Background: an optimization exercise with open tools, aiming at small area, a short achievable clock period and few clock cycles. Do not read the settings as production practice. At most, simulation tests tie the RTL to the original design; equivalence was not proved. Some runs may be left out. An edit can pass the tests and still lose a function that they never use. Function not checked in runs 3 to 5 and 10: the RTL went through the layout flow alone.

`flow/config.mk`:
```
export PLATFORM = sky130hd
export DESIGN_NAME = viterbi_top
export DESIGN_NICKNAME = viterbi_top
export VERILOG_FILES = /design/flow/design.v
export SDC_FILE = /design/flow/constraint.sdc
export NUM_CORES = 4
export LEC_CHECK = 0
export CAP_MARGIN = 20
export CORE_MARGIN = 2
export CORE_UTILIZATION = 40
export SLEW_MARGIN = 20
```
`flow/constraint.sdc`:
```
create_clock -name core_clock -period 12.0 [get_ports {clk}]
set_input_delay 2.4000 -clock core_clock [delete_from_list [all_inputs] [get_ports {clk}]]
set_output_delay 2.4000 -clock core_clock [all_outputs]
set_load 0.01 [all_outputs]
```
`flow/design.v`:
```
`timescale 1ns/1ps
module viterbi_top #(
    parameter N = 8,    
    parameter I = 3,    
    parameter K = 3,    
    parameter W = 16    
)(
    input                      clk,
    input                      rst_n,
    input                      start,
    input  [2:0]               length,
    input  [1:0]               obs_in,
    input                      obs_valid,
    input  signed [W-1:0]      logA_0,  logA_1,  logA_2,
    input  signed [W-1:0]      logA_3,  logA_4,  logA_5,
    input  signed [W-1:0]      logA_6,  logA_7,  logA_8,
    input  signed [W-1:0]      logC_0,  logC_1,  logC_2,
    input  signed [W-1:0]      logB_0,  logB_1,  logB_2,
    input  signed [W-1:0]      logB_3,  logB_4,  logB_5,
    input  signed [W-1:0]      logB_6,  logB_7,  logB_8,
    output reg [1:0]           path_0,
    output reg [1:0]           path_1,
    output reg [1:0]           path_2,
    output reg [1:0]           path_3,
    output reg [1:0]           path_4,
    output reg [1:0]           path_5,
    output reg [1:0]           path_6,
    output reg [1:0]           path_7,
    output reg                 done
);
  localparam IDLE = 2'd0, FORWARD = 2'd1, BACKWARD = 2'd2, DONE = 2'd3;
  reg [1:0] state;
  reg [3:0] t;                    
  reg [2:0] back_t;               
  reg signed [W-1:0] delta_0, delta_1, delta_2;
  reg [1:0] psi_1_0, psi_1_1, psi_1_2;  
  reg [1:0] psi_2_0, psi_2_1, psi_2_2;  
  reg [1:0] psi_3_0, psi_3_1, psi_3_2;  
  reg [1:0] psi_4_0, psi_4_1, psi_4_2;  
  reg [1:0] psi_5_0, psi_5_1, psi_5_2;  
  reg [1:0] psi_6_0, psi_6_1, psi_6_2;  
  reg [1:0] psi_7_0, psi_7_1, psi_7_2;  
  always @(posedge clk or negedge rst_n) begin
    if (!rst_n) begin
      state <= IDLE;
      done <= 0;
      t <= 0;
      back_t <= 0;
      delta_0 <= 0;
      delta_1 <= 0;
      delta_2 <= 0;
      path_0 <= 0; path_1 <= 0; path_2 <= 0; path_3 <= 0;
      path_4 <= 0; path_5 <= 0; path_6 <= 0; path_7 <= 0;
      psi_1_0 <= 0; psi_1_1 <= 0; psi_1_2 <= 0;
      psi_2_0 <= 0; psi_2_1 <= 0; psi_2_2 <= 0;
      psi_3_0 <= 0; psi_3_1 <= 0; psi_3_2 <= 0;
      psi_4_0 <= 0; psi_4_1 <= 0; psi_4_2 <= 0;
      psi_5_0 <= 0; psi_5_1 <= 0; psi_5_2 <= 0;
      psi_6_0 <= 0; psi_6_1 <= 0; psi_6_2 <= 0;
      psi_7_0 <= 0; psi_7_1 <= 0; psi_7_2 <= 0;
    end else begin
      case (state)
        IDLE: begin
          done <= 0;
          if (start) begin
            case (obs_in)
              2'd0: begin
                delta_0 <= logC_0 + logB_0;   
                delta_1 <= logC_1 + logB_3;   
                delta_2 <= logC_2 + logB_6;   
              end
              2'd1: begin
                delta_0 <= logC_0 + logB_1;   
                delta_1 <= logC_1 + logB_4;   
                delta_2 <= logC_2 + logB_7;   
              end
              2'd2: begin
                delta_0 <= logC_0 + logB_2;   
                delta_1 <= logC_1 + logB_5;   
                delta_2 <= logC_2 + logB_8;   
              end
              default: begin
                delta_0 <= logC_0 + logB_0;
                delta_1 <= logC_1 + logB_3;
                delta_2 <= logC_2 + logB_6;
              end
            endcase
            t <= 1;
            state <= FORWARD;
          end
        end
        FORWARD: begin
          if (t >= ((length == 3'd0) ? 4'd8 : {1'b0, length})) begin
            if (delta_0 >= delta_1 && delta_0 >= delta_2) begin
              case (length)
                3'd1: path_0 <= 0;
                3'd2: path_1 <= 0;
                3'd3: path_2 <= 0;
                3'd4: path_3 <= 0;
                3'd5: path_4 <= 0;
                3'd6: path_5 <= 0;
                3'd7: path_6 <= 0;
                default: path_7 <= 0;
              endcase
            end else if (delta_1 >= delta_2) begin
              case (length)
                3'd1: path_0 <= 1;
                3'd2: path_1 <= 1;
                3'd3: path_2 <= 1;
                3'd4: path_3 <= 1;
                3'd5: path_4 <= 1;
                3'd6: path_5 <= 1;
                3'd7: path_6 <= 1;
                default: path_7 <= 1;
              endcase
            end else begin
              case (length)
                3'd1: path_0 <= 2;
                3'd2: path_1 <= 2;
                3'd3: path_2 <= 2;
                3'd4: path_3 <= 2;
                3'd5: path_4 <= 2;
                3'd6: path_5 <= 2;
                3'd7: path_6 <= 2;
                default: path_7 <= 2;
              endcase
            end
            back_t <= length - 1;
            state <= BACKWARD;
          end else if (obs_valid) begin
            reg signed [W-1:0] new_delta_0, new_delta_1, new_delta_2;
            reg [1:0] new_psi_0, new_psi_1, new_psi_2;
            reg signed [W-1:0] emission_0, emission_1, emission_2;
            case (obs_in)
              2'd0: begin
                emission_0 = logB_0; emission_1 = logB_3; emission_2 = logB_6;
              end
              2'd1: begin
                emission_0 = logB_1; emission_1 = logB_4; emission_2 = logB_7;
              end
              2'd2: begin
                emission_0 = logB_2; emission_1 = logB_5; emission_2 = logB_8;
              end
              default: begin
                emission_0 = logB_0; emission_1 = logB_3; emission_2 = logB_6;
              end
            endcase
            new_delta_0 = delta_0 + logA_0;  
            new_psi_0 = 0;
            if (delta_1 + logA_3 > new_delta_0) begin  
              new_delta_0 = delta_1 + logA_3;
              new_psi_0 = 1;
            end
            if (delta_2 + logA_6 > new_delta_0) begin  
              new_delta_0 = delta_2 + logA_6;
              new_psi_0 = 2;
            end
            new_delta_0 = new_delta_0 + emission_0;
            new_delta_1 = delta_0 + logA_1;  
            new_psi_1 = 0;
            if (delta_1 + logA_4 > new_delta_1) begin  
              new_delta_1 = delta_1 + logA_4;
              new_psi_1 = 1;
            end
            if (delta_2 + logA_7 > new_delta_1) begin  
              new_delta_1 = delta_2 + logA_7;
              new_psi_1 = 2;
            end
            new_delta_1 = new_delta_1 + emission_1;
            new_delta_2 = delta_0 + logA_2;  
            new_psi_2 = 0;
            if (delta_1 + logA_5 > new_delta_2) begin  
              new_delta_2 = delta_1 + logA_5;
              new_psi_2 = 1;
            end
            if (delta_2 + logA_8 > new_delta_2) begin  
              new_delta_2 = delta_2 + logA_8;
              new_psi_2 = 2;
            end
            new_delta_2 = new_delta_2 + emission_2;
            delta_0 <= new_delta_0;
            delta_1 <= new_delta_1;
            delta_2 <= new_delta_2;
            case (t)
              3'd1: begin
                psi_1_0 <= new_psi_0; psi_1_1 <= new_psi_1; psi_1_2 <= new_psi_2;
              end
              3'd2: begin
                psi_2_0 <= new_psi_0; psi_2_1 <= new_psi_1; psi_2_2 <= new_psi_2;
              end
              3'd3: begin
                psi_3_0 <= new_psi_0; psi_3_1 <= new_psi_1; psi_3_2 <= new_psi_2;
              end
              3'd4: begin
                psi_4_0 <= new_psi_0; psi_4_1 <= new_psi_1; psi_4_2 <= new_psi_2;
              end
              3'd5: begin
                psi_5_0 <= new_psi_0; psi_5_1 <= new_psi_1; psi_5_2 <= new_psi_2;
              end
              3'd6: begin
                psi_6_0 <= new_psi_0; psi_6_1 <= new_psi_1; psi_6_2 <= new_psi_2;
              end
              3'd7: begin
                psi_7_0 <= new_psi_0; psi_7_1 <= new_psi_1; psi_7_2 <= new_psi_2;
              end
            endcase
            t <= t + 1;
          end
        end
        BACKWARD: begin
          if (back_t == 0) begin
            state <= DONE;
            done <= 1;
          end else begin
            case (back_t)
              3'd1: begin
                case (path_1)
                  2'd0: path_0 <= psi_1_0;
                  2'd1: path_0 <= psi_1_1;
                  2'd2: path_0 <= psi_1_2;
                  default: path_0 <= 0;
                endcase
              end
              3'd2: begin
                case (path_2)
                  2'd0: path_1 <= psi_2_0;
                  2'd1: path_1 <= psi_2_1;
                  2'd2: path_1 <= psi_2_2;
                  default: path_1 <= 0;
                endcase
              end
              3'd3: begin
                case (path_3)
                  2'd0: path_2 <= psi_3_0;
                  2'd1: path_2 <= psi_3_1;
                  2'd2: path_2 <= psi_3_2;
                  default: path_2 <= 0;
                endcase
              end
              3'd4: begin
                case (path_4)
                  2'd0: path_3 <= psi_4_0;
                  2'd1: path_3 <= psi_4_1;
                  2'd2: path_3 <= psi_4_2;
                  default: path_3 <= 0;
                endcase
              end
              3'd5: begin
                case (path_5)
                  2'd0: path_4 <= psi_5_0;
                  2'd1: path_4 <= psi_5_1;
                  2'd2: path_4 <= psi_5_2;
                  default: path_4 <= 0;
                endcase
              end
              3'd6: begin
                case (path_6)
                  2'd0: path_5 <= psi_6_0;
                  2'd1: path_5 <= psi_6_1;
                  2'd2: path_5 <= psi_6_2;
                  default: path_5 <= 0;
                endcase
              end
              3'd7: begin
                case (path_7)
                  2'd0: path_6 <= psi_7_0;
                  2'd1: path_6 <= psi_7_1;
                  2'd2: path_6 <= psi_7_2;
                  default: path_6 <= 0;
                endcase
              end
            endcase
            back_t <= back_t - 1;
          end
        end
        DONE: begin
          if (!start) begin
            state <= IDLE;
            t <= 0;
            back_t <= 0;
          end
        end
      endcase
    end
  end
endmodule
```
`flow/run.sh`:
```
#!/bin/bash
# synth_recipe.tcl (not shown) runs the flow's synth.tcl, then flattens the netlist and writes it again
# the make line also repeats each setting of config.mk as NAME=value (left out here)
make -C /OpenROAD-flow-scripts/flow DESIGN_CONFIG=/design/flow/config.mk WORK_HOME=/design/flow/orfs CLKGATE_MAP_FILE= SYNTH_SCRIPT=/design/flow/synth_recipe.tcl finish
```
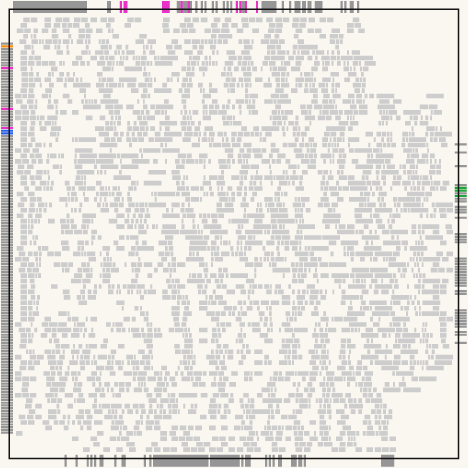
Fig. 1. I/O pins on the die edge (run 1).
Drawn at 2 px/um. Pins as bars across the die edge, other pins in gray.
Key: orange = clk [pins 1, direction input, edge left]; blue = obs_in [pins 2, direction input, edge left]; green = length [pins 3, direction input, edge right]; magenta = logC_0 [pins 16, direction input, edge 13 top, 3 left]
All pins by edge: 144 left, 97 top, 80 bottom, 41 right.
chip width: 224 um
Die Ht: 224 um
# port buffers: 361

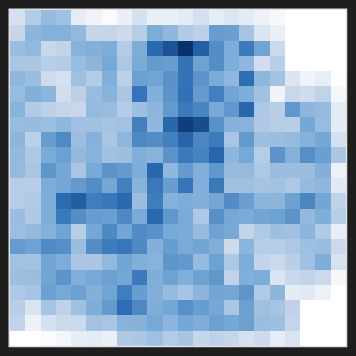
Fig. 2. Wire density map (run 1).
Drawn at 1.5 px/um. The die is cut into 22 by 22 equal tiles; white is low, dark blue is high, scaled to the fullest tile. Values are wire area over tile area, all layers added.
The fullest tile reaches 0.62. 31% of the tiles are over half the peak. The mean over all tiles is 0.25. The densest ninth of the die: middle. 6.0% of the tiles are nearly empty.
Global Route Usage Sum: 0.305
final wirelength: 77800 um
via count: 19800
routed len/inst: 22.8 um

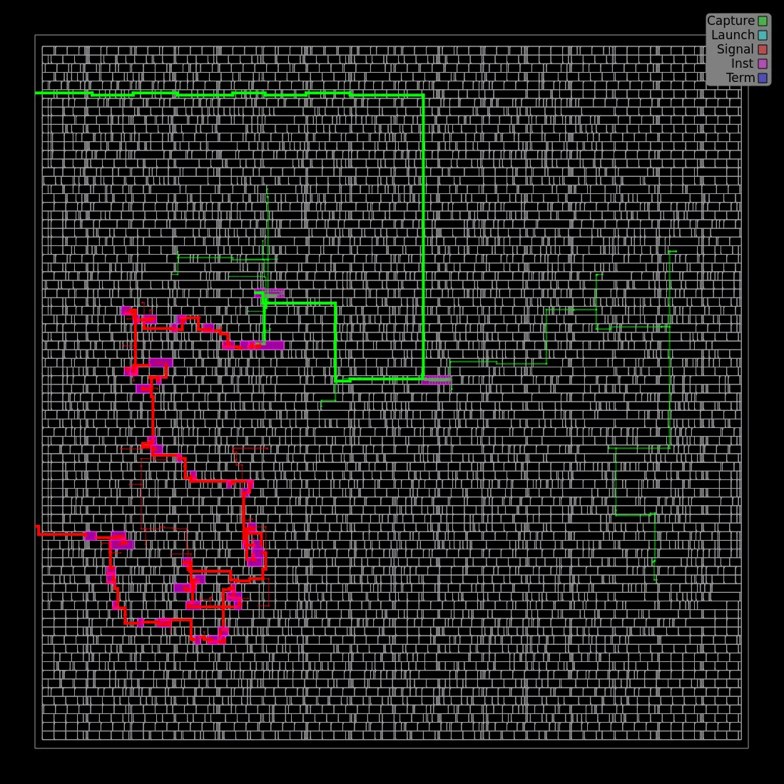
Fig. 3. Critical path on the layout (run 1).
final setup margin: 0.653 ns
Final min period: 11.35 ns
setup tns final: 0 ns
Final Util: 0.508

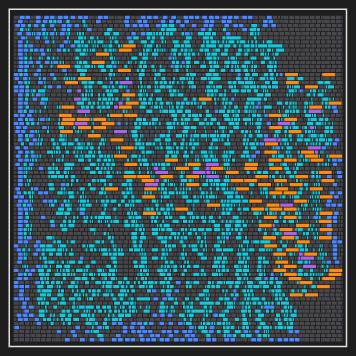
Fig. 4. Cell classes on the final placement (run 1).
Drawn at 1.5 px/um. Fill, decap, tap and diode cells in gray.
Key: blue = remaining buffers and delay cells [cells 389, share of their area 16%]; cyan = remaining logic cells [cells 2253, share of their area 69%]; purple = clock drivers and dummy loads [cells 31, share of their area 2.3%]; orange = registers [cells 116, share of their area 12%]
fin area: 24200 um^2
fraction of area in registers: 0.120
Core Region: 47700 um^2

## run 1: Yosys cell counts, drive strengths merged, types with 13 or more instances
cell type | instances | area, um^2
nand3b | 16 | 120
nand4 | 29 | 181
a21o | 77 | 578
o21a | 50 | 375
xnor2 | 101 | 903
a31oi | 18 | 125
o21ai | 236 | 1200
nand3 | 58 | 290
nor3 | 45 | 236
xor2 | 57 | 507
and3 | 14 | 87.6
mux2i | 60 | 608
a21oi | 169 | 850
nor2 | 122 | 458
a211oi | 22 | 170
a21boi | 13 | 97.6
dfrtp | 116 | 2900
o21bai | 33 | 248
o211ai | 15 | 123
ha | 346 | 4330
nor2b | 32 | 200
clkbuf | 58 | 218
and2 | 14 | 87.6
a22oi | 52 | 390
o31ai | 37 | 278
inv | 165 | 619
nand2b | 24 | 150
mux2 | 34 | 390
nand2 | 260 | 976
## run 1: worst reg2reg max path, delay by kind of cell (launching register included)
kind / cells / cell delay (ns)
AO/OA/AOI/OAI: 23 / 4.31
XOR/XNOR: 1 / 0.16
adder cells (fa/ha/maj): 6 / 1.82
buffers and inverters: 3 / 0.45
flip-flops: 1 / 0.64
multiplexers: 2 / 0.33
AND/OR/NAND/NOR: 9 / 1.89
## run 1: path summary, 6_finish.rpt
check	start	end	slack, ns	cells past startpoint
hold / removal	psi_1_2[0]	psi_1_2[0]	0.48	2
setup / recovery	logA_4[0]	delta_1[14]	0.65	46
min in group asynchronous	rst_n	psi_2_2[1]	2.03	1
max in group asynchronous	rst_n	delta_2[2]	8.56	2
hold reg to reg	psi_1_2[0]	psi_1_2[0]	0.48	2
setup reg to reg	delta_0[0]	delta_1[14]	2.36	44
## run 1: metrics by stage
stage | area [um^2] | util | setup slack [ns] | hold WS [ns] | std cells
floorplan | 19300 | - | 1.06 | 0.448 | 2439
global placement | 23600 | 0.495 | 0.325 | 0.459 | 3368
detailed placement | 23600 | 0.495 | 0.197 | 0.465 | 3368
CTS | 24200 | 0.506 | 0.611 | 0.479 | 3399
global route | 24200 | 0.508 | 0.0208 | 0.500 | 3404
finish | 24200 | 0.508 | 0.653 | 0.476 | 3405
==> metrics.csv, run 1 <==
metric;value;unit
synth warn;1;
non-clock buffer count;389;
crit path DAT;11.72;ns
simple-gate share of the synthesized area;0.164;
crit path launch type;input port;
most frequent cells in the layout;clkdlybuf4s50_1 (360), ha_1 (343), nand2_1 (260), o21ai_0 (207), a21oi_1 (168);
multi-input gate share of total cell area;0.642;
GR peak layer;met2;
Worst-Margin Slew;1.03;ns
Max Cap Viol;0;
total CTS buffers;17;
Final setup viols;0;
Max Fanout on Critical Path;20;
Seq. cell area;2900;um^2
Yosys cell types;91;
area delta synth->final;25.4;%
Final HPWL DP;64300;um
Post-synth top flop;dfrtp_1;
Final Hold Viols;0;
Syn Inst Count;2439;
Clock Network Area Fraction;0.0223;
Post-synth EDFFs;0;
top flop regs;delta_0 x16, delta_1 x16, delta_2 x16;
Worst EP required;12.37;ns
clock buffer depth;2;
FILL cells;4627;
met3 wire length;4340;um
Clock transition at path regs;0.06;ns
layout cells sized above 1;0.0516;
FF+latch count;116;
FP Rows;80;
combinational family with the most area after synthesis;compound AO/OA/AOI/OAI gates;
routed length on met2;37100;um
Post-CTS Setup Bufs;0;
Diodes inserted;1;
drt first-iter violations;1415;
Seq cells post-synth;116;
Multi-In Gates;2088;
post-synthesis sequential area ratio;0.150;
M3 GR Usage;0.0391;
initial antenna violation count;2;
xor/xnor share of the synthesized area;0.0729;
die area;50100;um^2
slowest stage delay, CP;0.49;ns
layout net count;3480;
Mean Syn Cell Area;7.93;um^2
Via-to-Cell Ratio;5.83;
Clk Latency, worst-skew pair;0.44;ns
RSZ-0062 raised after global routing;false;
CP Capture Type;flip-flop;
status;complete, no violations;
vias in the first global route;19700;
Post-CTS Hold Fix Bufs;0;
nonclk inv count;165;
cell family with most CP delay;compound AO/OA/AOI/OAI gates;
GRT Residual Overflow;0;
Placer Congestion;0.969;
met1 usage in global routing;0.373;
first-pass GRT wire length;115000;um
Worst path slowest cell;or4_1;
Final ANT Viol Nets;0;
# DRC;0;
I/O Pins;362;
Worst Skew;0.0171;ns
initial core utilization;0.405;
area of the multi-input gates;15600;um^2
mux cell area share after synthesis;0.0516;
First-pass DRT Iterations;5;
ys async rst share;1.00;
max-slew violations;0;
most frequent CP cell;a21o_1;
Clock Sinks;116;
Final period util;0.946;
clock buf count;19;
Root Buffer;clkbuf_16;
Biggest Area Class;multi-input combinational cells;
largest net degree at the start of global routing;94;
Buf/Inv on CP;5;
DR top layer;met5;
most common cell after layout, fill and taps aside;clkdlybuf4s50_1;
Post-Route M1 WL;32500;um
synthesized cell area;19300;um^2
top achievable clock speed;88.1;MHz
post-synthesis adder-cell area fraction;0.237;
post-CTS sizing;0;
syn nets;3142;
met2 usage in global routing;0.531;
Data buffer area share;0.158;
CTS tree;yes;
max_slew headroom;0.315;
Hold Crit Class;flip-flop to flip-flop;
tap cell count;615;
CTS HTree Levels;4;
crit path kind;input port to flip-flop;
compound-gate portion of the synthesized area;0.277;
Testbench counts for the RTL of run 1, summed over its fixed seeds: cycles 88,444.
Fig. 5: run 1, track usage over the die
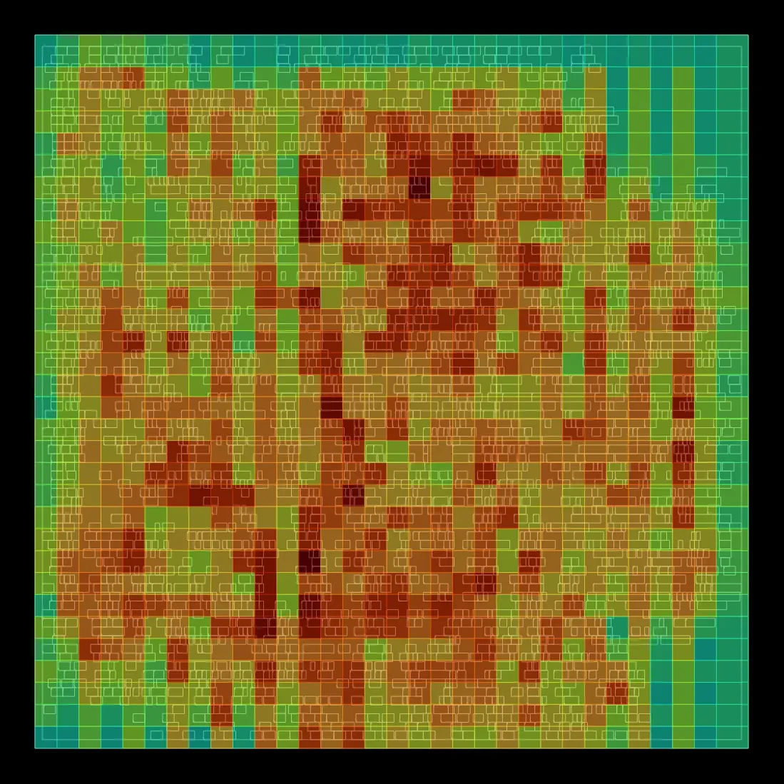

==> run 2, diff against run 1 <==
==> flow/design.v (replaced) <==
`timescale 1ns/1ps
module viterbi_top #(
    parameter N = 8,    
    parameter I = 3,    
    parameter K = 3,    
    parameter W = 16    
)(
    input                      clk,
    input                      rst_n,
    input                      start,
    input  [2:0]               length,
    input  [1:0]               obs_in,
    input                      obs_valid,
    input  signed [W-1:0]      logA_0,  logA_1,  logA_2,
    input  signed [W-1:0]      logA_3,  logA_4,  logA_5,
    input  signed [W-1:0]      logA_6,  logA_7,  logA_8,
    input  signed [W-1:0]      logC_0,  logC_1,  logC_2,
    input  signed [W-1:0]      logB_0,  logB_1,  logB_2,
    input  signed [W-1:0]      logB_3,  logB_4,  logB_5,
    input  signed [W-1:0]      logB_6,  logB_7,  logB_8,
    output [1:0]               path_0,
    output [1:0]               path_1,
    output [1:0]               path_2,
    output [1:0]               path_3,
    output [1:0]               path_4,
    output [1:0]               path_5,
    output [1:0]               path_6,
    output [1:0]               path_7,
    output reg                 done
);
  reg        busy;           
  reg  [2:0] cnt;            
  reg signed [W-1:0] delta_0, delta_1, delta_2;
  reg [13:0] surv_0, surv_1, surv_2;
  wire step = busy & obs_valid;
  wire last = ((cnt + 3'd1) == length);
  wire load = start | step;
  always @(posedge clk or negedge rst_n) begin
    if (!rst_n) begin
      busy <= 1'b0;
      done <= 1'b0;
      cnt  <= 3'd0;
    end else if (start) begin
      busy <= (length != 3'd1);
      done <= (length == 3'd1);
      cnt  <= 3'd1;
    end else if (step) begin
      cnt <= cnt + 3'd1;
      if (last) begin
        busy <= 1'b0;
        done <= 1'b1;
      end
    end
  end
  reg signed [W-1:0] e_0, e_1, e_2;
  always @(*) begin
    case (obs_in)
      2'd1:    begin e_0 = logB_1; e_1 = logB_4; e_2 = logB_7; end
      2'd2:    begin e_0 = logB_2; e_1 = logB_5; e_2 = logB_8; end
      default: begin e_0 = logB_0; e_1 = logB_3; e_2 = logB_6; end
    endcase
  end
  wire signed [W-1:0] c00 = delta_0 + logA_0;
  wire signed [W-1:0] c01 = delta_0 + logA_1;
  wire signed [W-1:0] c02 = delta_0 + logA_2;
  wire signed [W-1:0] c10 = delta_1 + logA_3;
  wire signed [W-1:0] c11 = delta_1 + logA_4;
  wire signed [W-1:0] c12 = delta_1 + logA_5;
  wire signed [W-1:0] c20 = delta_2 + logA_6;
  wire signed [W-1:0] c21 = delta_2 + logA_7;
  wire signed [W-1:0] c22 = delta_2 + logA_8;
  wire g10_0 = c10 > c00, g20_0 = c20 > c00, g21_0 = c20 > c10;
  wire g10_1 = c11 > c01, g20_1 = c21 > c01, g21_1 = c21 > c11;
  wire g10_2 = c12 > c02, g20_2 = c22 > c02, g21_2 = c22 > c12;
  wire s2_0 = g10_0 ? g21_0 : g20_0;
  wire s1_0 = g10_0 & ~g21_0;
  wire s2_1 = g10_1 ? g21_1 : g20_1;
  wire s1_1 = g10_1 & ~g21_1;
  wire s2_2 = g10_2 ? g21_2 : g20_2;
  wire s1_2 = g10_2 & ~g21_2;
  wire signed [W-1:0] m_0 = s2_0 ? c20 : s1_0 ? c10 : c00;
  wire signed [W-1:0] m_1 = s2_1 ? c21 : s1_1 ? c11 : c01;
  wire signed [W-1:0] m_2 = s2_2 ? c22 : s1_2 ? c12 : c02;
  wire signed [W-1:0] b_0 = busy ? m_0 : logC_0;
  wire signed [W-1:0] b_1 = busy ? m_1 : logC_1;
  wire signed [W-1:0] b_2 = busy ? m_2 : logC_2;
  wire [13:0] mask = busy ? {{2{cnt > 3'd6}}, {2{cnt > 3'd5}}, {2{cnt > 3'd4}},
                             {2{cnt > 3'd3}}, {2{cnt > 3'd2}}, {2{cnt > 3'd1}},
                             2'b11} : 14'd0;
  wire [13:0] p_0 = s2_0 ? surv_2 : s1_0 ? surv_1 : surv_0;
  wire [13:0] p_1 = s2_1 ? surv_2 : s1_1 ? surv_1 : surv_0;
  wire [13:0] p_2 = s2_2 ? surv_2 : s1_2 ? surv_1 : surv_0;
  always @(posedge clk) begin
    if (load) begin
      delta_0 <= b_0 + e_0;
      delta_1 <= b_1 + e_1;
      delta_2 <= b_2 + e_2;
      surv_0 <= p_0 & mask;
      surv_1 <= (p_1 & mask) | (~mask & {7{2'd1}});
      surv_2 <= (p_2 & mask) | (~mask & {7{2'd2}});
    end
  end
  wire best0 = (delta_0 >= delta_1) && (delta_0 >= delta_2);
  wire best1 = ~best0 && (delta_1 >= delta_2);
  wire [1:0] best = best0 ? 2'd0 : best1 ? 2'd1 : 2'd2;
  wire [13:0] sp = best0 ? surv_0 : best1 ? surv_1 : surv_2;
  assign path_0 = sp[1:0];
  assign path_1 = sp[3:2];
  assign path_2 = sp[5:4];
  assign path_3 = sp[7:6];
  assign path_4 = sp[9:8];
  assign path_5 = sp[11:10];
  assign path_6 = sp[13:12];
  assign path_7 = best;
endmodule
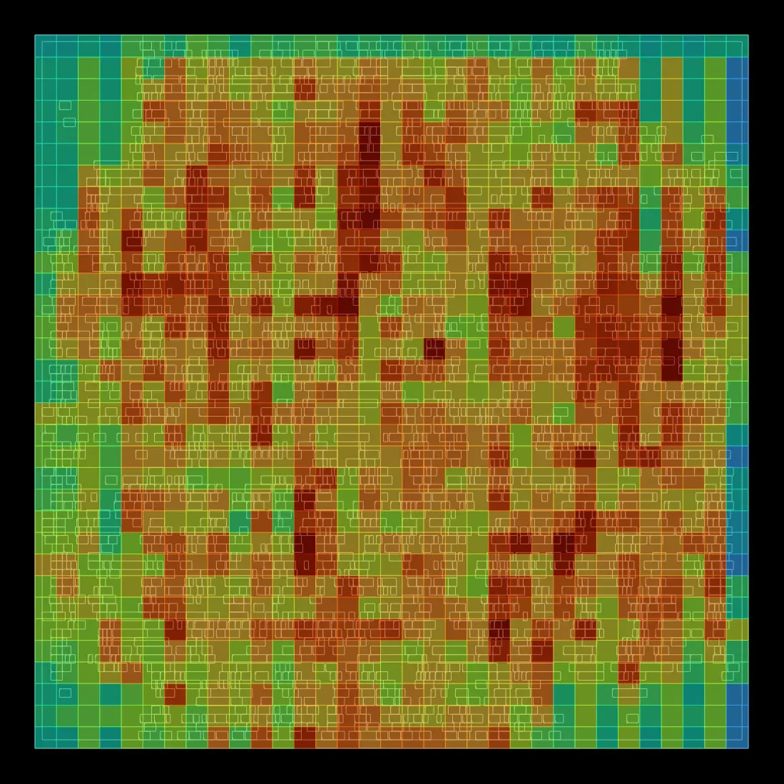
Fig. 6. Track usage over the die (run 2).
routed len/inst: 23.8 um
GR peak layer: met2
M3 GR Usage: 0.0500
met2 usage in global routing: 0.519
Final Util: 0.496

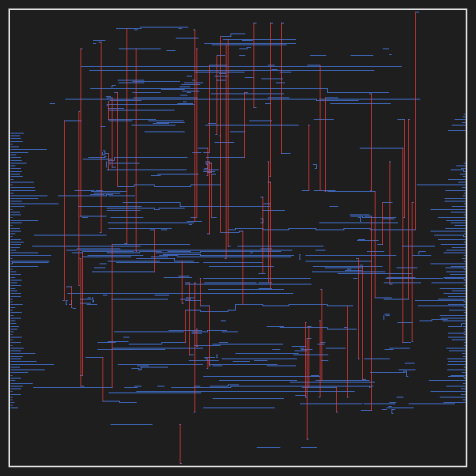
Fig. 7. Signal wires by layer (run 2).
Drawn at 2 px/um. Only two layers are drawn.
Key: red = M4 [wire length 3380 um]; blue = M3 [wire length 7000 um]
final wirelength: 82900 um
Global Route Usage Sum: 0.311
via count: 20700

==> metrics.csv, run 2 <==
metric;value;unit
ys async rst share;0.0526;
# DRC;0;
max_slew headroom;0.196;
synth warn;1;
Placer Congestion;0.952;
Worst-Margin Slew;1.20;ns
Final ANT Viol Nets;0;
vias in the first global route;20100;
Mean Syn Cell Area;8.10;um^2
Final period util;0.886;
area delta synth->final;23.3;%
post-synthesis sequential area ratio;0.141;
Root Buffer;clkbuf_16;
Final setup viols;0;
layout cells sized above 1;0.0556;
Post-CTS Setup Bufs;0;
Worst path slowest cell;or4_1;
most frequent cells in the layout;clkdlybuf4s50_1 (361), ha_1 (345), inv_1 (194), o21ai_0 (181), a21oi_1 (166);
Commonest cells post-synth;ha_1 (347), inv_1 (195), o21ai_0 (181);
Final min period;10.64;ns
Worst EP required;12.24;ns
final setup margin;1.36;ns
largest net degree at the start of global routing;56;
RR Endpoint;delta_0[14];
layout net count;3504;
Clock Sinks;95;
crit path kind;input port to flip-flop;
CTS HTree Levels;3;
Via-to-Cell Ratio;5.96;
hold path depth;1;
CP Capture Type;flip-flop;
placed cells;3461;
Worst Skew;0.0124;ns
largest area contributor in the netlist;ha_1;
Clock transition at path regs;0.07;ns
Final HPWL DP;66700;um
Max Cap Viol;0;
slowest stage delay, CP;0.53;ns
Yosys cell types;100;
final hold slack;0.525;ns
area fraction of the dominant cell type after synthesis;0.217;
top flop regs;delta_0 x16, delta_1 x16, delta_2 x16;
Final Hold Viols;0;
Core Region;49900;um^2
Seq. cell area;2830;um^2
initial core utilization;0.402;
crit path launch type;input port;
Max Fanout on Critical Path;13;
die area;51900;um^2
status;complete, no violations;
FP Rows;82;
met3 wire length;7000;um
most frequent CP cell;o21ai_0;
total CTS buffers;9;
RSZ-0062 raised after global routing;false;
Post-synth EDFFs;90;
drt first-iter violations;1844;
post-CTS sizing;0;
GRT Residual Overflow;0;
max-slew violations;0;
Hold Crit Class;flip-flop to flip-flop;
First-pass DRT Iterations;6;
initial antenna violation count;6;
synth top area cells;ha_1 (22%), edfxtp_1 (13%), xnor2_1 (4.8%), o21ai_0 (4.5%), a21oi_1 (4.1%);
CTS tree;yes;
Die Ht;228;um
routed length on met2;38000;um
synthesized cell area;20000;um^2
Hold Startpoint;done;
Post-synth top flop;edfxtp_1;
# port buffers;361;
Clk Latency, worst-skew pair;0.40;ns
path depth of the worst reg2reg path;36;
I/O Pins;362;
FILL cells;4890;
Post-CTS Hold Fix Bufs;0;
top achievable clock speed;94.0;MHz
Testbench counts for the RTL of run 2, summed over its fixed seeds: cycles 44,222.
run 2: changes by cell type after synthesis, sizes merged, moves of 13 or more:
cell,previous run,this run
dfrtp,116,5
nand2,260,166
edfxtp,0,90
o21ai,236,186
nor2,122,155
o211ai,15,46
inv,165,195
mux2,34,57
nand2b,24,41
a22o,0,14
a21o,77,64
buf,12,25
run 2: worst max path at each step:
stage / from / end / slack (ns) / cells after the start
floorplan: logA_0[0] / delta_0[14] / 2.55 / 35
global placement: logA_1[0] / delta_1[15] / 1.12 / 32
detailed placement: logA_0[0] / delta_0[14] / 1.03 / 37
CTS: logA_0[0] / delta_0[14] / 1.40 / 37
global route: logA_0[0] / delta_0[14] / 0.64 / 37
finish: logA_0[0] / delta_0[14] / 1.36 / 37
run 2: cell type report:
| cell class | instances | share of cell area |
|---|---|---|
| Antenna cell | 3 | 0.000304 |
| Multi-Input combinational cell | 2111 | 0.656 |
| Sequential cell | 95 | 0.114 |
| Clock buffer | 11 | 0.00942 |
| Timing Repair Buffer | 388 | 0.154 |
| Clock inverter | 5 | 0.00167 |
| Inverter | 195 | 0.0296 |
| Tap cell | 672 | 0.0340 |
run 2: stage by stage:
stage	cell area [um^2]	utilization
after global routing	24700	0.496
after detailed placement	24400	0.490
final	24700	0.496
after CTS	24700	0.496
after floorplan	20000	-
after global placement	24400	0.490
run 2: critical path, delay by kind of cell:
family                   cells  cell delay (ns)
AO/OA/AOI/OAI               19             4.03
buffers and inverters        5             1.06
adder cells (fa/ha/maj)      5             1.63
XOR/XNOR                     1             0.18
AND/OR/NAND/NOR              6             1.45
multiplexers                 1             0.12
run 2: cells by family after synthesis:
group | Yosys count | synth area share
xor gates and xnor gates | 168 | 0.0766
muxes | 109 | 0.0582
adders and majority gates | 368 | 0.233
and+or+nand+nor | 623 | 0.152
DFF | 95 | 0.141
buffers and inverters | 268 | 0.0522
AOI/OAI and AO/OA | 843 | 0.287
Fig. 8: run 2, critical path on the layout
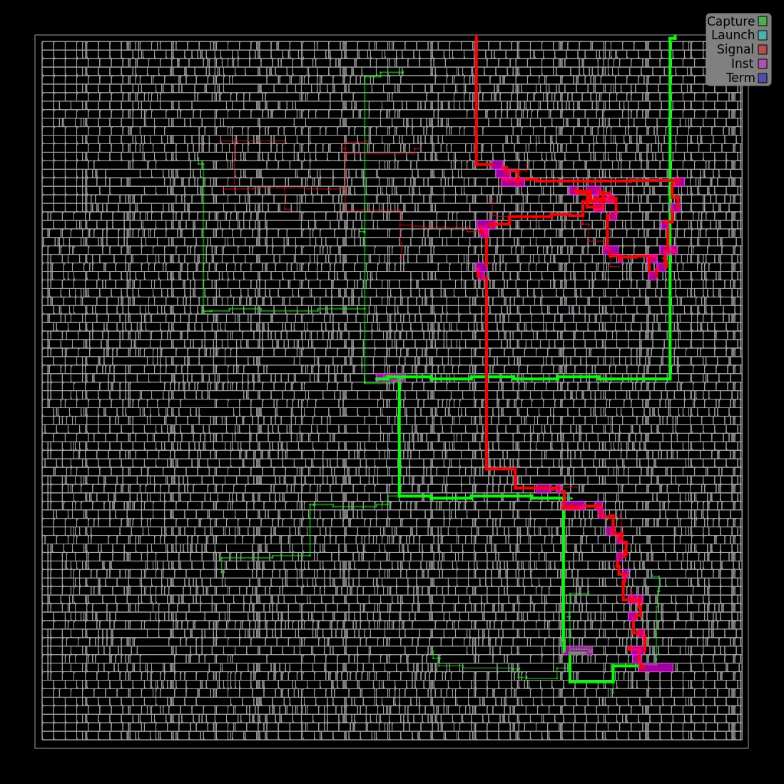

==> run 3: too many edits to list; what changed since run 2 <==
flow/design.v: 115 -> 1080 lines; modules unchanged: 0
  viterbi_top: edited, 114 -> 1043 lines
  vit_sgt: new, 14 lines
  vit_cmp4: new, 13 lines
  vit_gp4: new, 9 lines
==> module vit_cmp4 as of run 3 <==
module vit_cmp4 (
    input  [3:0] a,
    input  [3:0] b,
    output       g,
    output       p
);
  wire [3:0] gi = a & b;
  wire [3:0] pi = a | b;
  wire g10 = gi[1] | (pi[1] & gi[0]);
  wire g32 = gi[3] | (pi[3] & gi[2]);
  assign g = g32 | (pi[3] & pi[2] & g10);
  assign p = &pi;
endmodule
==> module vit_gp4 as of run 3 <==
module vit_gp4 (
    input  [3:0] g,
    input  [3:0] p,
    output       go
);
  wire g10 = g[1] | (p[1] & g[0]);
  wire g32 = g[3] | (p[3] & g[2]);
  assign go = g32 | (p[3] & p[2] & g10);
endmodule
==> module vit_sgt as of run 3 <==
module vit_sgt (
    input  [15:0] x,
    input  [15:0] y,
    output        gt
);
  wire [15:0] xa = {~x[15], x[14:0]};
  wire [15:0] yb = {y[15], ~y[14:0]};
  wire [3:0] g, p;
  vit_cmp4 u0 (.a(xa[3:0]),   .b(yb[3:0]),   .g(g[0]), .p(p[0]));
  vit_cmp4 u1 (.a(xa[7:4]),   .b(yb[7:4]),   .g(g[1]), .p(p[1]));
  vit_cmp4 u2 (.a(xa[11:8]),  .b(yb[11:8]),  .g(g[2]), .p(p[2]));
  vit_cmp4 u3 (.a(xa[15:12]), .b(yb[15:12]), .g(g[3]), .p(p[3]));
  vit_gp4 uc (.g(g), .p(p), .go(gt));
endmodule
==> flow/flow/run.sh (new file) <==
#!/bin/bash
# The standard layout (standard.sh), with plain buffers on the ports and
# timing repair aimed below the clock period.
set -euo pipefail
bash standard.sh \
  "BUFFER_PORTS_ARGS=-buffer_cell sky130_fd_sc_hd__buf_2" \
  SETUP_SLACK_MARGIN=7.5  "ADDER_MAP_FILE=" \
  finish > standard.log 2>&1
==> flow/standard.sh (new file) <==
#!/bin/bash
# synth_recipe.tcl (not shown) runs the flow's synth.tcl, then flattens the netlist and writes it again
# the make line also repeats each setting of config.mk as NAME=value (left out here)
make -C /OpenROAD-flow-scripts/flow DESIGN_CONFIG=/design/flow/config.mk WORK_HOME=/design/flow/orfs CLKGATE_MAP_FILE= SYNTH_SCRIPT=/design/flow/synth_recipe.tcl "${@:-finish}"
--- a/flow/config.mk
+++ b/flow/config.mk
@@ -6,6 +6,8 @@
 export NUM_CORES = 4
 export LEC_CHECK = 0
+export ABC_AREA = 1
 export CAP_MARGIN = 20
 export CORE_MARGIN = 2
 export CORE_UTILIZATION = 40
 export SLEW_MARGIN = 20
+export SYNTH_HIERARCHICAL = 1
removed: flow/run.sh
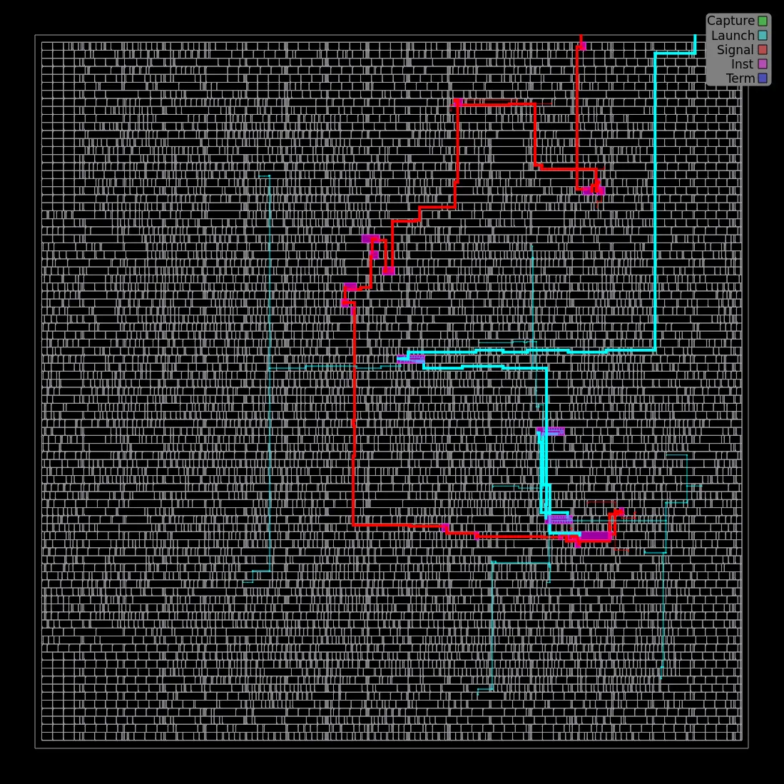
Fig. 9. Critical path on the layout (run 3).
Final min period: 5.41 ns
final setup margin: 6.59 ns
Final Util: 0.571
final std cells w/o fill: 5461

==> metrics.csv, run 3 <==
metric;value;unit
die area;58500;um^2
CTS HTree Levels;2;
area delta synth->final;41.8;%
clock buffer depth;3;
Core Region;56200;um^2
Final ANT Viol Nets;0;
routed length on met2;42300;um
Post-Route M1 WL;38300;um
Final setup viols;0;
largest net degree at the start of global routing;60;
crit path launch type;flip-flop;
Worst path slowest cell;edfxtp_1;
Clock Sinks;239;
First-pass DRT Iterations;7;
total CTS buffers;34;
placed cells;5019;
# port buffers;361;
Via-to-Cell Ratio;5.04;
slowest stage delay, CP;0.48;ns
Final period util;0.451;
most frequent cells in the layout;nand2_1 (1156), inv_1 (565), nor2_1 (444), buf_2 (358), buf_4 (283);
drt first-iter violations;2325;
Syn Inst Count;3951;
via count;27500;
synth warn;7;
Global Route Usage Sum;0.297;
Final Hold Viols;0;
RSZ-0062 raised after global routing;true;
Placer Congestion;0.945;
initial core utilization;0.403;
final wirelength;92700;um
most frequent CP cell;nand2_1;
max_slew headroom;0.377;
DR top layer;met4;
vias in the first global route;24700;
R2R Setup Slk;6.90;ns
CTS tree;yes;
synthesized cell area;22600;um^2
cell family with most CP delay;buffers and inverters;
layout cells sized above 1;0.319;
crit path DAT;3.01;ns
Max Fanout on Critical Path;7;
Post-CTS Hold Fix Bufs;0;
CP Capture Type;output pin;
I/O Pins;362;
FP Rows;87;
met3 wire length;6870;um
Worst-Margin Slew;0.935;ns
Clock transition at path regs;0.06;ns
initial antenna violation count;0;
syn nets;4296;
Root Buffer;clkbuf_16;
Diodes inserted;0;
first-pass GRT wire length;135000;um
GRT Residual Overflow;0;
Worst Skew;0.0211;ns
routed len/inst;17.0;um
Mean Syn Cell Area;5.73;um^2
Final HPWL DP;65100;um
top achievable clock speed;185;MHz
Worst EP required;9.60;ns
max-slew violations;0;
crit path kind;flip-flop to output pin;
most common cell after layout, fill and taps aside;nand2_1;
layout net count;5025;
Buf/Inv on CP;6;
Hold Crit Class;flip-flop to flip-flop;
CP cell instances;inv_1 > nor2_1 > nor2_1 > nand3_1 > nand2_1 > nand2_1 > nand2_2 > nand2_1 > nand2_2 > nor2_4 > clkinvlp_4 > o21ai_4 > buf_6 > clkinvlp_4 > buf_4 > nand2_1 > o21ai_2 > buf_2;
status;complete, no violations;
setup tns final;0;ns
Max Cap Viol;0;
Clk Latency, worst-skew pair;0.56;ns
# DRC;0;
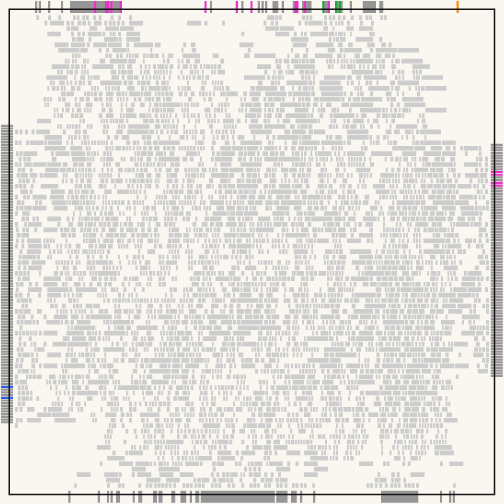
Fig. 10. I/O pins on the die edge (run 3).
Drawn at 2 px/um. Pins as bars across the die edge, other pins in gray.
Key: magenta = logC_0 [pins 16, direction input, edge 12 top, 4 right]; orange = clk [pins 1, direction input, edge top]; green = length [pins 3, direction input, edge top]; blue = obs_in [pins 2, direction input, edge left]
chip width: 242 um
Die Ht: 242 um

## run 3: cell count changes in the layout (fill, tap and decap cells not counted), moves of 78 or more
cell | previous run | this run
o21ai_0 | 181 | 103
buf_2 | 0 | 358
ha_1 | 345 | 0
dfxtp_1 | 0 | 144
buf_6 | 0 | 87
nor2_1 | 154 | 444
buf_4 | 27 | 283
clkdlybuf4s50_1 | 361 | 0
nand3_1 | 49 | 281
inv_1 | 194 | 565
nand2_2 | 2 | 167
nand2_1 | 164 | 1156
## run 3: path summary, 6_finish.rpt
| kind | startpoint | depth (start not counted) | end |
|---|---|---|---|
| max | delta_1[3] | 18 | path_4[1] |
| min | done | 1 | done |
| max reg2reg | delta_1[8] | 42 | delta_1[12] |
| min reg2reg | done | 1 | done |
| max in group asynchronous | rst_n | 1 | done |
| min in group asynchronous | rst_n | 1 | busy |
## run 3: layout make-up
type	count	area, um^2
clock buffer	45	955
clock inverter	16	170
fill	5574	24100
inverter	623	2430
multi-input combinational	3028	16500
sequential	239	5710
tap	756	946
timing repair buffer	746	5270
timing repair inverter	8	80.1
## run 3: timing repair
action                     4_1_cts  5_1_grt
buffers inserted               277       89
cloned                          14        1
setup endpoints to repair       94       79
pin swaps                      134      205
hold endpoints to repair         0        0
resized for setup              418      382
## run 3: per-stage QoR
stage	setup slack [ns]	util	area [um^2]	hold WS [ns]
2_1_floorplan	7.51	-	22600	0.530
3_3_place_gp	5.63	0.449	25200	0.481
3_5_place_dp	5.53	0.449	25200	0.483
4_1_cts	6.52	0.535	30000	0.498
5_1_grt	6.47	0.571	32100	0.530
6_report	6.59	0.571	32100	0.488
## run 3: per-layer routing
layer	vias up	GRT usage
met5	-	0
met2	1147	0.499
met3	220	0.0404
met4	0	0.138
li1	13800	-
met1	12300	0.378
Fig. 11: run 3, signal wires by layer
Drawn at 2 px/um. Only two layers are drawn.
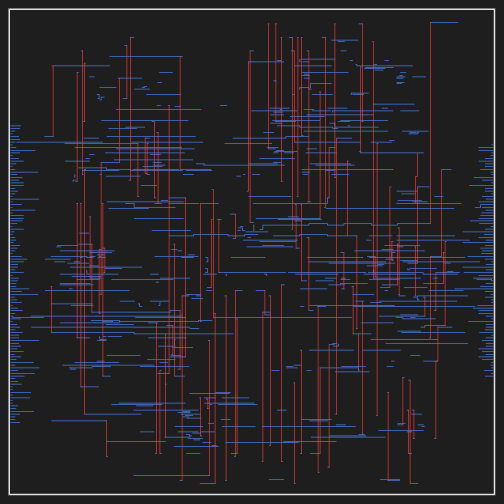

--- run 4: outline of the changes from run 3 ---
flow/design.v: 1080 -> 1350 lines; modules unchanged: 3
  viterbi_top: edited, 1043 -> 1313 lines
--- a/flow/flow/run.sh
+++ b/flow/flow/run.sh
@@ -5,4 +5,4 @@
 bash standard.sh \
   "BUFFER_PORTS_ARGS=-buffer_cell sky130_fd_sc_hd__buf_2" \
-  SETUP_SLACK_MARGIN=7.5  "ADDER_MAP_FILE=" \
+  SETUP_SLACK_MARGIN=6.5  "ADDER_MAP_FILE=" \
   finish > standard.log 2>&1
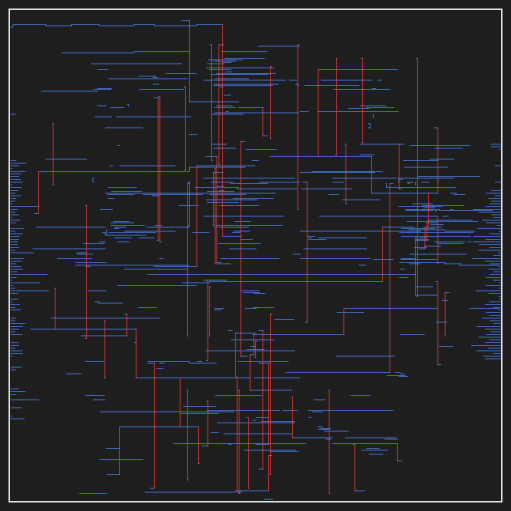
Fig. 12. Signal wires by layer (run 4).
Drawn at 2 px/um. Only two layers are drawn.
Key: blue = M3 [wire length 6290 um]; red = M4 [wire length 2660 um]
Global Route Usage Sum: 0.276
via count: 27100
routed len/inst: 16.2 um

==> metrics.csv, run 4 <==
metric;value;unit
layout net count;4999;
RR Endpoint;delta_2[9];
syn nets;4568;
first-pass GRT wire length;129000;um
FF-to-FF Start;delta_1[3];
Area after DPL;25800;um^2
area delta synth->final;19.0;%
crit path from;delta_1[7];
CP Capture Type;output pin;
Max Fanout on Critical Path;6;
total CTS buffers;30;
CTS HTree Levels;1;
Final setup viols;0;
Core Region;57700;um^2
Root Buffer;clkbuf_16;
Clock Sinks;239;
status;complete, no violations;
Final ANT Viol Nets;0;
Worst path slowest cell;edfxtp_1;
Worst Setup EP;path_3[0];
synthesized cell area;23300;um^2
crit path kind;flip-flop to output pin;
clock buffer depth;3;
die area;60300;um^2
First-pass DRT Iterations;6;
initial core utilization;0.404;
Syn Inst Count;4223;
Worst EP required;9.60;ns
crit path DAT;3.00;ns
# DRC;0;
Die Ht;246;um
GRT Residual Overflow;0;
# port buffers;361;
slowest stage delay, CP;0.44;ns
Hold Crit Class;flip-flop to flip-flop;
vias in the first global route;23800;
CP cell instances;buf_4 > nor2_1 > nor2_1 > nand2_1 > nor2_1 > nand2_1 > nand2_2 > nand2_2 > nand2_4 > inv_2 > nor2_4 > clkinv_4 > o21ai_2 > buf_6 > clkinvlp_4 > clkbuf_16 > nand2_1 > o21ai_0 > buf_2;
initial antenna violation count;1;
Max Cap Viol;0;
final setup margin;6.60;ns
Clock transition at path regs;0.06;ns
Worst-Margin Slew;1.13;ns
Placer Congestion;0.929;
max-slew violations;0;
FP Rows;88;
Clk Latency, worst-skew pair;0.60;ns
final wirelength;88000;um
Final Hold Viols;0;
top achievable clock speed;185;MHz
cell family with most CP delay;buffers and inverters;
Post-CTS Hold Fix Bufs;0;
synth warn;7;
Via-to-Cell Ratio;4.98;
most common cell after layout, fill and taps aside;nand2_1;
I/O Pins;362;
CTS tree;yes;
Buf/Inv on CP;7;
largest net degree at the start of global routing;68;
drt first-iter violations;2208;
layout cells sized above 1;0.165;
crit path launch type;flip-flop;
Diodes inserted;0;
R2R Setup Slk;6.98;ns
Final period util;0.450;
dpl ws;5.73;ns
RSZ-0062 raised after global routing;true;
Worst Skew;0.0153;ns
Mean Syn Cell Area;5.53;um^2
setup tns final;0;ns
chip width;246;um
fin area;27800;um^2
most frequent cells in the layout;nand2_1 (1711), inv_1 (566), nor2_1 (538), buf_2 (361), nand3_1 (274);
path depth of the worst reg2reg path;32;
Worst path depth;19;
max_slew headroom;0.249;
Final HPWL DP;68200;um
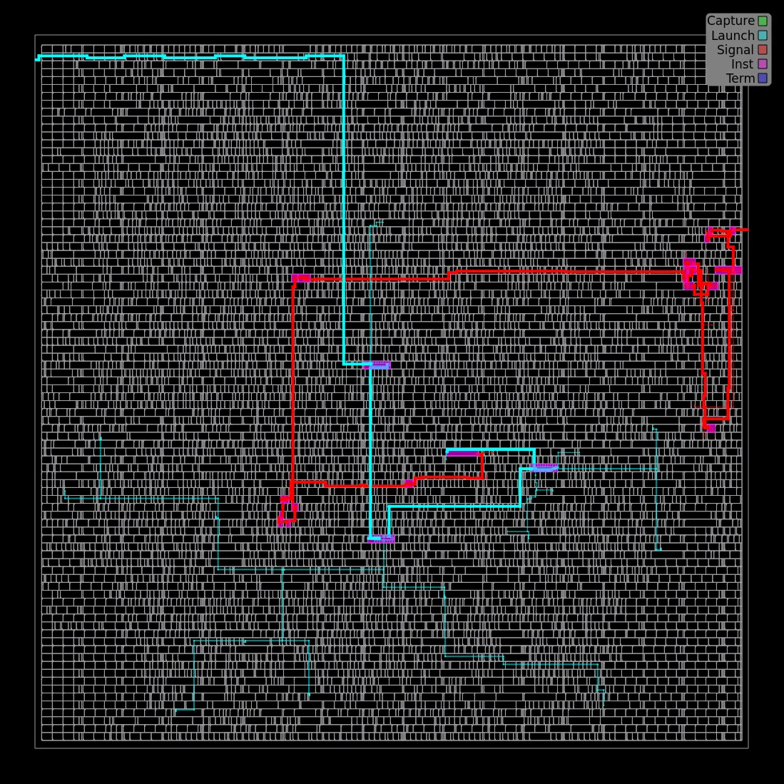
Fig. 13. Critical path on the layout (run 4).
Final Util: 0.481
Final min period: 5.40 ns

-- run 4: final cells by class --
class / count / area, um^2
multi-input combinational: 3315 / 15100
sequential: 239 / 5710
timing repair buffer: 470 / 2680
fill: 6239 / 29900
clock buffer: 39 / 911
inverter: 598 / 2250
tap: 765 / 957
clock inverter: 17 / 124
-- run 4: repair_timing --
action                                  4_1_cts  5_1_grt
setup buffers                                48       51
cloned                                        0        8
pin swaps                                     1       15
endpoints found under the setup margin       22       46
resized for setup                             8       23
-- run 4: worst register-to-register path: cells and delay by family (launching register included) --
| family | cells | cell delay, ns |
|---|---|---|
| AO/OA/AOI/OAI | 1 | 0.24 |
| AND/OR/NAND/NOR | 28 | 3.48 |
| flip-flops | 1 | 0.53 |
| buffers and inverters | 3 | 0.53 |
-- run 4: worst min-delay path by stage --
stage / startpoint / cells past startpoint / end / slack [ns]
4_1_cts: done / 1 / done / 0.49
6_report: done / 1 / done / 0.49
5_1_grt: done / 1 / done / 0.51
2_1_floorplan: done / 1 / done / 0.53
3_3_place_gp: done / 1 / done / 0.47
3_5_place_dp: done / 1 / done / 0.48
-- run 4: routing by layer --
metal / share of wire / routed length [um] / vias up / track usage
met2: 0.45 / 39300 / 840 / 0.456
met5: 0 / 0 / - / 0
met3: 0.072 / 6290 / 137 / 0.0259
met1: 0.45 / 39700 / 12000 / 0.378
met4: 0.030 / 2650 / 0 / 0.0886
li1: - / - / 14100 / -
-- run 4: through the flow --
stage               cells  utilization  hold WS, ns
finish               5443        0.481        0.490
global placement     5280        0.447        0.470
CTS                  5384        0.472        0.494
detailed placement   5280        0.447        0.479
floorplan            4223            -        0.530
global route         5443        0.481        0.509
Fig. 14: run 4, cell classes on the final placement
Drawn at 1.5 px/um. Fill, decap, tap and diode cells in gray.
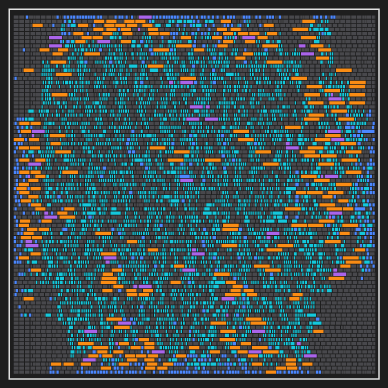

==> run 5, diff against run 4 <==
--- a/flow/flow/run.sh
+++ b/flow/flow/run.sh
@@ -4,5 +4,5 @@
 set -euo pipefail
 bash standard.sh \
   "BUFFER_PORTS_ARGS=-buffer_cell sky130_fd_sc_hd__buf_2" \
-  SETUP_SLACK_MARGIN=6.5  "ADDER_MAP_FILE=" \
+  SETUP_SLACK_MARGIN=7.0  "ADDER_MAP_FILE=" \
   finish > standard.log 2>&1
--- a/flow/config.mk
+++ b/flow/config.mk
@@ -11,3 +11,4 @@
 export CORE_UTILIZATION = 40
 export SLEW_MARGIN = 20
 export SYNTH_HIERARCHICAL = 1
+export TNS_END_PERCENT = 0
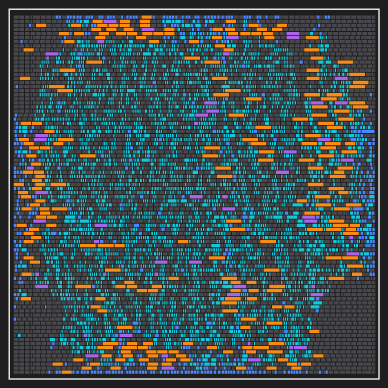
Fig. 15. Cell classes on the final placement (run 5).
Drawn at 1.5 px/um. Fill, decap, tap and diode cells in gray.
Key: cyan = remaining logic cells [cells 3914, share of their area 65%]; orange = registers [cells 239, share of their area 21%]; blue = remaining buffers and delay cells [cells 459, share of their area 9.7%]; purple = clock drivers and dummy loads [cells 54, share of their area 4.0%]
Final Util: 0.482
FP Rows: 88
fraction of area in registers: 0.206
fin area: 27800 um^2
Core Region: 57700 um^2

==> metrics.csv, run 5 <==
metric;value;unit
vias in the first global route;24100;
Via-to-Cell Ratio;4.95;
top achievable clock speed;186;MHz
FF-to-FF Start;delta_1[3];
Mean Syn Cell Area;5.53;um^2
crit path launch type;flip-flop;
Final min period;5.38;ns
Final setup viols;0;
first-pass GRT wire length;130000;um
Hold Path End;done;
Die Ht;246;um
Worst EP required;9.60;ns
Root Buffer;clkbuf_16;
most frequent cells in the layout;nand2_1 (1703), inv_1 (564), nor2_1 (537), buf_2 (360), nand3_1 (274);
Placer Congestion;0.945;
Max Fanout on Critical Path;7;
Post-CTS Hold Fix Bufs;0;
crit path from;delta_1[7];
Area after DPL;25800;um^2
largest net degree at the start of global routing;55;
Worst Skew;0.0125;ns
Final Hold Viols;0;
# DRC;0;
max-slew violations;0;
most common cell after layout, fill and taps aside;nand2_1;
clock buffer depth;3;
Hold Crit Class;flip-flop to flip-flop;
Final HPWL DP;67600;um
CP Capture Type;output pin;
GRT Residual Overflow;0;
area delta synth->final;19.0;%
Max Cap Viol;0;
First-pass DRT Iterations;9;
RR Endpoint;delta_2[15];
syn nets;4568;
hold path depth;1;
Clock Sinks;239;
drt first-iter violations;2056;
layout net count;4988;
initial core utilization;0.404;
# port buffers;361;
Clock transition at path regs;0.06;ns
die area;60300;um^2
crit path kind;flip-flop to output pin;
synthesized cell area;23300;um^2
RSZ-0062 raised after global routing;true;
placed cells;5280;
setup tns final;0;ns
I/O Pins;362;
via count;26900;
status;complete, no violations;
CTS HTree Levels;1;
initial antenna violation count;1;
crit path DAT;2.98;ns
final wirelength;87400;um
total CTS buffers;29;
Final ANT Viol Nets;0;
Hold Startpoint;done;
dpl ws;5.77;ns
path depth of the worst reg2reg path;31;
final std cells w/o fill;5431;
CTS tree;yes;
Final period util;0.448;
layout cells sized above 1;0.166;
Clk Latency, worst-skew pair;0.61;ns
Worst-Margin Slew;0.804;ns
final setup margin;6.62;ns
synth warn;7;
chip width;246;um
Syn Inst Count;4223;
max_slew headroom;0.464;
Diodes inserted;0;
R2R Setup Slk;6.98;ns
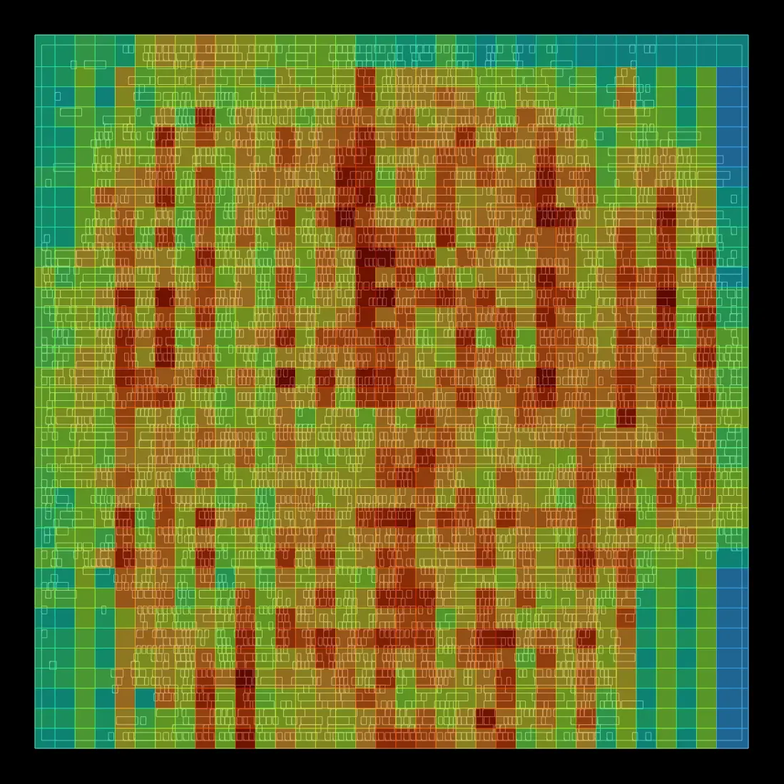
Fig. 16. Track usage over the die (run 5).
met1 usage in global routing: 0.364
routed len/inst: 16.1 um
Global Route Usage Sum: 0.278
M3 GR Usage: 0.0370

-- run 5: cell types whose count changed in the layout (fill, tap and decap cells not counted), sizes merged --
cell,previous run,this run
buf,468,457
clkbuf,40,42
clkinv,14,7
clkinvlp,1,2
inv,600,602
nand3,294,295
-- run 5: critical path, cell delays in order (launching register included) --
cell and delay [ns]:
edfxtp_1 0.55, buf_6 0.16, inv_2 0.04, nor2_1 0.08
nor2_1 0.07, nand2_1 0.06, nor2_1 0.04, nand2_1 0.08
nand2_2 0.09, nand2_2 0.10, nand2_4 0.07, nor2_4 0.15
clkinv_4 0.06, o21ai_2 0.06, buf_6 0.15, clkinvlp_4 0.18
clkbuf_16 0.21, buf_4 0.14, buf_6 0.11
-- run 5: cell type report --
cell class / instances / area [um^2]
Multi-Input combinational cell: 3316 / 15200
Inverter: 598 / 2250
Timing Repair Buffer: 459 / 2610
Fill cell: 6179 / 29900
Tap cell: 765 / 957
Clock inverter: 13 / 105
Clock buffer: 41 / 981
Sequential cell: 239 / 5710
-- run 5: through the flow --
step                      hold slack [ns]   util
final                               0.485  0.482
after global routing                0.520  0.482
after CTS                           0.492  0.475
after detailed placement            0.478  0.447
after global placement              0.479  0.447
after floorplan                     0.530      -
-- run 5: timing repair --
action | 4_1_cts | 5_1_grt
setup endpoints to repair | 51 | 58
pin swaps | 6 | 24
setup buffers | 60 | 28
endpoints found under the hold margin | 0 | 0
resized for setup | 15 | 45
cloned | 1 | 8
-- run 5: metal layers --
layer	vias to the layer above	GRT usage	wire, um
met5	-	0	0
met4	0	0.110	3470
met3	136	0.0370	6480
met2	839	0.462	39400
met1	11800	0.364	38100
li1	14100	-	-
-- run 5: how the worst max path moves through the flow --
stage	to	slack (ns)	cells after the start
floorplan	delta_0[13]	7.26	15
global placement	path_0[0]	5.85	19
detailed placement	path_0[0]	5.77	19
CTS	path_5[1]	6.66	19
global route	path_0[1]	6.48	19
finish	path_7[1]	6.62	18
Fig. 17: run 5, I/O pins on the die edge
Drawn at 2 px/um. Pins as bars across the die edge, other pins in gray.
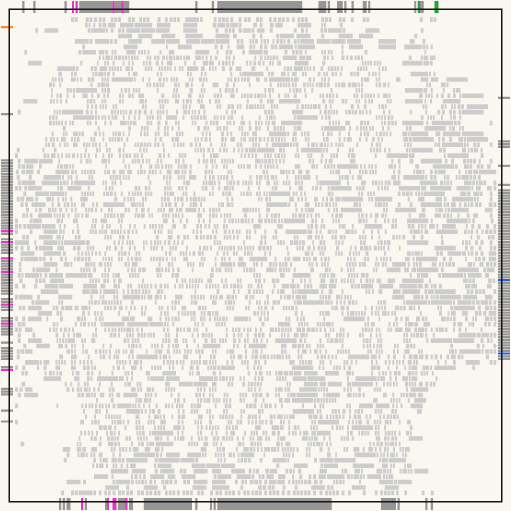

==> run 6, diff against run 5 <==
--- a/flow/design.v
+++ b/flow/design.v
@@ -1277,12 +1277,102 @@
   assign m_2[13] = m_2_p[13] ^ m_2_G3_12;
   assign m_2[14] = m_2_p[14] ^ m_2_G3_13;
   assign m_2[15] = m_2_p[15] ^ m_2_G3_14;
-  wire f10;
-  vit_sgt u_f10 (.x(delta_1), .y(delta_0), .gt(f10));
-  wire f20;
-  vit_sgt u_f20 (.x(delta_2), .y(delta_0), .gt(f20));
-  wire f21;
-  vit_sgt u_f21 (.x(delta_2), .y(delta_1), .gt(f21));
+  wire [15:0] f10_x = {~delta_1[15], delta_1[14:0]};
+  wire [15:0] f10_y = {delta_0[15], ~delta_0[14:0]};
+  wire f10_g0_0 = (f10_x[1] & f10_y[1]) | ((f10_x[1] | f10_y[1]) & (f10_x[0] & f10_y[0]));
+  wire f10_p0_0 = (f10_x[1] | f10_y[1]) & (f10_x[0] | f10_y[0]);
+  wire f10_g0_2 = (f10_x[3] & f10_y[3]) | ((f10_x[3] | f10_y[3]) & (f10_x[2] & f10_y[2]));
+  wire f10_p0_2 = (f10_x[3] | f10_y[3]) & (f10_x[2] | f10_y[2]);
+  wire f10_g0_4 = (f10_x[5] & f10_y[5]) | ((f10_x[5] | f10_y[5]) & (f10_x[4] & f10_y[4]));
+  wire f10_p0_4 = (f10_x[5] | f10_y[5]) & (f10_x[4] | f10_y[4]);
+  wire f10_g0_6 = (f10_x[7] & f10_y[7]) | ((f10_x[7] | f10_y[7]) & (f10_x[6] & f10_y[6]));
+  wire f10_p0_6 = (f10_x[7] | f10_y[7]) & (f10_x[6] | f10_y[6]);
+  wire f10_g0_8 = (f10_x[9] & f10_y[9]) | ((f10_x[9] | f10_y[9]) & (f10_x[8] & f10_y[8]));
+  wire f10_p0_8 = (f10_x[9] | f10_y[9]) & (f10_x[8] | f10_y[8]);
+  wire f10_g0_10 = (f10_x[11] & f10_y[11]) | ((f10_x[11] | f10_y[11]) & (f10_x[10] & f10_y[10]));
+  wire f10_p0_10 = (f10_x[11] | f10_y[11]) & (f10_x[10] | f10_y[10]);
+  wire f10_g0_12 = (f10_x[13] & f10_y[13]) | ((f10_x[13] | f10_y[13]) & (f10_x[12] & f10_y[12]));
+  wire f10_p0_12 = (f10_x[13] | f10_y[13]) & (f10_x[12] | f10_y[12]);
+  wire f10_g0_14 = (f10_x[15] & f10_y[15]) | ((f10_x[15] | f10_y[15]) & (f10_x[14] & f10_y[14]));
+  wire f10_p0_14 = (f10_x[15] | f10_y[15]) & (f10_x[14] | f10_y[14]);
+  wire f10_g1_0 = f10_g0_2 | (f10_p0_2 & f10_g0_0);
+  wire f10_p1_0 = f10_p0_2 & f10_p0_0;
+  wire f10_g1_2 = f10_g0_6 | (f10_p0_6 & f10_g0_4);
+  wire f10_p1_2 = f10_p0_6 & f10_p0_4;
+  wire f10_g1_4 = f10_g0_10 | (f10_p0_10 & f10_g0_8);
+  wire f10_p1_4 = f10_p0_10 & f10_p0_8;
+  wire f10_g1_6 = f10_g0_14 | (f10_p0_14 & f10_g0_12);
+  wire f10_p1_6 = f10_p0_14 & f10_p0_12;
+  wire f10_g2_0 = f10_g1_2 | (f10_p1_2 & f10_g1_0);
+  wire f10_p2_0 = f10_p1_2 & f10_p1_0;
+  wire f10_g2_2 = f10_g1_6 | (f10_p1_6 & f10_g1_4);
+  wire f10_p2_2 = f10_p1_6 & f10_p1_4;
+  wire f10_g3_0 = f10_g2_2 | (f10_p2_2 & f10_g2_0);
+  wire f10 = f10_g3_0;
+  wire [15:0] f20_x = {~delta_2[15], delta_2[14:0]};
+  wire [15:0] f20_y = {delta_0[15], ~delta_0[14:0]};
+  wire f20_g0_0 = (f20_x[1] & f20_y[1]) | ((f20_x[1] | f20_y[1]) & (f20_x[0] & f20_y[0]));
+  wire f20_p0_0 = (f20_x[1] | f20_y[1]) & (f20_x[0] | f20_y[0]);
+  wire f20_g0_2 = (f20_x[3] & f20_y[3]) | ((f20_x[3] | f20_y[3]) & (f20_x[2] & f20_y[2]));
+  wire f20_p0_2 = (f20_x[3] | f20_y[3]) & (f20_x[2] | f20_y[2]);
+  wire f20_g0_4 = (f20_x[5] & f20_y[5]) | ((f20_x[5] | f20_y[5]) & (f20_x[4] & f20_y[4]));
+  wire f20_p0_4 = (f20_x[5] | f20_y[5]) & (f20_x[4] | f20_y[4]);
+  wire f20_g0_6 = (f20_x[7] & f20_y[7]) | ((f20_x[7] | f20_y[7]) & (f20_x[6] & f20_y[6]));
+  wire f20_p0_6 = (f20_x[7] | f20_y[7]) & (f20_x[6] | f20_y[6]);
+  wire f20_g0_8 = (f20_x[9] & f20_y[9]) | ((f20_x[9] | f20_y[9]) & (f20_x[8] & f20_y[8]));
+  wire f20_p0_8 = (f20_x[9] | f20_y[9]) & (f20_x[8] | f20_y[8]);
+  wire f20_g0_10 = (f20_x[11] & f20_y[11]) | ((f20_x[11] | f20_y[11]) & (f20_x[10] & f20_y[10]));
+  wire f20_p0_10 = (f20_x[11] | f20_y[11]) & (f20_x[10] | f20_y[10]);
+  wire f20_g0_12 = (f20_x[13] & f20_y[13]) | ((f20_x[13] | f20_y[13]) & (f20_x[12] & f20_y[12]));
+  wire f20_p0_12 = (f20_x[13] | f20_y[13]) & (f20_x[12] | f20_y[12]);
+  wire f20_g0_14 = (f20_x[15] & f20_y[15]) | ((f20_x[15] | f20_y[15]) & (f20_x[14] & f20_y[14]));
+  wire f20_p0_14 = (f20_x[15] | f20_y[15]) & (f20_x[14] | f20_y[14]);
+  wire f20_g1_0 = f20_g0_2 | (f20_p0_2 & f20_g0_0);
+  wire f20_p1_0 = f20_p0_2 & f20_p0_0;
+  wire f20_g1_2 = f20_g0_6 | (f20_p0_6 & f20_g0_4);
+  wire f20_p1_2 = f20_p0_6 & f20_p0_4;
+  wire f20_g1_4 = f20_g0_10 | (f20_p0_10 & f20_g0_8);
+  wire f20_p1_4 = f20_p0_10 & f20_p0_8;
+  wire f20_g1_6 = f20_g0_14 | (f20_p0_14 & f20_g0_12);
+  wire f20_p1_6 = f20_p0_14 & f20_p0_12;
+  wire f20_g2_0 = f20_g1_2 | (f20_p1_2 & f20_g1_0);
+  wire f20_p2_0 = f20_p1_2 & f20_p1_0;
+  wire f20_g2_2 = f20_g1_6 | (f20_p1_6 & f20_g1_4);
+  wire f20_p2_2 = f20_p1_6 & f20_p1_4;
+  wire f20_g3_0 = f20_g2_2 | (f20_p2_2 & f20_g2_0);
+  wire f20 = f20_g3_0;
+  wire [15:0] f21_x = {~delta_2[15], delta_2[14:0]};
+  wire [15:0] f21_y = {delta_1[15], ~delta_1[14:0]};
+  wire f21_g0_0 = (f21_x[1] & f21_y[1]) | ((f21_x[1] | f21_y[1]) & (f21_x[0] & f21_y[0]));
+  wire f21_p0_0 = (f21_x[1] | f21_y[1]) & (f21_x[0] | f21_y[0]);
+  wire f21_g0_2 = (f21_x[3] & f21_y[3]) | ((f21_x[3] | f21_y[3]) & (f21_x[2] & f21_y[2]));
+  wire f21_p0_2 = (f21_x[3] | f21_y[3]) & (f21_x[2] | f21_y[2]);
+  wire f21_g0_4 = (f21_x[5] & f21_y[5]) | ((f21_x[5] | f21_y[5]) & (f21_x[4] & f21_y[4]));
+  wire f21_p0_4 = (f21_x[5] | f21_y[5]) & (f21_x[4] | f21_y[4]);
+  wire f21_g0_6 = (f21_x[7] & f21_y[7]) | ((f21_x[7] | f21_y[7]) & (f21_x[6] & f21_y[6]));
+  wire f21_p0_6 = (f21_x[7] | f21_y[7]) & (f21_x[6] | f21_y[6]);
+  wire f21_g0_8 = (f21_x[9] & f21_y[9]) | ((f21_x[9] | f21_y[9]) & (f21_x[8] & f21_y[8]));
+  wire f21_p0_8 = (f21_x[9] | f21_y[9]) & (f21_x[8] | f21_y[8]);
+  wire f21_g0_10 = (f21_x[11] & f21_y[11]) | ((f21_x[11] | f21_y[11]) & (f21_x[10] & f21_y[10]));
+  wire f21_p0_10 = (f21_x[11] | f21_y[11]) & (f21_x[10] | f21_y[10]);
+  wire f21_g0_12 = (f21_x[13] & f21_y[13]) | ((f21_x[13] | f21_y[13]) & (f21_x[12] & f21_y[12]));
+  wire f21_p0_12 = (f21_x[13] | f21_y[13]) & (f21_x[12] | f21_y[12]);
+  wire f21_g0_14 = (f21_x[15] & f21_y[15]) | ((f21_x[15] | f21_y[15]) & (f21_x[14] & f21_y[14]));
+  wire f21_p0_14 = (f21_x[15] | f21_y[15]) & (f21_x[14] | f21_y[14]);
+  wire f21_g1_0 = f21_g0_2 | (f21_p0_2 & f21_g0_0);
+  wire f21_p1_0 = f21_p0_2 & f21_p0_0;
+  wire f21_g1_2 = f21_g0_6 | (f21_p0_6 & f21_g0_4);
+  wire f21_p1_2 = f21_p0_6 & f21_p0_4;
+  wire f21_g1_4 = f21_g0_10 | (f21_p0_10 & f21_g0_8);
+  wire f21_p1_4 = f21_p0_10 & f21_p0_8;
+  wire f21_g1_6 = f21_g0_14 | (f21_p0_14 & f21_g0_12);
+  wire f21_p1_6 = f21_p0_14 & f21_p0_12;
+  wire f21_g2_0 = f21_g1_2 | (f21_p1_2 & f21_g1_0);
+  wire f21_p2_0 = f21_p1_2 & f21_p1_0;
+  wire f21_g2_2 = f21_g1_6 | (f21_p1_6 & f21_g1_4);
+  wire f21_p2_2 = f21_p1_6 & f21_p1_4;
+  wire f21_g3_0 = f21_g2_2 | (f21_p2_2 & f21_g2_0);
+  wire f21 = f21_g3_0;
   wire [13:0] mask = busy ? {{2{cnt > 3'd6}}, {2{cnt > 3'd5}}, {2{cnt > 3'd4}},
                              {2{cnt > 3'd3}}, {2{cnt > 3'd2}}, {2{cnt > 3'd1}},
                              2'b11} : 14'd0;
@@ -1312,39 +1402,3 @@
   assign path_6 = sp[13:12];
   assign path_7 = best;
 endmodule
-module vit_sgt (
-    input  [15:0] x,
-    input  [15:0] y,
-    output        gt
-);
-  wire [15:0] xa = {~x[15], x[14:0]};
-  wire [15:0] yb = {y[15], ~y[14:0]};
-  wire [3:0] g, p;
-  vit_cmp4 u0 (.a(xa[3:0]),   .b(yb[3:0]),   .g(g[0]), .p(p[0]));
-  vit_cmp4 u1 (.a(xa[7:4]),   .b(yb[7:4]),   .g(g[1]), .p(p[1]));
-  vit_cmp4 u2 (.a(xa[11:8]),  .b(yb[11:8]),  .g(g[2]), .p(p[2]));
-  vit_cmp4 u3 (.a(xa[15:12]), .b(yb[15:12]), .g(g[3]), .p(p[3]));
-  vit_gp4 uc (.g(g), .p(p), .go(gt));
-endmodule
-module vit_cmp4 (
-    input  [3:0] a,
-    input  [3:0] b,
-    output       g,
-    output       p
-);
-  wire [3:0] gi = a & b;
-  wire [3:0] pi = a | b;
-  wire g10 = gi[1] | (pi[1] & gi[0]);
-  wire g32 = gi[3] | (pi[3] & gi[2]);
-  assign g = g32 | (pi[3] & pi[2] & g10);
-  assign p = &pi;
-endmodule
-module vit_gp4 (
-    input  [3:0] g,
-    input  [3:0] p,
-    output       go
-);
-  wire g10 = g[1] | (p[1] & g[0]);
-  wire g32 = g[3] | (p[3] & g[2]);
-  assign go = g32 | (p[3] & p[2] & g10);
-endmodule
--- a/flow/flow/run.sh
+++ b/flow/flow/run.sh
@@ -4,5 +4,5 @@
 set -euo pipefail
 bash standard.sh \
   "BUFFER_PORTS_ARGS=-buffer_cell sky130_fd_sc_hd__buf_2" \
-  SETUP_SLACK_MARGIN=7.0  "ADDER_MAP_FILE=" \
+  SETUP_SLACK_MARGIN=6.5  \
   finish > standard.log 2>&1
--- a/flow/config.mk
+++ b/flow/config.mk
@@ -10,5 +10,3 @@
 export CORE_MARGIN = 2
 export CORE_UTILIZATION = 40
 export SLEW_MARGIN = 20
-export SYNTH_HIERARCHICAL = 1
-export TNS_END_PERCENT = 0
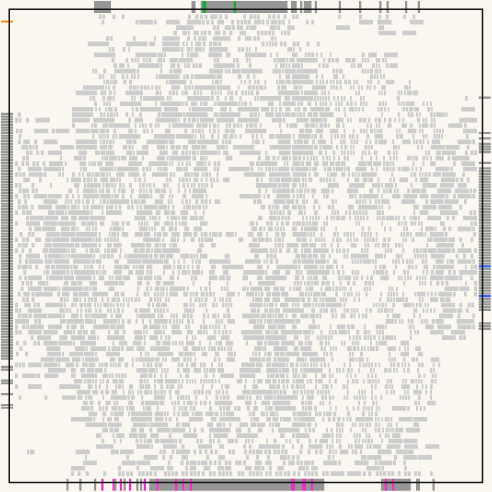
Fig. 18. I/O pins on the die edge (run 6).
Drawn at 2 px/um. Pins as bars across the die edge, other pins in gray.
Key: magenta = logC_0 [pins 16, direction input, edge bottom]; orange = clk [pins 1, direction input, edge left]; blue = obs_in [pins 2, direction input, edge right]; green = length [pins 3, direction input, edge top]
All pins by edge: 126 bottom, 99 left, 73 top, 64 right.
Die Ht: 236 um
chip width: 236 um

==> metrics.csv, run 6 <==
metric;value;unit
status;complete, no violations;
Post-synth EDFFs;90;
Hold Crit Class;flip-flop to flip-flop;
GRT Residual Overflow;0;
CTS tree;yes;
First-pass DRT Iterations;6;
Post-synth top flop;dfxtp_1;
most common cell after layout, fill and taps aside;nand2_1;
crit path DAT;6.04;ns
Worst path slowest cell;fa_2;
max_slew headroom;0.314;
Core Region;53500;um^2
Worst-Margin Slew;1.03;ns
die area;55700;um^2
Worst Skew;0.0168;ns
largest area contributor in the netlist;nand2_1;
routed len/inst;19.1;um
placed cells;4176;
Post-CTS Hold Fix Bufs;0;
Seq cells post-synth;239;
Clock Sinks;239;
Final ANT Viol Nets;0;
clock buffer depth;3;
max-slew violations;0;
fin area;28200;um^2
crit path kind;flip-flop to flip-flop;
Via-to-Cell Ratio;5.24;
layout cells sized above 1;0.276;
area fraction of the dominant cell type after synthesis;0.168;
Yosys cell types;60;
slowest stage delay, CP;0.51;ns
initial antenna violation count;0;
Final HPWL DP;60400;um
post-synthesis sequential area ratio;0.265;
layout net count;4302;
Final setup viols;0;
initial core utilization;0.402;
total CTS buffers;29;
Worst EP required;12.36;ns
final hold slack;0.524;ns
# DRC;0;
synthesized cell area;21500;um^2
Diodes inserted;0;
Final period util;0.473;
Clock transition at path regs;0.06;ns
path depth of the worst reg2reg path;39;
Commonest cells post-synth;nand2_1 (963), inv_1 (502), nor2_1 (234);
synth warn;1;
most frequent cells in the layout;nand2_1 (908), inv_1 (450), buf_2 (359), nor2_1 (219), buf_4 (182);
count leader, synth;nand2_1;
Root Buffer;clkbuf_16;
Area after DPL;23800;um^2
Max Fanout on Critical Path;5;
Syn Inst Count;3183;
syn nets;3749;
Final Hold Viols;0;
RSZ-0062 raised after global routing;true;
Clk Latency, worst-skew pair;0.61;ns
hold path depth;1;
synth top area cells;nand2_1 (17%), dfxtp_1 (13%), edfxtp_1 (13%), ha_1 (10%), inv_1 (8.8%);
ys async rst share;0.0209;
via count;23400;
Placer Congestion;0.957;
largest net degree at the start of global routing;68;
# port buffers;361;
I/O Pins;362;
top achievable clock speed;176;MHz
Testbench counts for the RTL of run 6, summed over its fixed seeds: cycles 44,222.
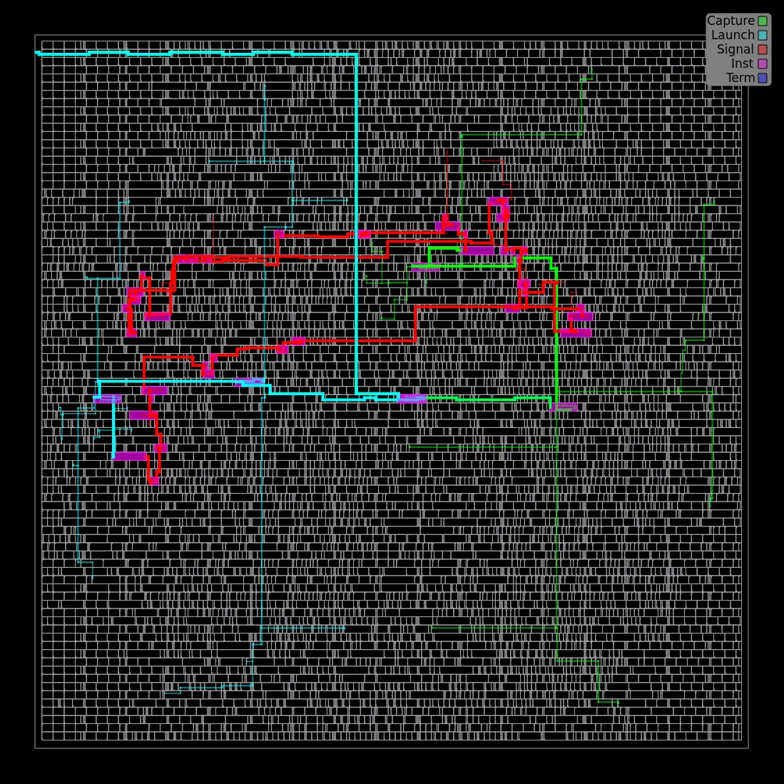
Fig. 19. Critical path on the layout (run 6).
Final min period: 5.68 ns
Final Util: 0.528
final std cells w/o fill: 4455
final setup margin: 6.32 ns

## run 6: cell count changes in the layout (fill, tap and decap cells not counted), sizes merged, moves of 48 or more
cell   before   now
buf       457   578
ha          0   173
inv       602   522
nand2    1786  1008
o21ai     200   285
nor2      573   245
nand3     295   182
fa          0    48
## run 6: path summary, 6_finish.rpt
check / from / endpoint / slack, ns
worst min register to register: done / done / 0.52
max in group asynchronous: rst_n / busy / 10.24
worst max-delay path: delta_1[0] / delta_2[8] / 6.32
min in group asynchronous: rst_n / cnt[1] / 1.61
worst max register to register: delta_1[0] / delta_2[8] / 6.32
worst min-delay path: done / done / 0.52
## run 6: area by class of cell
| type | count | area (um^2) |
|---|---|---|
| fill | 5255 | 25300 |
| multi-input combinational | 2362 | 14800 |
| sequential | 239 | 5710 |
| timing repair buffer | 582 | 3850 |
| inverter | 519 | 2010 |
| tap | 696 | 871 |
| clock buffer | 32 | 790 |
| clock inverter | 22 | 155 |
| timing repair inverter | 3 | 21.3 |
## run 6: cells by family (layout without fill, tap and decap cells)
| group | after synthesis | count (layout) | share of synthesized area |
|---|---|---|---|
| AOI/OAI and AO/OA | 577 | 577 | 0.160 |
| xor gates and xnor gates | 77 | 77 | 0.0313 |
| adders and majority gates | 225 | 225 | 0.147 |
| buffers and inverters | 593 | 1158 | 0.112 |
| DFF | 239 | 239 | 0.265 |
| muxes | 2 | 2 | 0.000930 |
| and+or+nand+nor | 1470 | 1481 | 0.283 |
## run 6: metal layers
layer	vias to the layer above	global-route usage	wire, um	share of wire
li1	11500	-	-	-
met1	10700	0.393	36800	0.43
met2	1001	0.470	38000	0.45
met3	160	0.0453	6960	0.082
met4	0	0.102	3350	0.039
met5	-	0	0	0
## run 6: critical path: cells and delay by family (launching register included)
family          cells  cell delay [ns]
flops               1             0.35
buf+inv            10             0.67
compound gates      6             0.70
simple gates       16             1.50
xor+xnor            1             0.18
fa+ha+maj           6             2.02
## run 6: what timing repair did
item,CTS,global route
endpoints found under the setup margin,58,44
pin swaps,116,141
buffers inserted,129,78
gates resized for setup,249,193
gates cloned,15,3
Fig. 20: run 6, wire density map
Drawn at 1.5 px/um. The die is cut into 24 by 24 equal tiles; white is low, dark blue is high, scaled to the fullest tile. Values are wire area over tile area, all layers added.
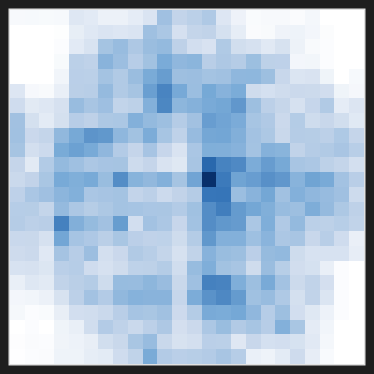

==> run 7, diff against run 6 <==
--- a/flow/flow/run.sh
+++ b/flow/flow/run.sh
@@ -4,5 +4,5 @@
 set -euo pipefail
 bash standard.sh \
   "BUFFER_PORTS_ARGS=-buffer_cell sky130_fd_sc_hd__buf_2" \
-  SETUP_SLACK_MARGIN=6.5  \
+  SETUP_SLACK_MARGIN=7.0  "ADDER_MAP_FILE=" \
   finish > standard.log 2>&1
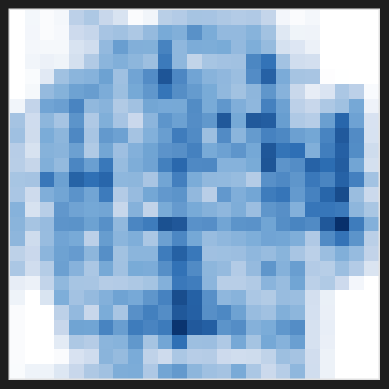
Fig. 21. Wire density map (run 7).
Drawn at 1.5 px/um. The die is cut into 25 by 25 equal tiles; white is low, dark blue is high, scaled to the fullest tile. Values are wire area over tile area, all layers added.
The densest ninth of the die: right middle. 34% of the tiles are over half the peak. The mean over all tiles is 0.24. 8.6% of the tiles are nearly empty. The fullest tile reaches 0.59.
Global Route Usage Sum: 0.274
routed len/inst: 16.5 um
via count: 26500

==> metrics.csv, run 7 <==
metric;value;unit
drt first-iter violations;2033;
Final HPWL DP;67000;um
layout cells sized above 1;0.188;
max-slew violations;0;
dpl ws;5.33;ns
GRT Residual Overflow;0;
syn nets;4461;
Final period util;0.489;
Max Fanout on Critical Path;5;
largest area contributor in the netlist;nand2_1;
layout net count;4839;
first-pass GRT wire length;128000;um
setup tns final;0;ns
CTS HTree Levels;1;
ys async rst share;0.0209;
Max Cap Viol;0;
Area after DPL;25500;um^2
Commonest cells post-synth;nand2_1 (1604), inv_1 (517), nor2_1 (471);
Via-to-Cell Ratio;5.02;
Root Buffer;clkbuf_16;
RSZ-0062 raised after global routing;true;
area of the multi-input gates;15200;um^2
most common cell after layout, fill and taps aside;nand2_1;
# DRC;0;
max_slew headroom;0.426;
final std cells w/o fill;5288;
Final Util;0.478;
FILL cells;6237;
Worst Skew;0.0273;ns
synthesized cell area;23400;um^2
Die Ht;246;um
fin area;27600;um^2
post-synthesis sequential area ratio;0.244;
Syn Inst Count;4116;
synth warn;1;
Post-CTS Hold Fix Bufs;0;
clock buffer depth;3;
Final Hold Viols;0;
Seq. cell area;5710;um^2
Worst EP required;9.60;ns
crit path launch type;flip-flop;
Post-synth EDFFs;90;
CP Capture Type;output pin;
vias in the first global route;23500;
Seq cells post-synth;239;
die area;60400;um^2
Hold Crit Class;flip-flop to flip-flop;
Final ANT Viol Nets;0;
chip width;246;um
most frequent cells in the layout;nand2_1 (1588), inv_1 (513), nor2_1 (466), buf_2 (361), nand3_1 (274);
Worst-Margin Slew;0.862;ns
synth top area cells;nand2_1 (26%), dfxtp_1 (12%), edfxtp_1 (12%), inv_1 (8.3%), nor2_1 (7.6%);
Post-synth top flop;dfxtp_1;
FP Rows;88;
count leader, synth;nand2_1;
# port buffers;361;
total CTS buffers;31;
Clock Sinks;239;
CTS tree;yes;
status;complete, no violations;
Clk Latency, worst-skew pair;0.62;ns
Yosys cell types;60;
initial antenna violation count;2;
top achievable clock speed;170;MHz
Clock transition at path regs;0.06;ns
final setup margin;6.13;ns
placed cells;5144;
Placer Congestion;0.957;
crit path kind;flip-flop to output pin;
First-pass DRT Iterations;5;
crit path DAT;3.47;ns
largest net degree at the start of global routing;57;
I/O Pins;362;
area delta synth->final;18.1;%
initial core utilization;0.405;
Mean Syn Cell Area;5.68;um^2
Final setup viols;0;
Core Region;57700;um^2
Final min period;5.87;ns
area fraction of the dominant cell type after synthesis;0.258;
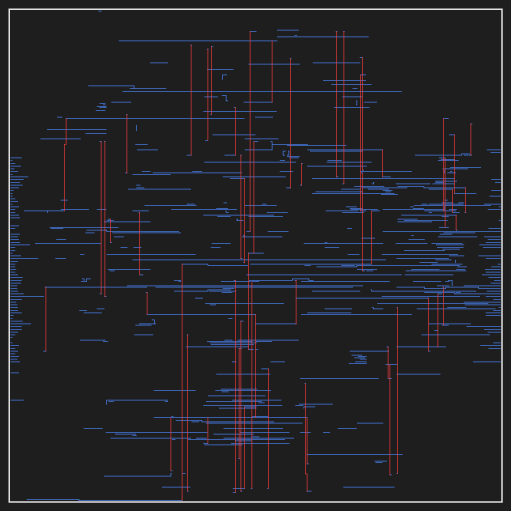
Fig. 22. Signal wires by layer (run 7).
Drawn at 2 px/um. Only two layers are drawn.
Key: blue = M3 [wire length 6440 um]; red = M4 [wire length 2460 um]
final wirelength: 87200 um

-- run 7: final cells by class --
cell class,count,area share
multi-input cells,3213,0.550
flip-flops and latches,239,0.207
repair buffers,437,0.0905
inverters,570,0.0784
well taps,765,0.0347
clock buffers,34,0.0293
clock inverters,24,0.00839
repair inverters,2,0.000726
diodes,4,0.000363
-- run 7: metal layers --
metal,routed length (um),vias to the layer above,track usage
met5,0,-,0
met4,2460,0,0.0838
met3,6440,118,0.0319
met2,40800,845,0.471
met1,37500,11800,0.357
li1,-,13800,-
-- run 7: kinds of logic after synthesis --
group | count (synthesis) | share of synthesized area
AOI/OAI and AO/OA | 473 | 0.123
xor gates and xnor gates | 51 | 0.0207
buffers and inverters | 675 | 0.120
DFF | 239 | 0.244
muxes | 4 | 0.00177
and+or+nand+nor | 2674 | 0.491
-- run 7: critical path, cell delays in order, from the launching register on --
cell	delay [ns]
edfxtp_1	0.49
o211ai_1	0.23
a31oi_1	0.10
a21oi_1	0.17
a21oi_1	0.06
o22ai_1	0.17
nand2_1	0.09
o21ai_2	0.07
o21ai_1	0.10
a21oi_2	0.16
a21oi_1	0.05
o211ai_1	0.21
nand3_2	0.14
buf_4	0.18
nand2_8	0.11
nand2_8	0.10
buf_6	0.13
o221ai_2	0.13
buf_2	0.16
-- run 7: through the flow --
step	hold WS [ns]
finish	0.499
global route	0.546
CTS	0.503
detailed placement	0.488
global placement	0.480
floorplan	0.530
-- run 7: worst paths after layout --
path	start	end	slack (ns)	depth (start not counted)
worst min register to register	done	done	0.50	1
max in group asynchronous	rst_n	busy	10.26	1
worst max-delay path	delta_1[1]	path_3[0]	6.13	18
worst min-delay path	done	done	0.50	1
min in group asynchronous	rst_n	cnt[0]	1.59	1
worst max register to register	delta_1[5]	delta_1[15]	7.33	33
-- run 7: repair_timing --
item | in CTS | in global routing
endpoints found under the setup margin | 47 | 50
endpoints found under the hold margin | 0 | 0
pin swaps | 14 | 21
buffers inserted | 21 | 46
gates cloned | 6 | 9
resized for setup | 34 | 37
Fig. 23: run 7, I/O pins on the die edge
Drawn at 2 px/um. Pins as bars across the die edge, other pins in gray.
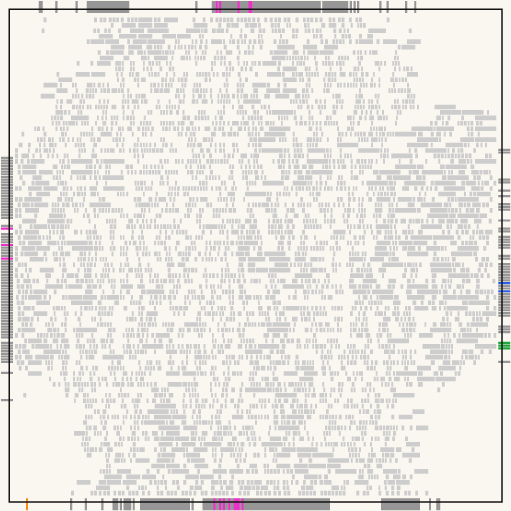

==> run 8, diff against run 7 <==
--- a/flow/flow/run.sh
+++ b/flow/flow/run.sh
@@ -4,5 +4,5 @@
 set -euo pipefail
 bash standard.sh \
   "BUFFER_PORTS_ARGS=-buffer_cell sky130_fd_sc_hd__buf_2" \
-  SETUP_SLACK_MARGIN=7.0  "ADDER_MAP_FILE=" \
+  SETUP_SLACK_MARGIN=6.5  "ADDER_MAP_FILE=" \
   finish > standard.log 2>&1
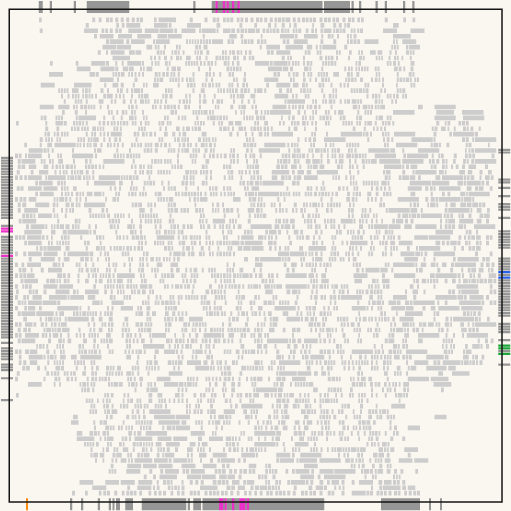
Fig. 24. I/O pins on the die edge (run 8).
Drawn at 2 px/um. Pins as bars across the die edge, other pins in gray.
Key: green = length [pins 3, direction input, edge right]; orange = clk [pins 1, direction input, edge bottom]; magenta = logC_0 [pins 16, direction input, edge 8 bottom, 5 top, 3 left]; blue = obs_in [pins 2, direction input, edge right]
All pins by edge: 130 bottom, 108 top, 75 left, 49 right.
chip width: 246 um
Die Ht: 246 um

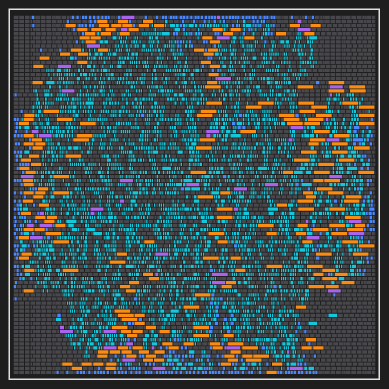
Fig. 25. Cell classes on the final placement (run 8).
Drawn at 1.5 px/um. Fill, decap, tap and diode cells in gray.
Key: blue = remaining buffers and delay cells [cells 400, share of their area 8.1%]; orange = registers [cells 239, share of their area 22%]; purple = clock drivers and dummy loads [cells 58, share of their area 4.1%]; cyan = remaining logic cells [cells 3777, share of their area 66%]
Final Util: 0.469
fin area: 27000 um^2
fraction of area in registers: 0.211

==> metrics.csv, run 8 <==
metric;value;unit
compound-gate portion of the synthesized area;0.123;
Post-synth EDFFs;90;
Worst Skew;0.0443;ns
# port buffers;361;
initial antenna violation count;3;
slowest stage delay, CP;0.48;ns
Final period util;0.490;
Via-to-Cell Ratio;5.01;
crit path launch type;flip-flop;
count leader, synth;nand2_1;
via count;26300;
CTS tree;yes;
GRT Residual Overflow;0;
most common cell after layout, fill and taps aside;nand2_1;
Seq cells post-synth;239;
synth top area cells;nand2_1 (26%), dfxtp_1 (12%), edfxtp_1 (12%), inv_1 (8.3%), nor2_1 (7.6%);
setup tns final;0;ns
die area;60400;um^2
top achievable clock speed;170;MHz
CTS HTree Levels;1;
Mean Syn Cell Area;5.68;um^2
crit path DAT;3.48;ns
I/O Pins;362;
post-synthesis sequential area ratio;0.244;
most frequent cells in the layout;nand2_1 (1595), inv_1 (513), nor2_1 (469), buf_2 (360), nand3_1 (275);
simple-gate share of the synthesized area;0.491;
Hold Crit Class;flip-flop to flip-flop;
area delta synth->final;15.7;%
CP cell instances;o211ai_1 > a31oi_1 > a21oi_1 > a21oi_1 > o22ai_1 > nand2_1 > o21ai_1 > o21ai_1 > a21oi_2 > a21oi_1 > o211ai_1 > nand3_2 > nor2_4 > inv_2 > nand2_4 > clkinv_4 > nand2_1 > o211ai_1 > buf_2;
first-pass GRT wire length;128000;um
synthesized cell area;23400;um^2
total CTS buffers;31;
Commonest cells post-synth;nand2_1 (1604), inv_1 (517), nor2_1 (471);
final wirelength;85700;um
M3 GR Usage;0.0250;
Final ANT Viol Nets;0;
ys async rst share;0.0209;
placed cells;5144;
Worst-Margin Slew;0.817;ns
Clock Sinks;239;
RSZ-0062 raised after global routing;true;
Placer Congestion;0.946;
layout net count;4794;
# DRC;0;
clock buffer depth;3;
initial core utilization;0.405;
xor/xnor share of the synthesized area;0.0207;
Core Region;57700;um^2
Max Fanout on Critical Path;5;
Clock transition at path regs;0.06;ns
drt first-iter violations;1871;
Final Hold Viols;0;
synth warn;1;
syn nets;4461;
Clk Latency, worst-skew pair;0.62;ns
Yosys cell types;60;
Final HPWL DP;67200;um
area fraction of the dominant cell type after synthesis;0.258;
final std cells w/o fill;5241;
post-synthesis adder-cell area fraction;0;
Final setup viols;0;
Worst path slowest cell;edfxtp_1;
Post-CTS Hold Fix Bufs;0;
Max Cap Viol;0;
Root Buffer;clkbuf_16;
routed len/inst;16.3;um
Area after DPL;25500;um^2
largest net degree at the start of global routing;58;
met2 usage in global routing;0.463;
met1 usage in global routing;0.365;
R2R Setup Slk;6.92;ns
layout cells sized above 1;0.174;
Syn Inst Count;4116;
CP Capture Type;output pin;
combinational family with the most area after synthesis;simple AND/OR/NAND/NOR gates;
vias in the first global route;23500;
FP Rows;88;
Worst EP required;9.60;ns
First-pass DRT Iterations;6;
mux cell area share after synthesis;0.00177;
status;complete, no violations;
max_slew headroom;0.454;
Post-synth top flop;dfxtp_1;
largest area contributor in the netlist;nand2_1;
Final min period;5.88;ns
crit path kind;flip-flop to output pin;
max-slew violations;0;
GR peak layer;met2;
Global Route Usage Sum;0.274;
==> run 8: cell counts after synthesis <==
Identical to the previous run, type by type.
==> run 8: kinds of logic after synthesis <==
group           count (synthesis)
buf+inv                       675
mux                             4
compound gates                473
xor+xnor                       51
simple gates                 2674
flops                         239
==> run 8: worst paths after layout <==
| kind | from | endpoint | cells past startpoint |
|---|---|---|---|
| hold reg to reg | done | done | 1 |
| min in group asynchronous | rst_n | cnt[1] | 1 |
| max in group asynchronous | rst_n | busy | 1 |
| setup reg to reg | delta_2[8] | delta_2[14] | 27 |
| setup / recovery | delta_1[1] | path_4[0] | 19 |
| hold / removal | done | done | 1 |
==> run 8: cell type report <==
| type | instances | area [um^2] |
|---|---|---|
| antenna | 2 | 5.00 |
| multi-input combinational | 3206 | 15000 |
| inverter | 570 | 2150 |
| clock buffer | 40 | 892 |
| fill | 6236 | 30700 |
| clock inverter | 18 | 170 |
| sequential | 239 | 5710 |
| tap | 765 | 957 |
| timing repair inverter | 1 | 8.76 |
| timing repair buffer | 400 | 2120 |
==> run 8: routing by layer <==
layer,routed length (um),share of wire,up-vias
met1,37800,0.44,11700
met4,3140,0.037,2
met3,5370,0.063,115
li1,-,-,13600
met5,11,0.00013,-
met2,39300,0.46,780
==> run 8: what timing repair did <==
item | in CTS | in global routing
setup buffers | 23 | 8
gates resized for setup | 28 | 7
endpoints found under the setup margin | 28 | 44
pin swaps | 8 | 9
cloned | 3 | 3
==> run 8: worst max-delay path: cells and delay by family, from the launching register on <==
| family | cells | cell delay [ns] |
|---|---|---|
| and+or+nand+nor | 5 | 0.63 |
| buffers and inverters | 3 | 0.32 |
| DFF | 1 | 0.48 |
| AOI/OAI and AO/OA | 11 | 1.45 |
==> run 8: per-stage QoR <==
step | worst slack (ns) | hold WS, ns
2_1_floorplan | 6.98 | 0.530
4_1_cts | 6.11 | 0.497
5_1_grt | 5.92 | 0.531
3_5_place_dp | 5.34 | 0.483
6_report | 6.12 | 0.492
3_3_place_gp | 5.54 | 0.473
Fig. 26: run 8, track usage over the die
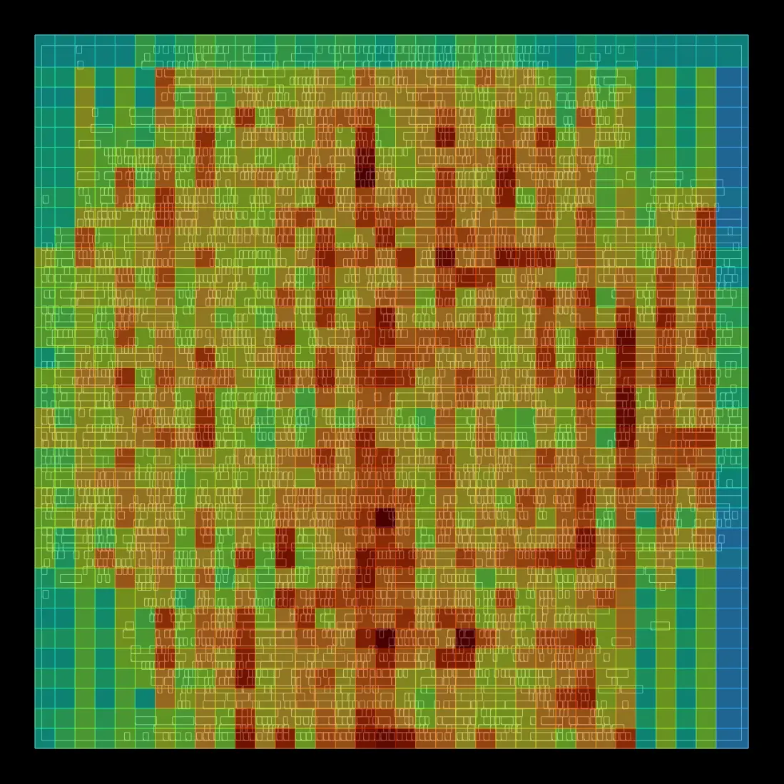

==> run 9, diff against run 8 <==
--- a/flow/config.mk
+++ b/flow/config.mk
@@ -5,7 +5,6 @@
 export SDC_FILE = /design/flow/constraint.sdc
 export NUM_CORES = 4
 export LEC_CHECK = 0
-export ABC_AREA = 1
 export CAP_MARGIN = 20
 export CORE_MARGIN = 2
 export CORE_UTILIZATION = 40
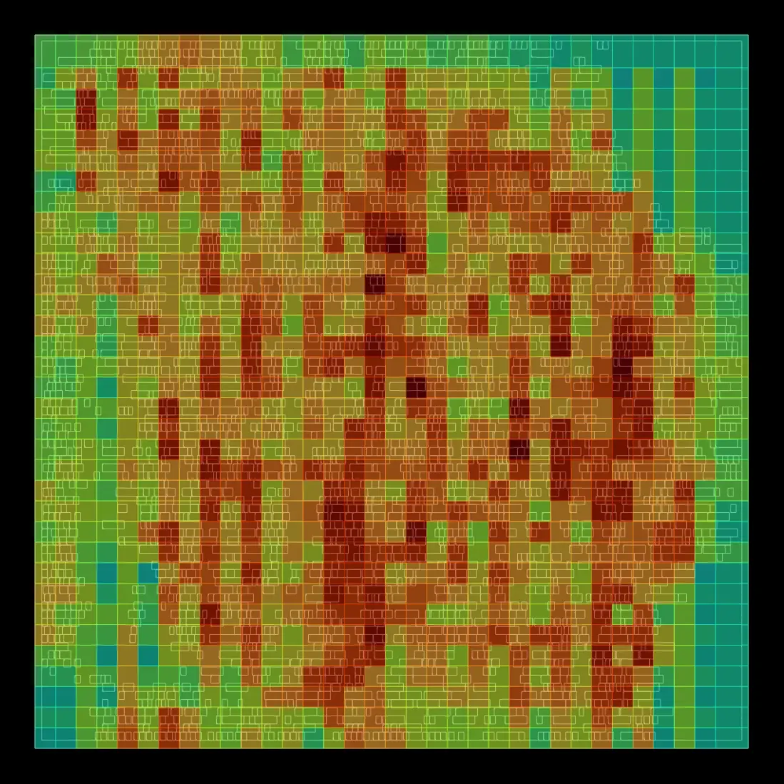
Fig. 27. Track usage over the die (run 9).
met1 usage in global routing: 0.419
M3 GR Usage: 0.0480
Global Route Usage Sum: 0.316
routed len/inst: 24.3 um

==> metrics.csv, run 9 <==
metric;value;unit
# port buffers;361;
compound-gate portion of the synthesized area;0.255;
area fraction of the dominant cell type after synthesis;0.131;
mux cell area share after synthesis;0.0637;
Worst path slowest cell;edfxtp_1;
syn nets;3069;
FF-to-FF Start;delta_0[0];
FP Rows;86;
Final ANT Viol Nets;0;
slowest stage delay, CP;0.44;ns
crit path from;delta_1[0];
crit path launch type;flip-flop;
Final Util;0.533;
CP Capture Type;output pin;
initial antenna violation count;2;
Via-to-Cell Ratio;6.14;
path depth of the worst reg2reg path;23;
simple-gate share of the synthesized area;0.173;
First-pass DRT Iterations;8;
Worst path depth;21;
layout net count;3507;
Post-CTS Hold Fix Bufs;0;
Post-synth EDFFs;90;
layout cells sized above 1;0.324;
most frequent CP cell;maj3_2;
Placer Congestion;0.961;
clock buffer depth;3;
Clock transition at path regs;0.06;ns
drt first-iter violations;2112;
Worst EP required;9.60;ns
synth top area cells;dfxtp_1 (13%), edfxtp_1 (12%), xnor2_1 (9.5%), xor2_1 (5.3%), mux2i_1 (5.1%);
CP cell instances;nor2b_4 > maj3_2 > maj3_2 > maj3_2 > maj3_2 > maj3_2 > maj3_2 > maj3_2 > maj3_2 > maj3_2 > maj3_2 > maj3_2 > maj3_2 > maj3_2 > maj3_2 > maj3_2 > nor2_8 > buf_12 > mux2i_2 > a21oi_2 > buf_2;
GRT Residual Overflow;0;
status;complete, no violations;
RSZ-0062 raised after global routing;true;
# DRC;0;
R2R Setup Slk;5.47;ns
Final Hold Viols;0;
Clk Latency, worst-skew pair;0.61;ns
crit path kind;flip-flop to output pin;
final hold slack;0.594;ns
die area;57000;um^2
Core Region;54800;um^2
largest area contributor in the netlist;dfxtp_1;
Yosys cell types;95;
RR Endpoint;delta_1[15];
Syn Inst Count;2724;
Mean Syn Cell Area;8.09;um^2
first-pass GRT wire length;137000;um
area delta synth->final;32.5;%
Final period util;0.767;
Worst Skew;0.0189;ns
combinational family with the most area after synthesis;compound AO/OA/AOI/OAI gates;
Buf/Inv on CP;2;
post-synthesis sequential area ratio;0.259;
Max Cap Viol;0;
crit path DAT;6.80;ns
CTS HTree Levels;1;
count leader, synth;nor2_1;
I/O Pins;362;
Final HPWL DP;70000;um
Post-synth top flop;dfxtp_1;
most frequent cells in the layout;buf_2 (358), nor2_1 (250), nand2_1 (204), xnor2_1 (190), buf_4 (178);
most common cell after layout, fill and taps aside;buf_2;
post-synthesis adder-cell area fraction;0.0591;
synthesized cell area;22000;um^2
synth warn;1;
Commonest cells post-synth;nor2_1 (256), xnor2_1 (239), nand2_1 (210);
max_slew headroom;0.228;
fin area;29200;um^2
Clock Sinks;239;
setup tns final;0;ns
Final setup viols;0;
chip width;239;um
Max Fanout on Critical Path;15;
top achievable clock speed;109;MHz
Worst Setup EP;path_0[0];
total CTS buffers;29;
ys async rst share;0.0209;
Root Buffer;clkbuf_16;
largest net degree at the start of global routing;86;
Die Ht;239;um
vias in the first global route;22900;
max-slew violations;0;
Final min period;9.20;ns
CTS tree;yes;
initial core utilization;0.402;
cell family with most CP delay;adder cells;
xor/xnor share of the synthesized area;0.148;
Area after DPL;24600;um^2
Worst-Margin Slew;1.15;ns
Seq cells post-synth;239;
Hold Crit Class;flip-flop to flip-flop;
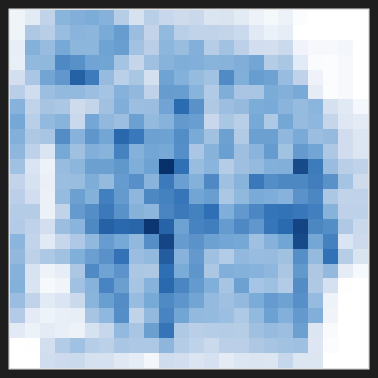
Fig. 28. Wire density map (run 9).
Drawn at 1.5 px/um. The die is cut into 24 by 24 equal tiles; white is low, dark blue is high, scaled to the fullest tile. Values are wire area over tile area, all layers added.
The mean over all tiles is 0.27. The fullest tile reaches 0.72. 6.1% of the tiles are nearly empty. 27% of the tiles are over half the peak.
final wirelength: 94500 um
via count: 23900

[run 9: changes by cell type after synthesis, sizes merged, moves of 107 or more]
cell	change
maj3	+128
xor2	+107
xnor2	+214
nand3	-224
inv	-500
nand2	-1494
nor2	-267
mux2i	+109
[run 9: cells by family (layout without fill, tap and decap cells)]
kind of cell,Yosys count,count (layout)
simple gates,812,813
compound gates,810,811
xor+xnor,372,372
flops,239,239
buf+inv,226,683
mux,137,137
fa+ha+maj,128,128
other cells,0,2
[run 9: area by class of cell]
type                       instances  area, um^2
multi-input combinational       2261       17800
sequential                       239        5710
timing repair buffer             563        3560
tap                              704         881
antenna                            2        5.00
inverter                          68         258
clock buffer                      42         910
clock inverter                    10        85.1
fill                            5068       25600
[run 9: metal layers]
layer  global-route usage  vias to the layer above  share of wire
met5                    0                        -        0.00029
met4                0.114                        4          0.040
met3               0.0480                      210          0.079
met2                0.521                     1174           0.45
met1                0.419                    11500           0.43
li1                     -                    11000              -
[run 9: timing repair]
| item | CTS | global route |
|---|---|---|
| gates resized for setup | 258 | 131 |
| setup endpoints to repair | 106 | 85 |
| cloned | 3 | 2 |
| setup buffers | 125 | 53 |
| pin swaps | 69 | 47 |
[run 9: worst min path at each step]
stage,slack [ns],from,cells past startpoint,to
global placement,0.54,done,1,done
CTS,0.57,done,1,done
detailed placement,0.55,done,1,done
floorplan,0.54,done,1,done
finish,0.59,done,1,done
global route,0.59,done,1,done
[run 9: metrics by stage]
stage | instances | worst slack (ns)
global placement | 3652 | 3.09
global route | 3888 | 2.64
CTS | 3832 | 2.81
finish | 3889 | 2.80
detailed placement | 3652 | 2.97
floorplan | 2724 | 3.83
Fig. 29: run 9, signal wires by layer
Drawn at 2 px/um. Only two layers are drawn.
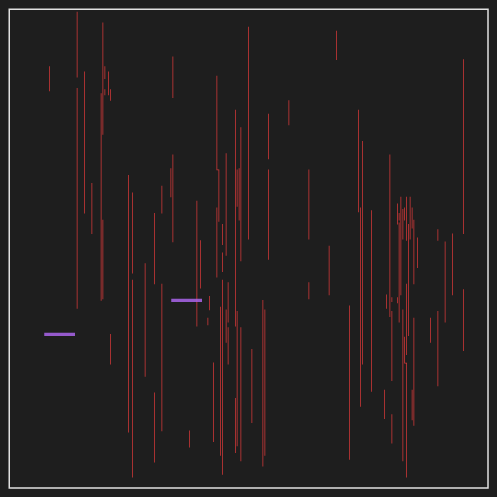

==> run 10: too many edits to list; what changed since run 9 <==
flow/design.v: 1404 -> 1840 lines; modules unchanged: 0
  viterbi_top: edited, 1403 -> 1839 lines
==> flow/run.sh (new file) <==
#!/bin/bash
# synth_recipe.tcl (not shown) runs the flow's synth.tcl, then flattens the netlist and writes it again
# the make line also repeats each setting of config.mk as NAME=value (left out here)
make -C /OpenROAD-flow-scripts/flow DESIGN_CONFIG=/design/flow/config.mk WORK_HOME=/design/flow/orfs CLKGATE_MAP_FILE= SYNTH_SCRIPT=/design/flow/synth_recipe.tcl finish
--- a/flow/config.mk
+++ b/flow/config.mk
@@ -6,4 +6,5 @@
 export NUM_CORES = 4
 export LEC_CHECK = 0
+export ABC_AREA = 1
 export CAP_MARGIN = 20
 export CORE_MARGIN = 2
removed: flow/flow/run.sh
removed: flow/standard.sh
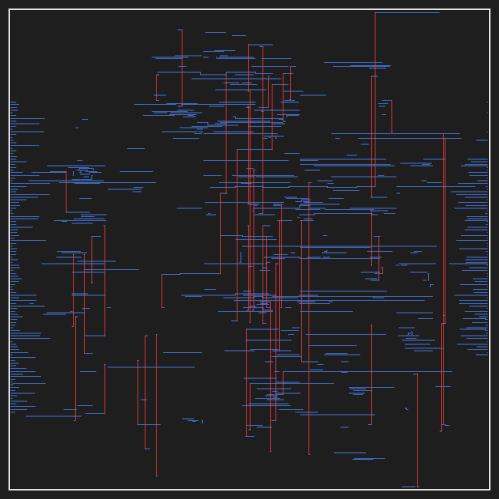
Fig. 30. Signal wires by layer (run 10).
Drawn at 2 px/um. Only two layers are drawn.
Key: blue = M3 [wire length 5720 um]; red = M4 [wire length 2410 um]
final wirelength: 84700 um
via count: 24200
routed len/inst: 18.1 um
Global Route Usage Sum: 0.294

==> metrics.csv, run 10 <==
metric;value;unit
status;complete, no violations;
top flop regs;delta_0 x16, delta_1 x16, delta_2 x16;
area delta synth->final;20.5;%
CTS HTree Levels;3;
Placer Congestion;0.950;
Final min period;7.46;ns
Final period util;0.621;
Final ANT Viol Nets;0;
syn nets;4274;
most frequent CP cell;nand2_1;
Clock transition at path regs;0.07;ns
die area;57300;um^2
crit path launch type;input port;
vias in the first global route;22400;
I/O Pins;362;
Post-synth top flop;edfxtp_1;
Max Fanout on Critical Path;41;
crit path from;logA_7[0];
FF-to-FF Start;busy;
CP cell instances;clkdlybuf4s50_1 > ha_1 > inv_1 > fa_1 > nand3b_1 > nand2_1 > nand3_1 > nand2_1 > inv_1 > fa_1 > inv_1 > o21ai_0 > a21oi_1 > nand2_1 > nor2_1 > nand2_1 > nand2_1 > nor2_2 > nand3_2 > buf_4 > inv_1 > nand2_1 > nand3_1 > nand2_1;
post-synthesis sequential area ratio;0.127;
drt first-iter violations;2236;
post-CTS sizing;0;
Worst Skew;0.0163;ns
synthesized cell area;22200;um^2
Post-CTS Hold Fix Bufs;0;
Commonest cells post-synth;nand2_1 (1217), inv_1 (556), nand3_1 (265);
largest area contributor in the netlist;nand2_1;
top achievable clock speed;134;MHz
layout cells sized above 1;0.0349;
most common cell after layout, fill and taps aside;nand2_1;
CTS tree;yes;
CP Capture Type;flip-flop;
first-pass GRT wire length;129000;um
Worst EP required;12.12;ns
initial antenna violation count;2;
Final HPWL DP;69100;um
Die Ht;239;um
# port buffers;361;
Seq cells post-synth;95;
max-slew violations;0;
synth top area cells;nand2_1 (21%), ha_1 (14%), edfxtp_1 (12%), inv_1 (9.4%), fa_1 (6.2%);
GRT Residual Overflow;0;
Worst path slowest cell;nor2_2;
crit path kind;input port to flip-flop;
setup tns final;0;ns
slowest stage delay, CP;0.82;ns
Via-to-Cell Ratio;5.18;
synth warn;1;
initial core utilization;0.403;
Clk Latency, worst-skew pair;0.38;ns
Clock Sinks;95;
Hold Startpoint;done;
Syn Inst Count;3609;
RSZ-0062 raised after global routing;false;
layout net count;4583;
final hold slack;0.509;ns
chip width;239;um
clock buffer depth;2;
count leader, synth;nand2_1;
Max Cap Viol;0;
total CTS buffers;9;
most frequent cells in the layout;nand2_1 (1216), inv_1 (554), clkdlybuf4s50_1 (361), nand3_1 (265), nor2_1 (254);
crit path DAT;7.58;ns
FILL cells;5789;
FP Rows;86;
largest net degree at the start of global routing;66;
Final Util;0.486;
Post-synth EDFFs;90;
Final Hold Viols;0;
Post-CTS Setup Bufs;0;
First-pass DRT Iterations;6;
Yosys cell types;60;
Final setup viols;0;
ys async rst share;0.0526;
Mean Syn Cell Area;6.15;um^2
# DRC;0;
Worst-Margin Slew;1.10;ns
area fraction of the dominant cell type after synthesis;0.206;
Hold Crit Class;flip-flop to flip-flop;
max_slew headroom;0.266;
Core Region;55000;um^2
Root Buffer;clkbuf_16;
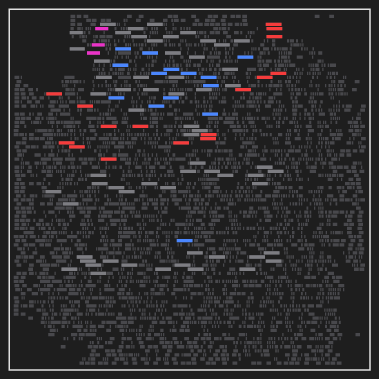
Fig. 31. Sequential cells grouped by signal name (run 10).
Drawn at 1.5 px/um. Other sequential cells in the stronger gray, the rest of the logic in the fainter gray.
Key: red = delta_2 [placed flops 16]; magenta = cnt [placed flops 3]; blue = surv_1 [placed flops 14, where top middle]
fraction of area in registers: 0.106

==> run 10: changes by cell type after synthesis, sizes merged, moves of 144 or more <==
cell / previous run / this run
nand2: 211 / 1252
inv: 68 / 566
nand3: 67 / 283
ha: 0 / 251
xnor2: 239 / 52
dfxtp: 144 / 0
==> run 10: layout make-up <==
type / instances / area, um^2 / area share
repair buffers: 374 / 3710 / 0.139
inverters: 567 / 2130 / 0.0797
flip-flops and latches: 95 / 2830 / 0.106
clock inverters: 4 / 31.3 / 0.00117
diodes: 1 / 2.50 / 0.0000937
multi-input cells: 2871 / 16800 / 0.630
well taps: 748 / 936 / 0.0350
clock buffers: 12 / 246 / 0.00922
==> run 10: through the flow <==
stage	worst slack, ns	area, um^2	instances
after global routing	4.27	26700	4672
final	4.54	26700	4672
after CTS	4.66	26700	4671
after floorplan	5.75	22200	3609
after global placement	4.32	26400	4655
after detailed placement	4.26	26400	4655
==> run 10: cell families after synthesis <==
group | Yosys count | synth area share
xor+xnor | 118 | 0.0466
flops | 95 | 0.127
simple gates | 1908 | 0.367
mux | 3 | 0.00135
compound gates | 522 | 0.139
fa+ha+maj | 320 | 0.204
buf+inv | 643 | 0.114
==> run 10: path summary, 6_finish.rpt <==
kind,end,slack [ns],cells after the start
max,delta_1[1],4.54,24
min,done,0.51,1
max reg2reg,delta_0[1],5.45,28
min reg2reg,done,0.51,1
max in group asynchronous,busy,9.52,1
min in group asynchronous,done,2.25,1
==> run 10: worst max-delay path: cells and delay by family <==
kind	cells	cell delay, ns
AO/OA/AOI/OAI	2	0.29
adder cells (fa/ha/maj)	3	1.15
buffers and inverters	6	1.37
AND/OR/NAND/NOR	13	2.35
==> run 10: layer usage <==
layer | up-vias | routed length (um) | GRT usage
met5 | - | 0 | 0
met4 | 0 | 2410 | 0.0814
met3 | 104 | 5720 | 0.0348
met2 | 918 | 37800 | 0.487
met1 | 10900 | 38700 | 0.402
li1 | 12300 | - | -

==> layout pictures side by side <==
I/O pins on the die edge.
Drawn at 2 px/um. Pins as bars across the die edge, other pins in gray.
picture 1
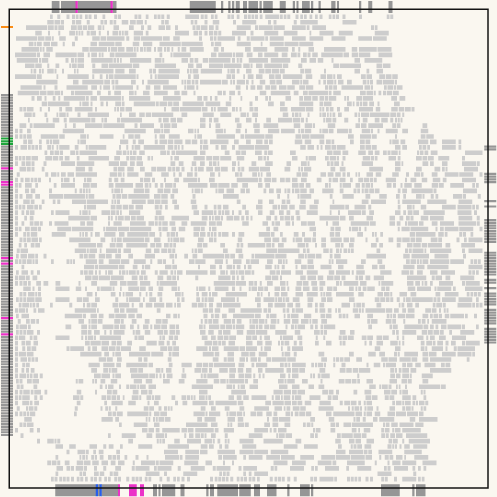
picture 2
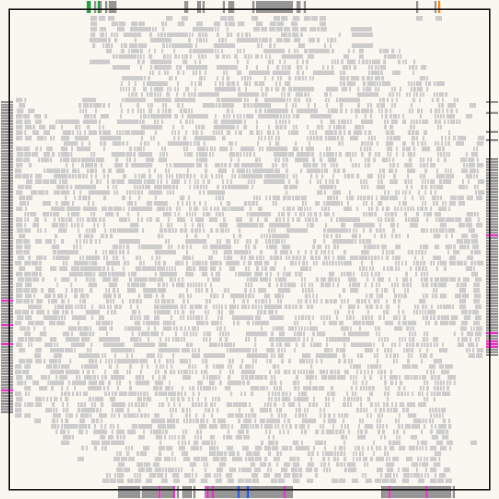
picture 3
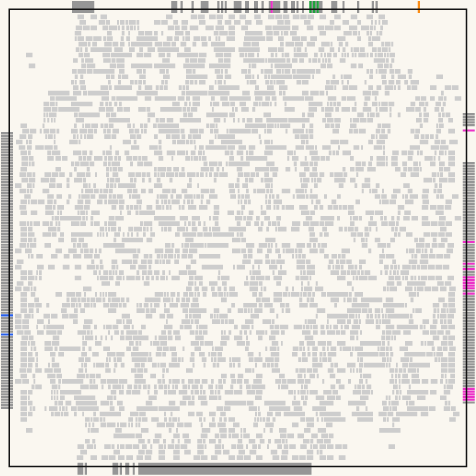
picture 4
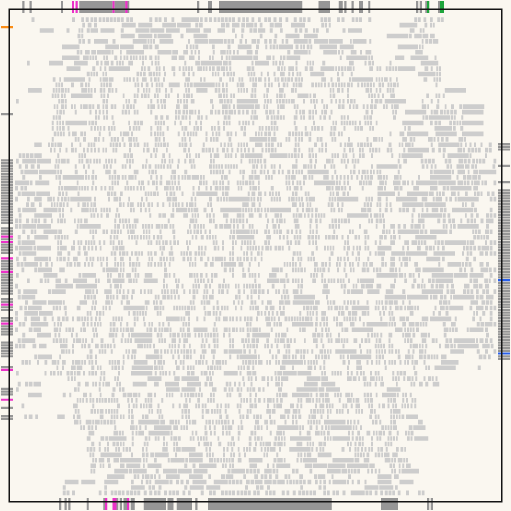
run 2 -> picture 3
run 9 -> picture 1
run 4 -> picture 4
run 10 -> picture 2

Key to picture 4:
Key: magenta = logC_0 [pins 16, direction input, edge 8 left, 4 bottom, 4 top]; blue = obs_in [pins 2, direction input, edge right]; orange = clk [pins 1, direction input, edge left]; green = length [pins 3, direction input, edge top]
All pins by edge: 117 bottom, 100 top, 77 left, 68 right.


## Gallery

Critical path on the layout.
(a)
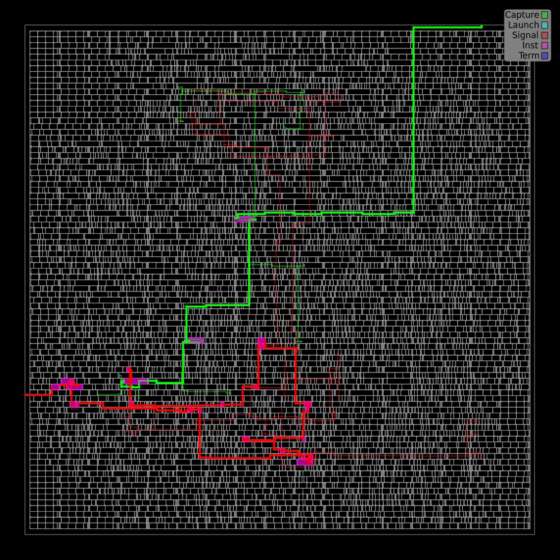
(b)
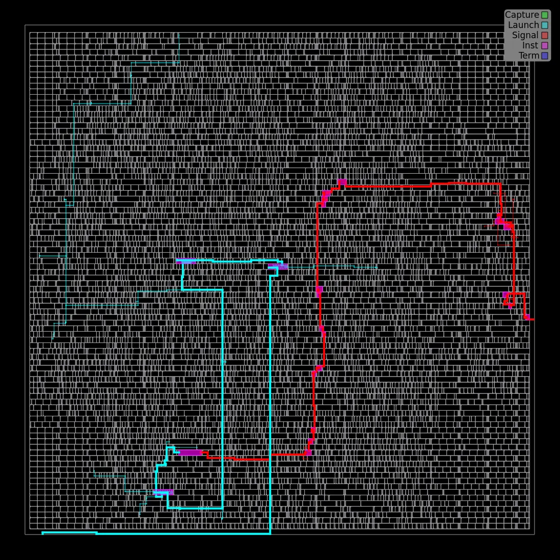
(c)
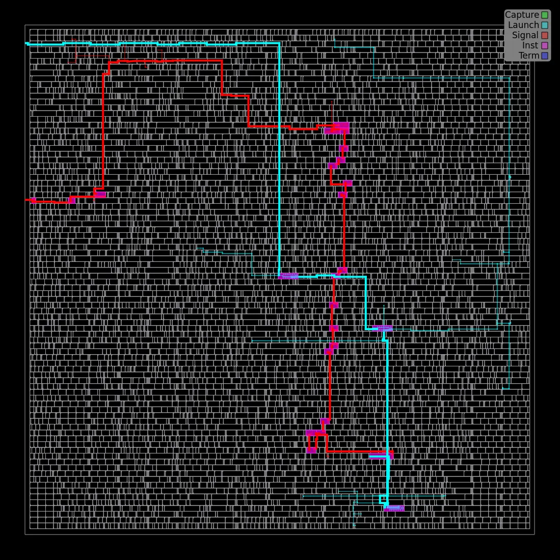
(a) -> run 10
(c) -> run 9
(b) -> run 8

[what the ideal ports hide]
How much do the figures lean on ideal ports? The routed layouts below were timed once more, with nothing changed but the port constraints.
Step 1 assumes that a clkbuf_16 drives the clock port and a buf_2 every other input.
Step 2, shift: input delay + t, output delay - t, t = (earliest + latest rising clock arrival at the registers) / 2. This alone moves slack from input paths to output paths.
Slacks: no drivers / after step 1 / after step 2; pairs: no drivers / after step 1.
run | t, ns | slack for setup (ns) | hold slack, ns | slew at the worst register clock pin (ns) | pins driven straight from the clock port
run 1 | 0.497 | 0.653 / 0.684 / 0.187 | 0.476 / 0.476 / 0.476 | 0.07 / 0.07 | 1
run 2 | 0.453 | 1.363 / 1.377 / 0.924 | 0.525 / 0.525 / 0.525 | 0.08 / 0.08 | 1
run 3 | 0.611 | 6.589 / 6.531 / 6.641 | 0.488 / 0.488 / 0.488 | 0.07 / 0.07 | 1
run 4 | 0.657 | 6.603 / 6.542 / 6.289 | 0.490 / 0.490 / 0.490 | 0.07 / 0.07 | 1
run 5 | 0.667 | 6.621 / 6.555 / 6.184 | 0.485 / 0.485 / 0.485 | 0.07 / 0.07 | 1
run 6 | 0.658 | 6.324 / 6.320 / 5.766 | 0.524 / 0.524 / 0.524 | 0.07 / 0.07 | 1
run 7 | 0.664 | 6.131 / 6.072 / 6.564 | 0.499 / 0.499 / 0.499 | 0.07 / 0.07 | 1
run 8 | 0.652 | 6.120 / 6.062 / 6.194 | 0.492 / 0.492 / 0.492 | 0.07 / 0.07 | 1
run 9 | 0.671 | 2.798 / 2.732 / 3.402 | 0.594 / 0.594 / 0.594 | 0.07 / 0.07 | 1
run 10 | 0.433 | 4.544 / 4.570 / 4.137 | 0.509 / 0.509 / 0.509 | 0.08 / 0.08 | 1
After both steps every run listed still meets setup and hold. The setup slack of run 6, which loses most, moves by -0.004 ns with the drivers and by -0.558 ns with both steps.
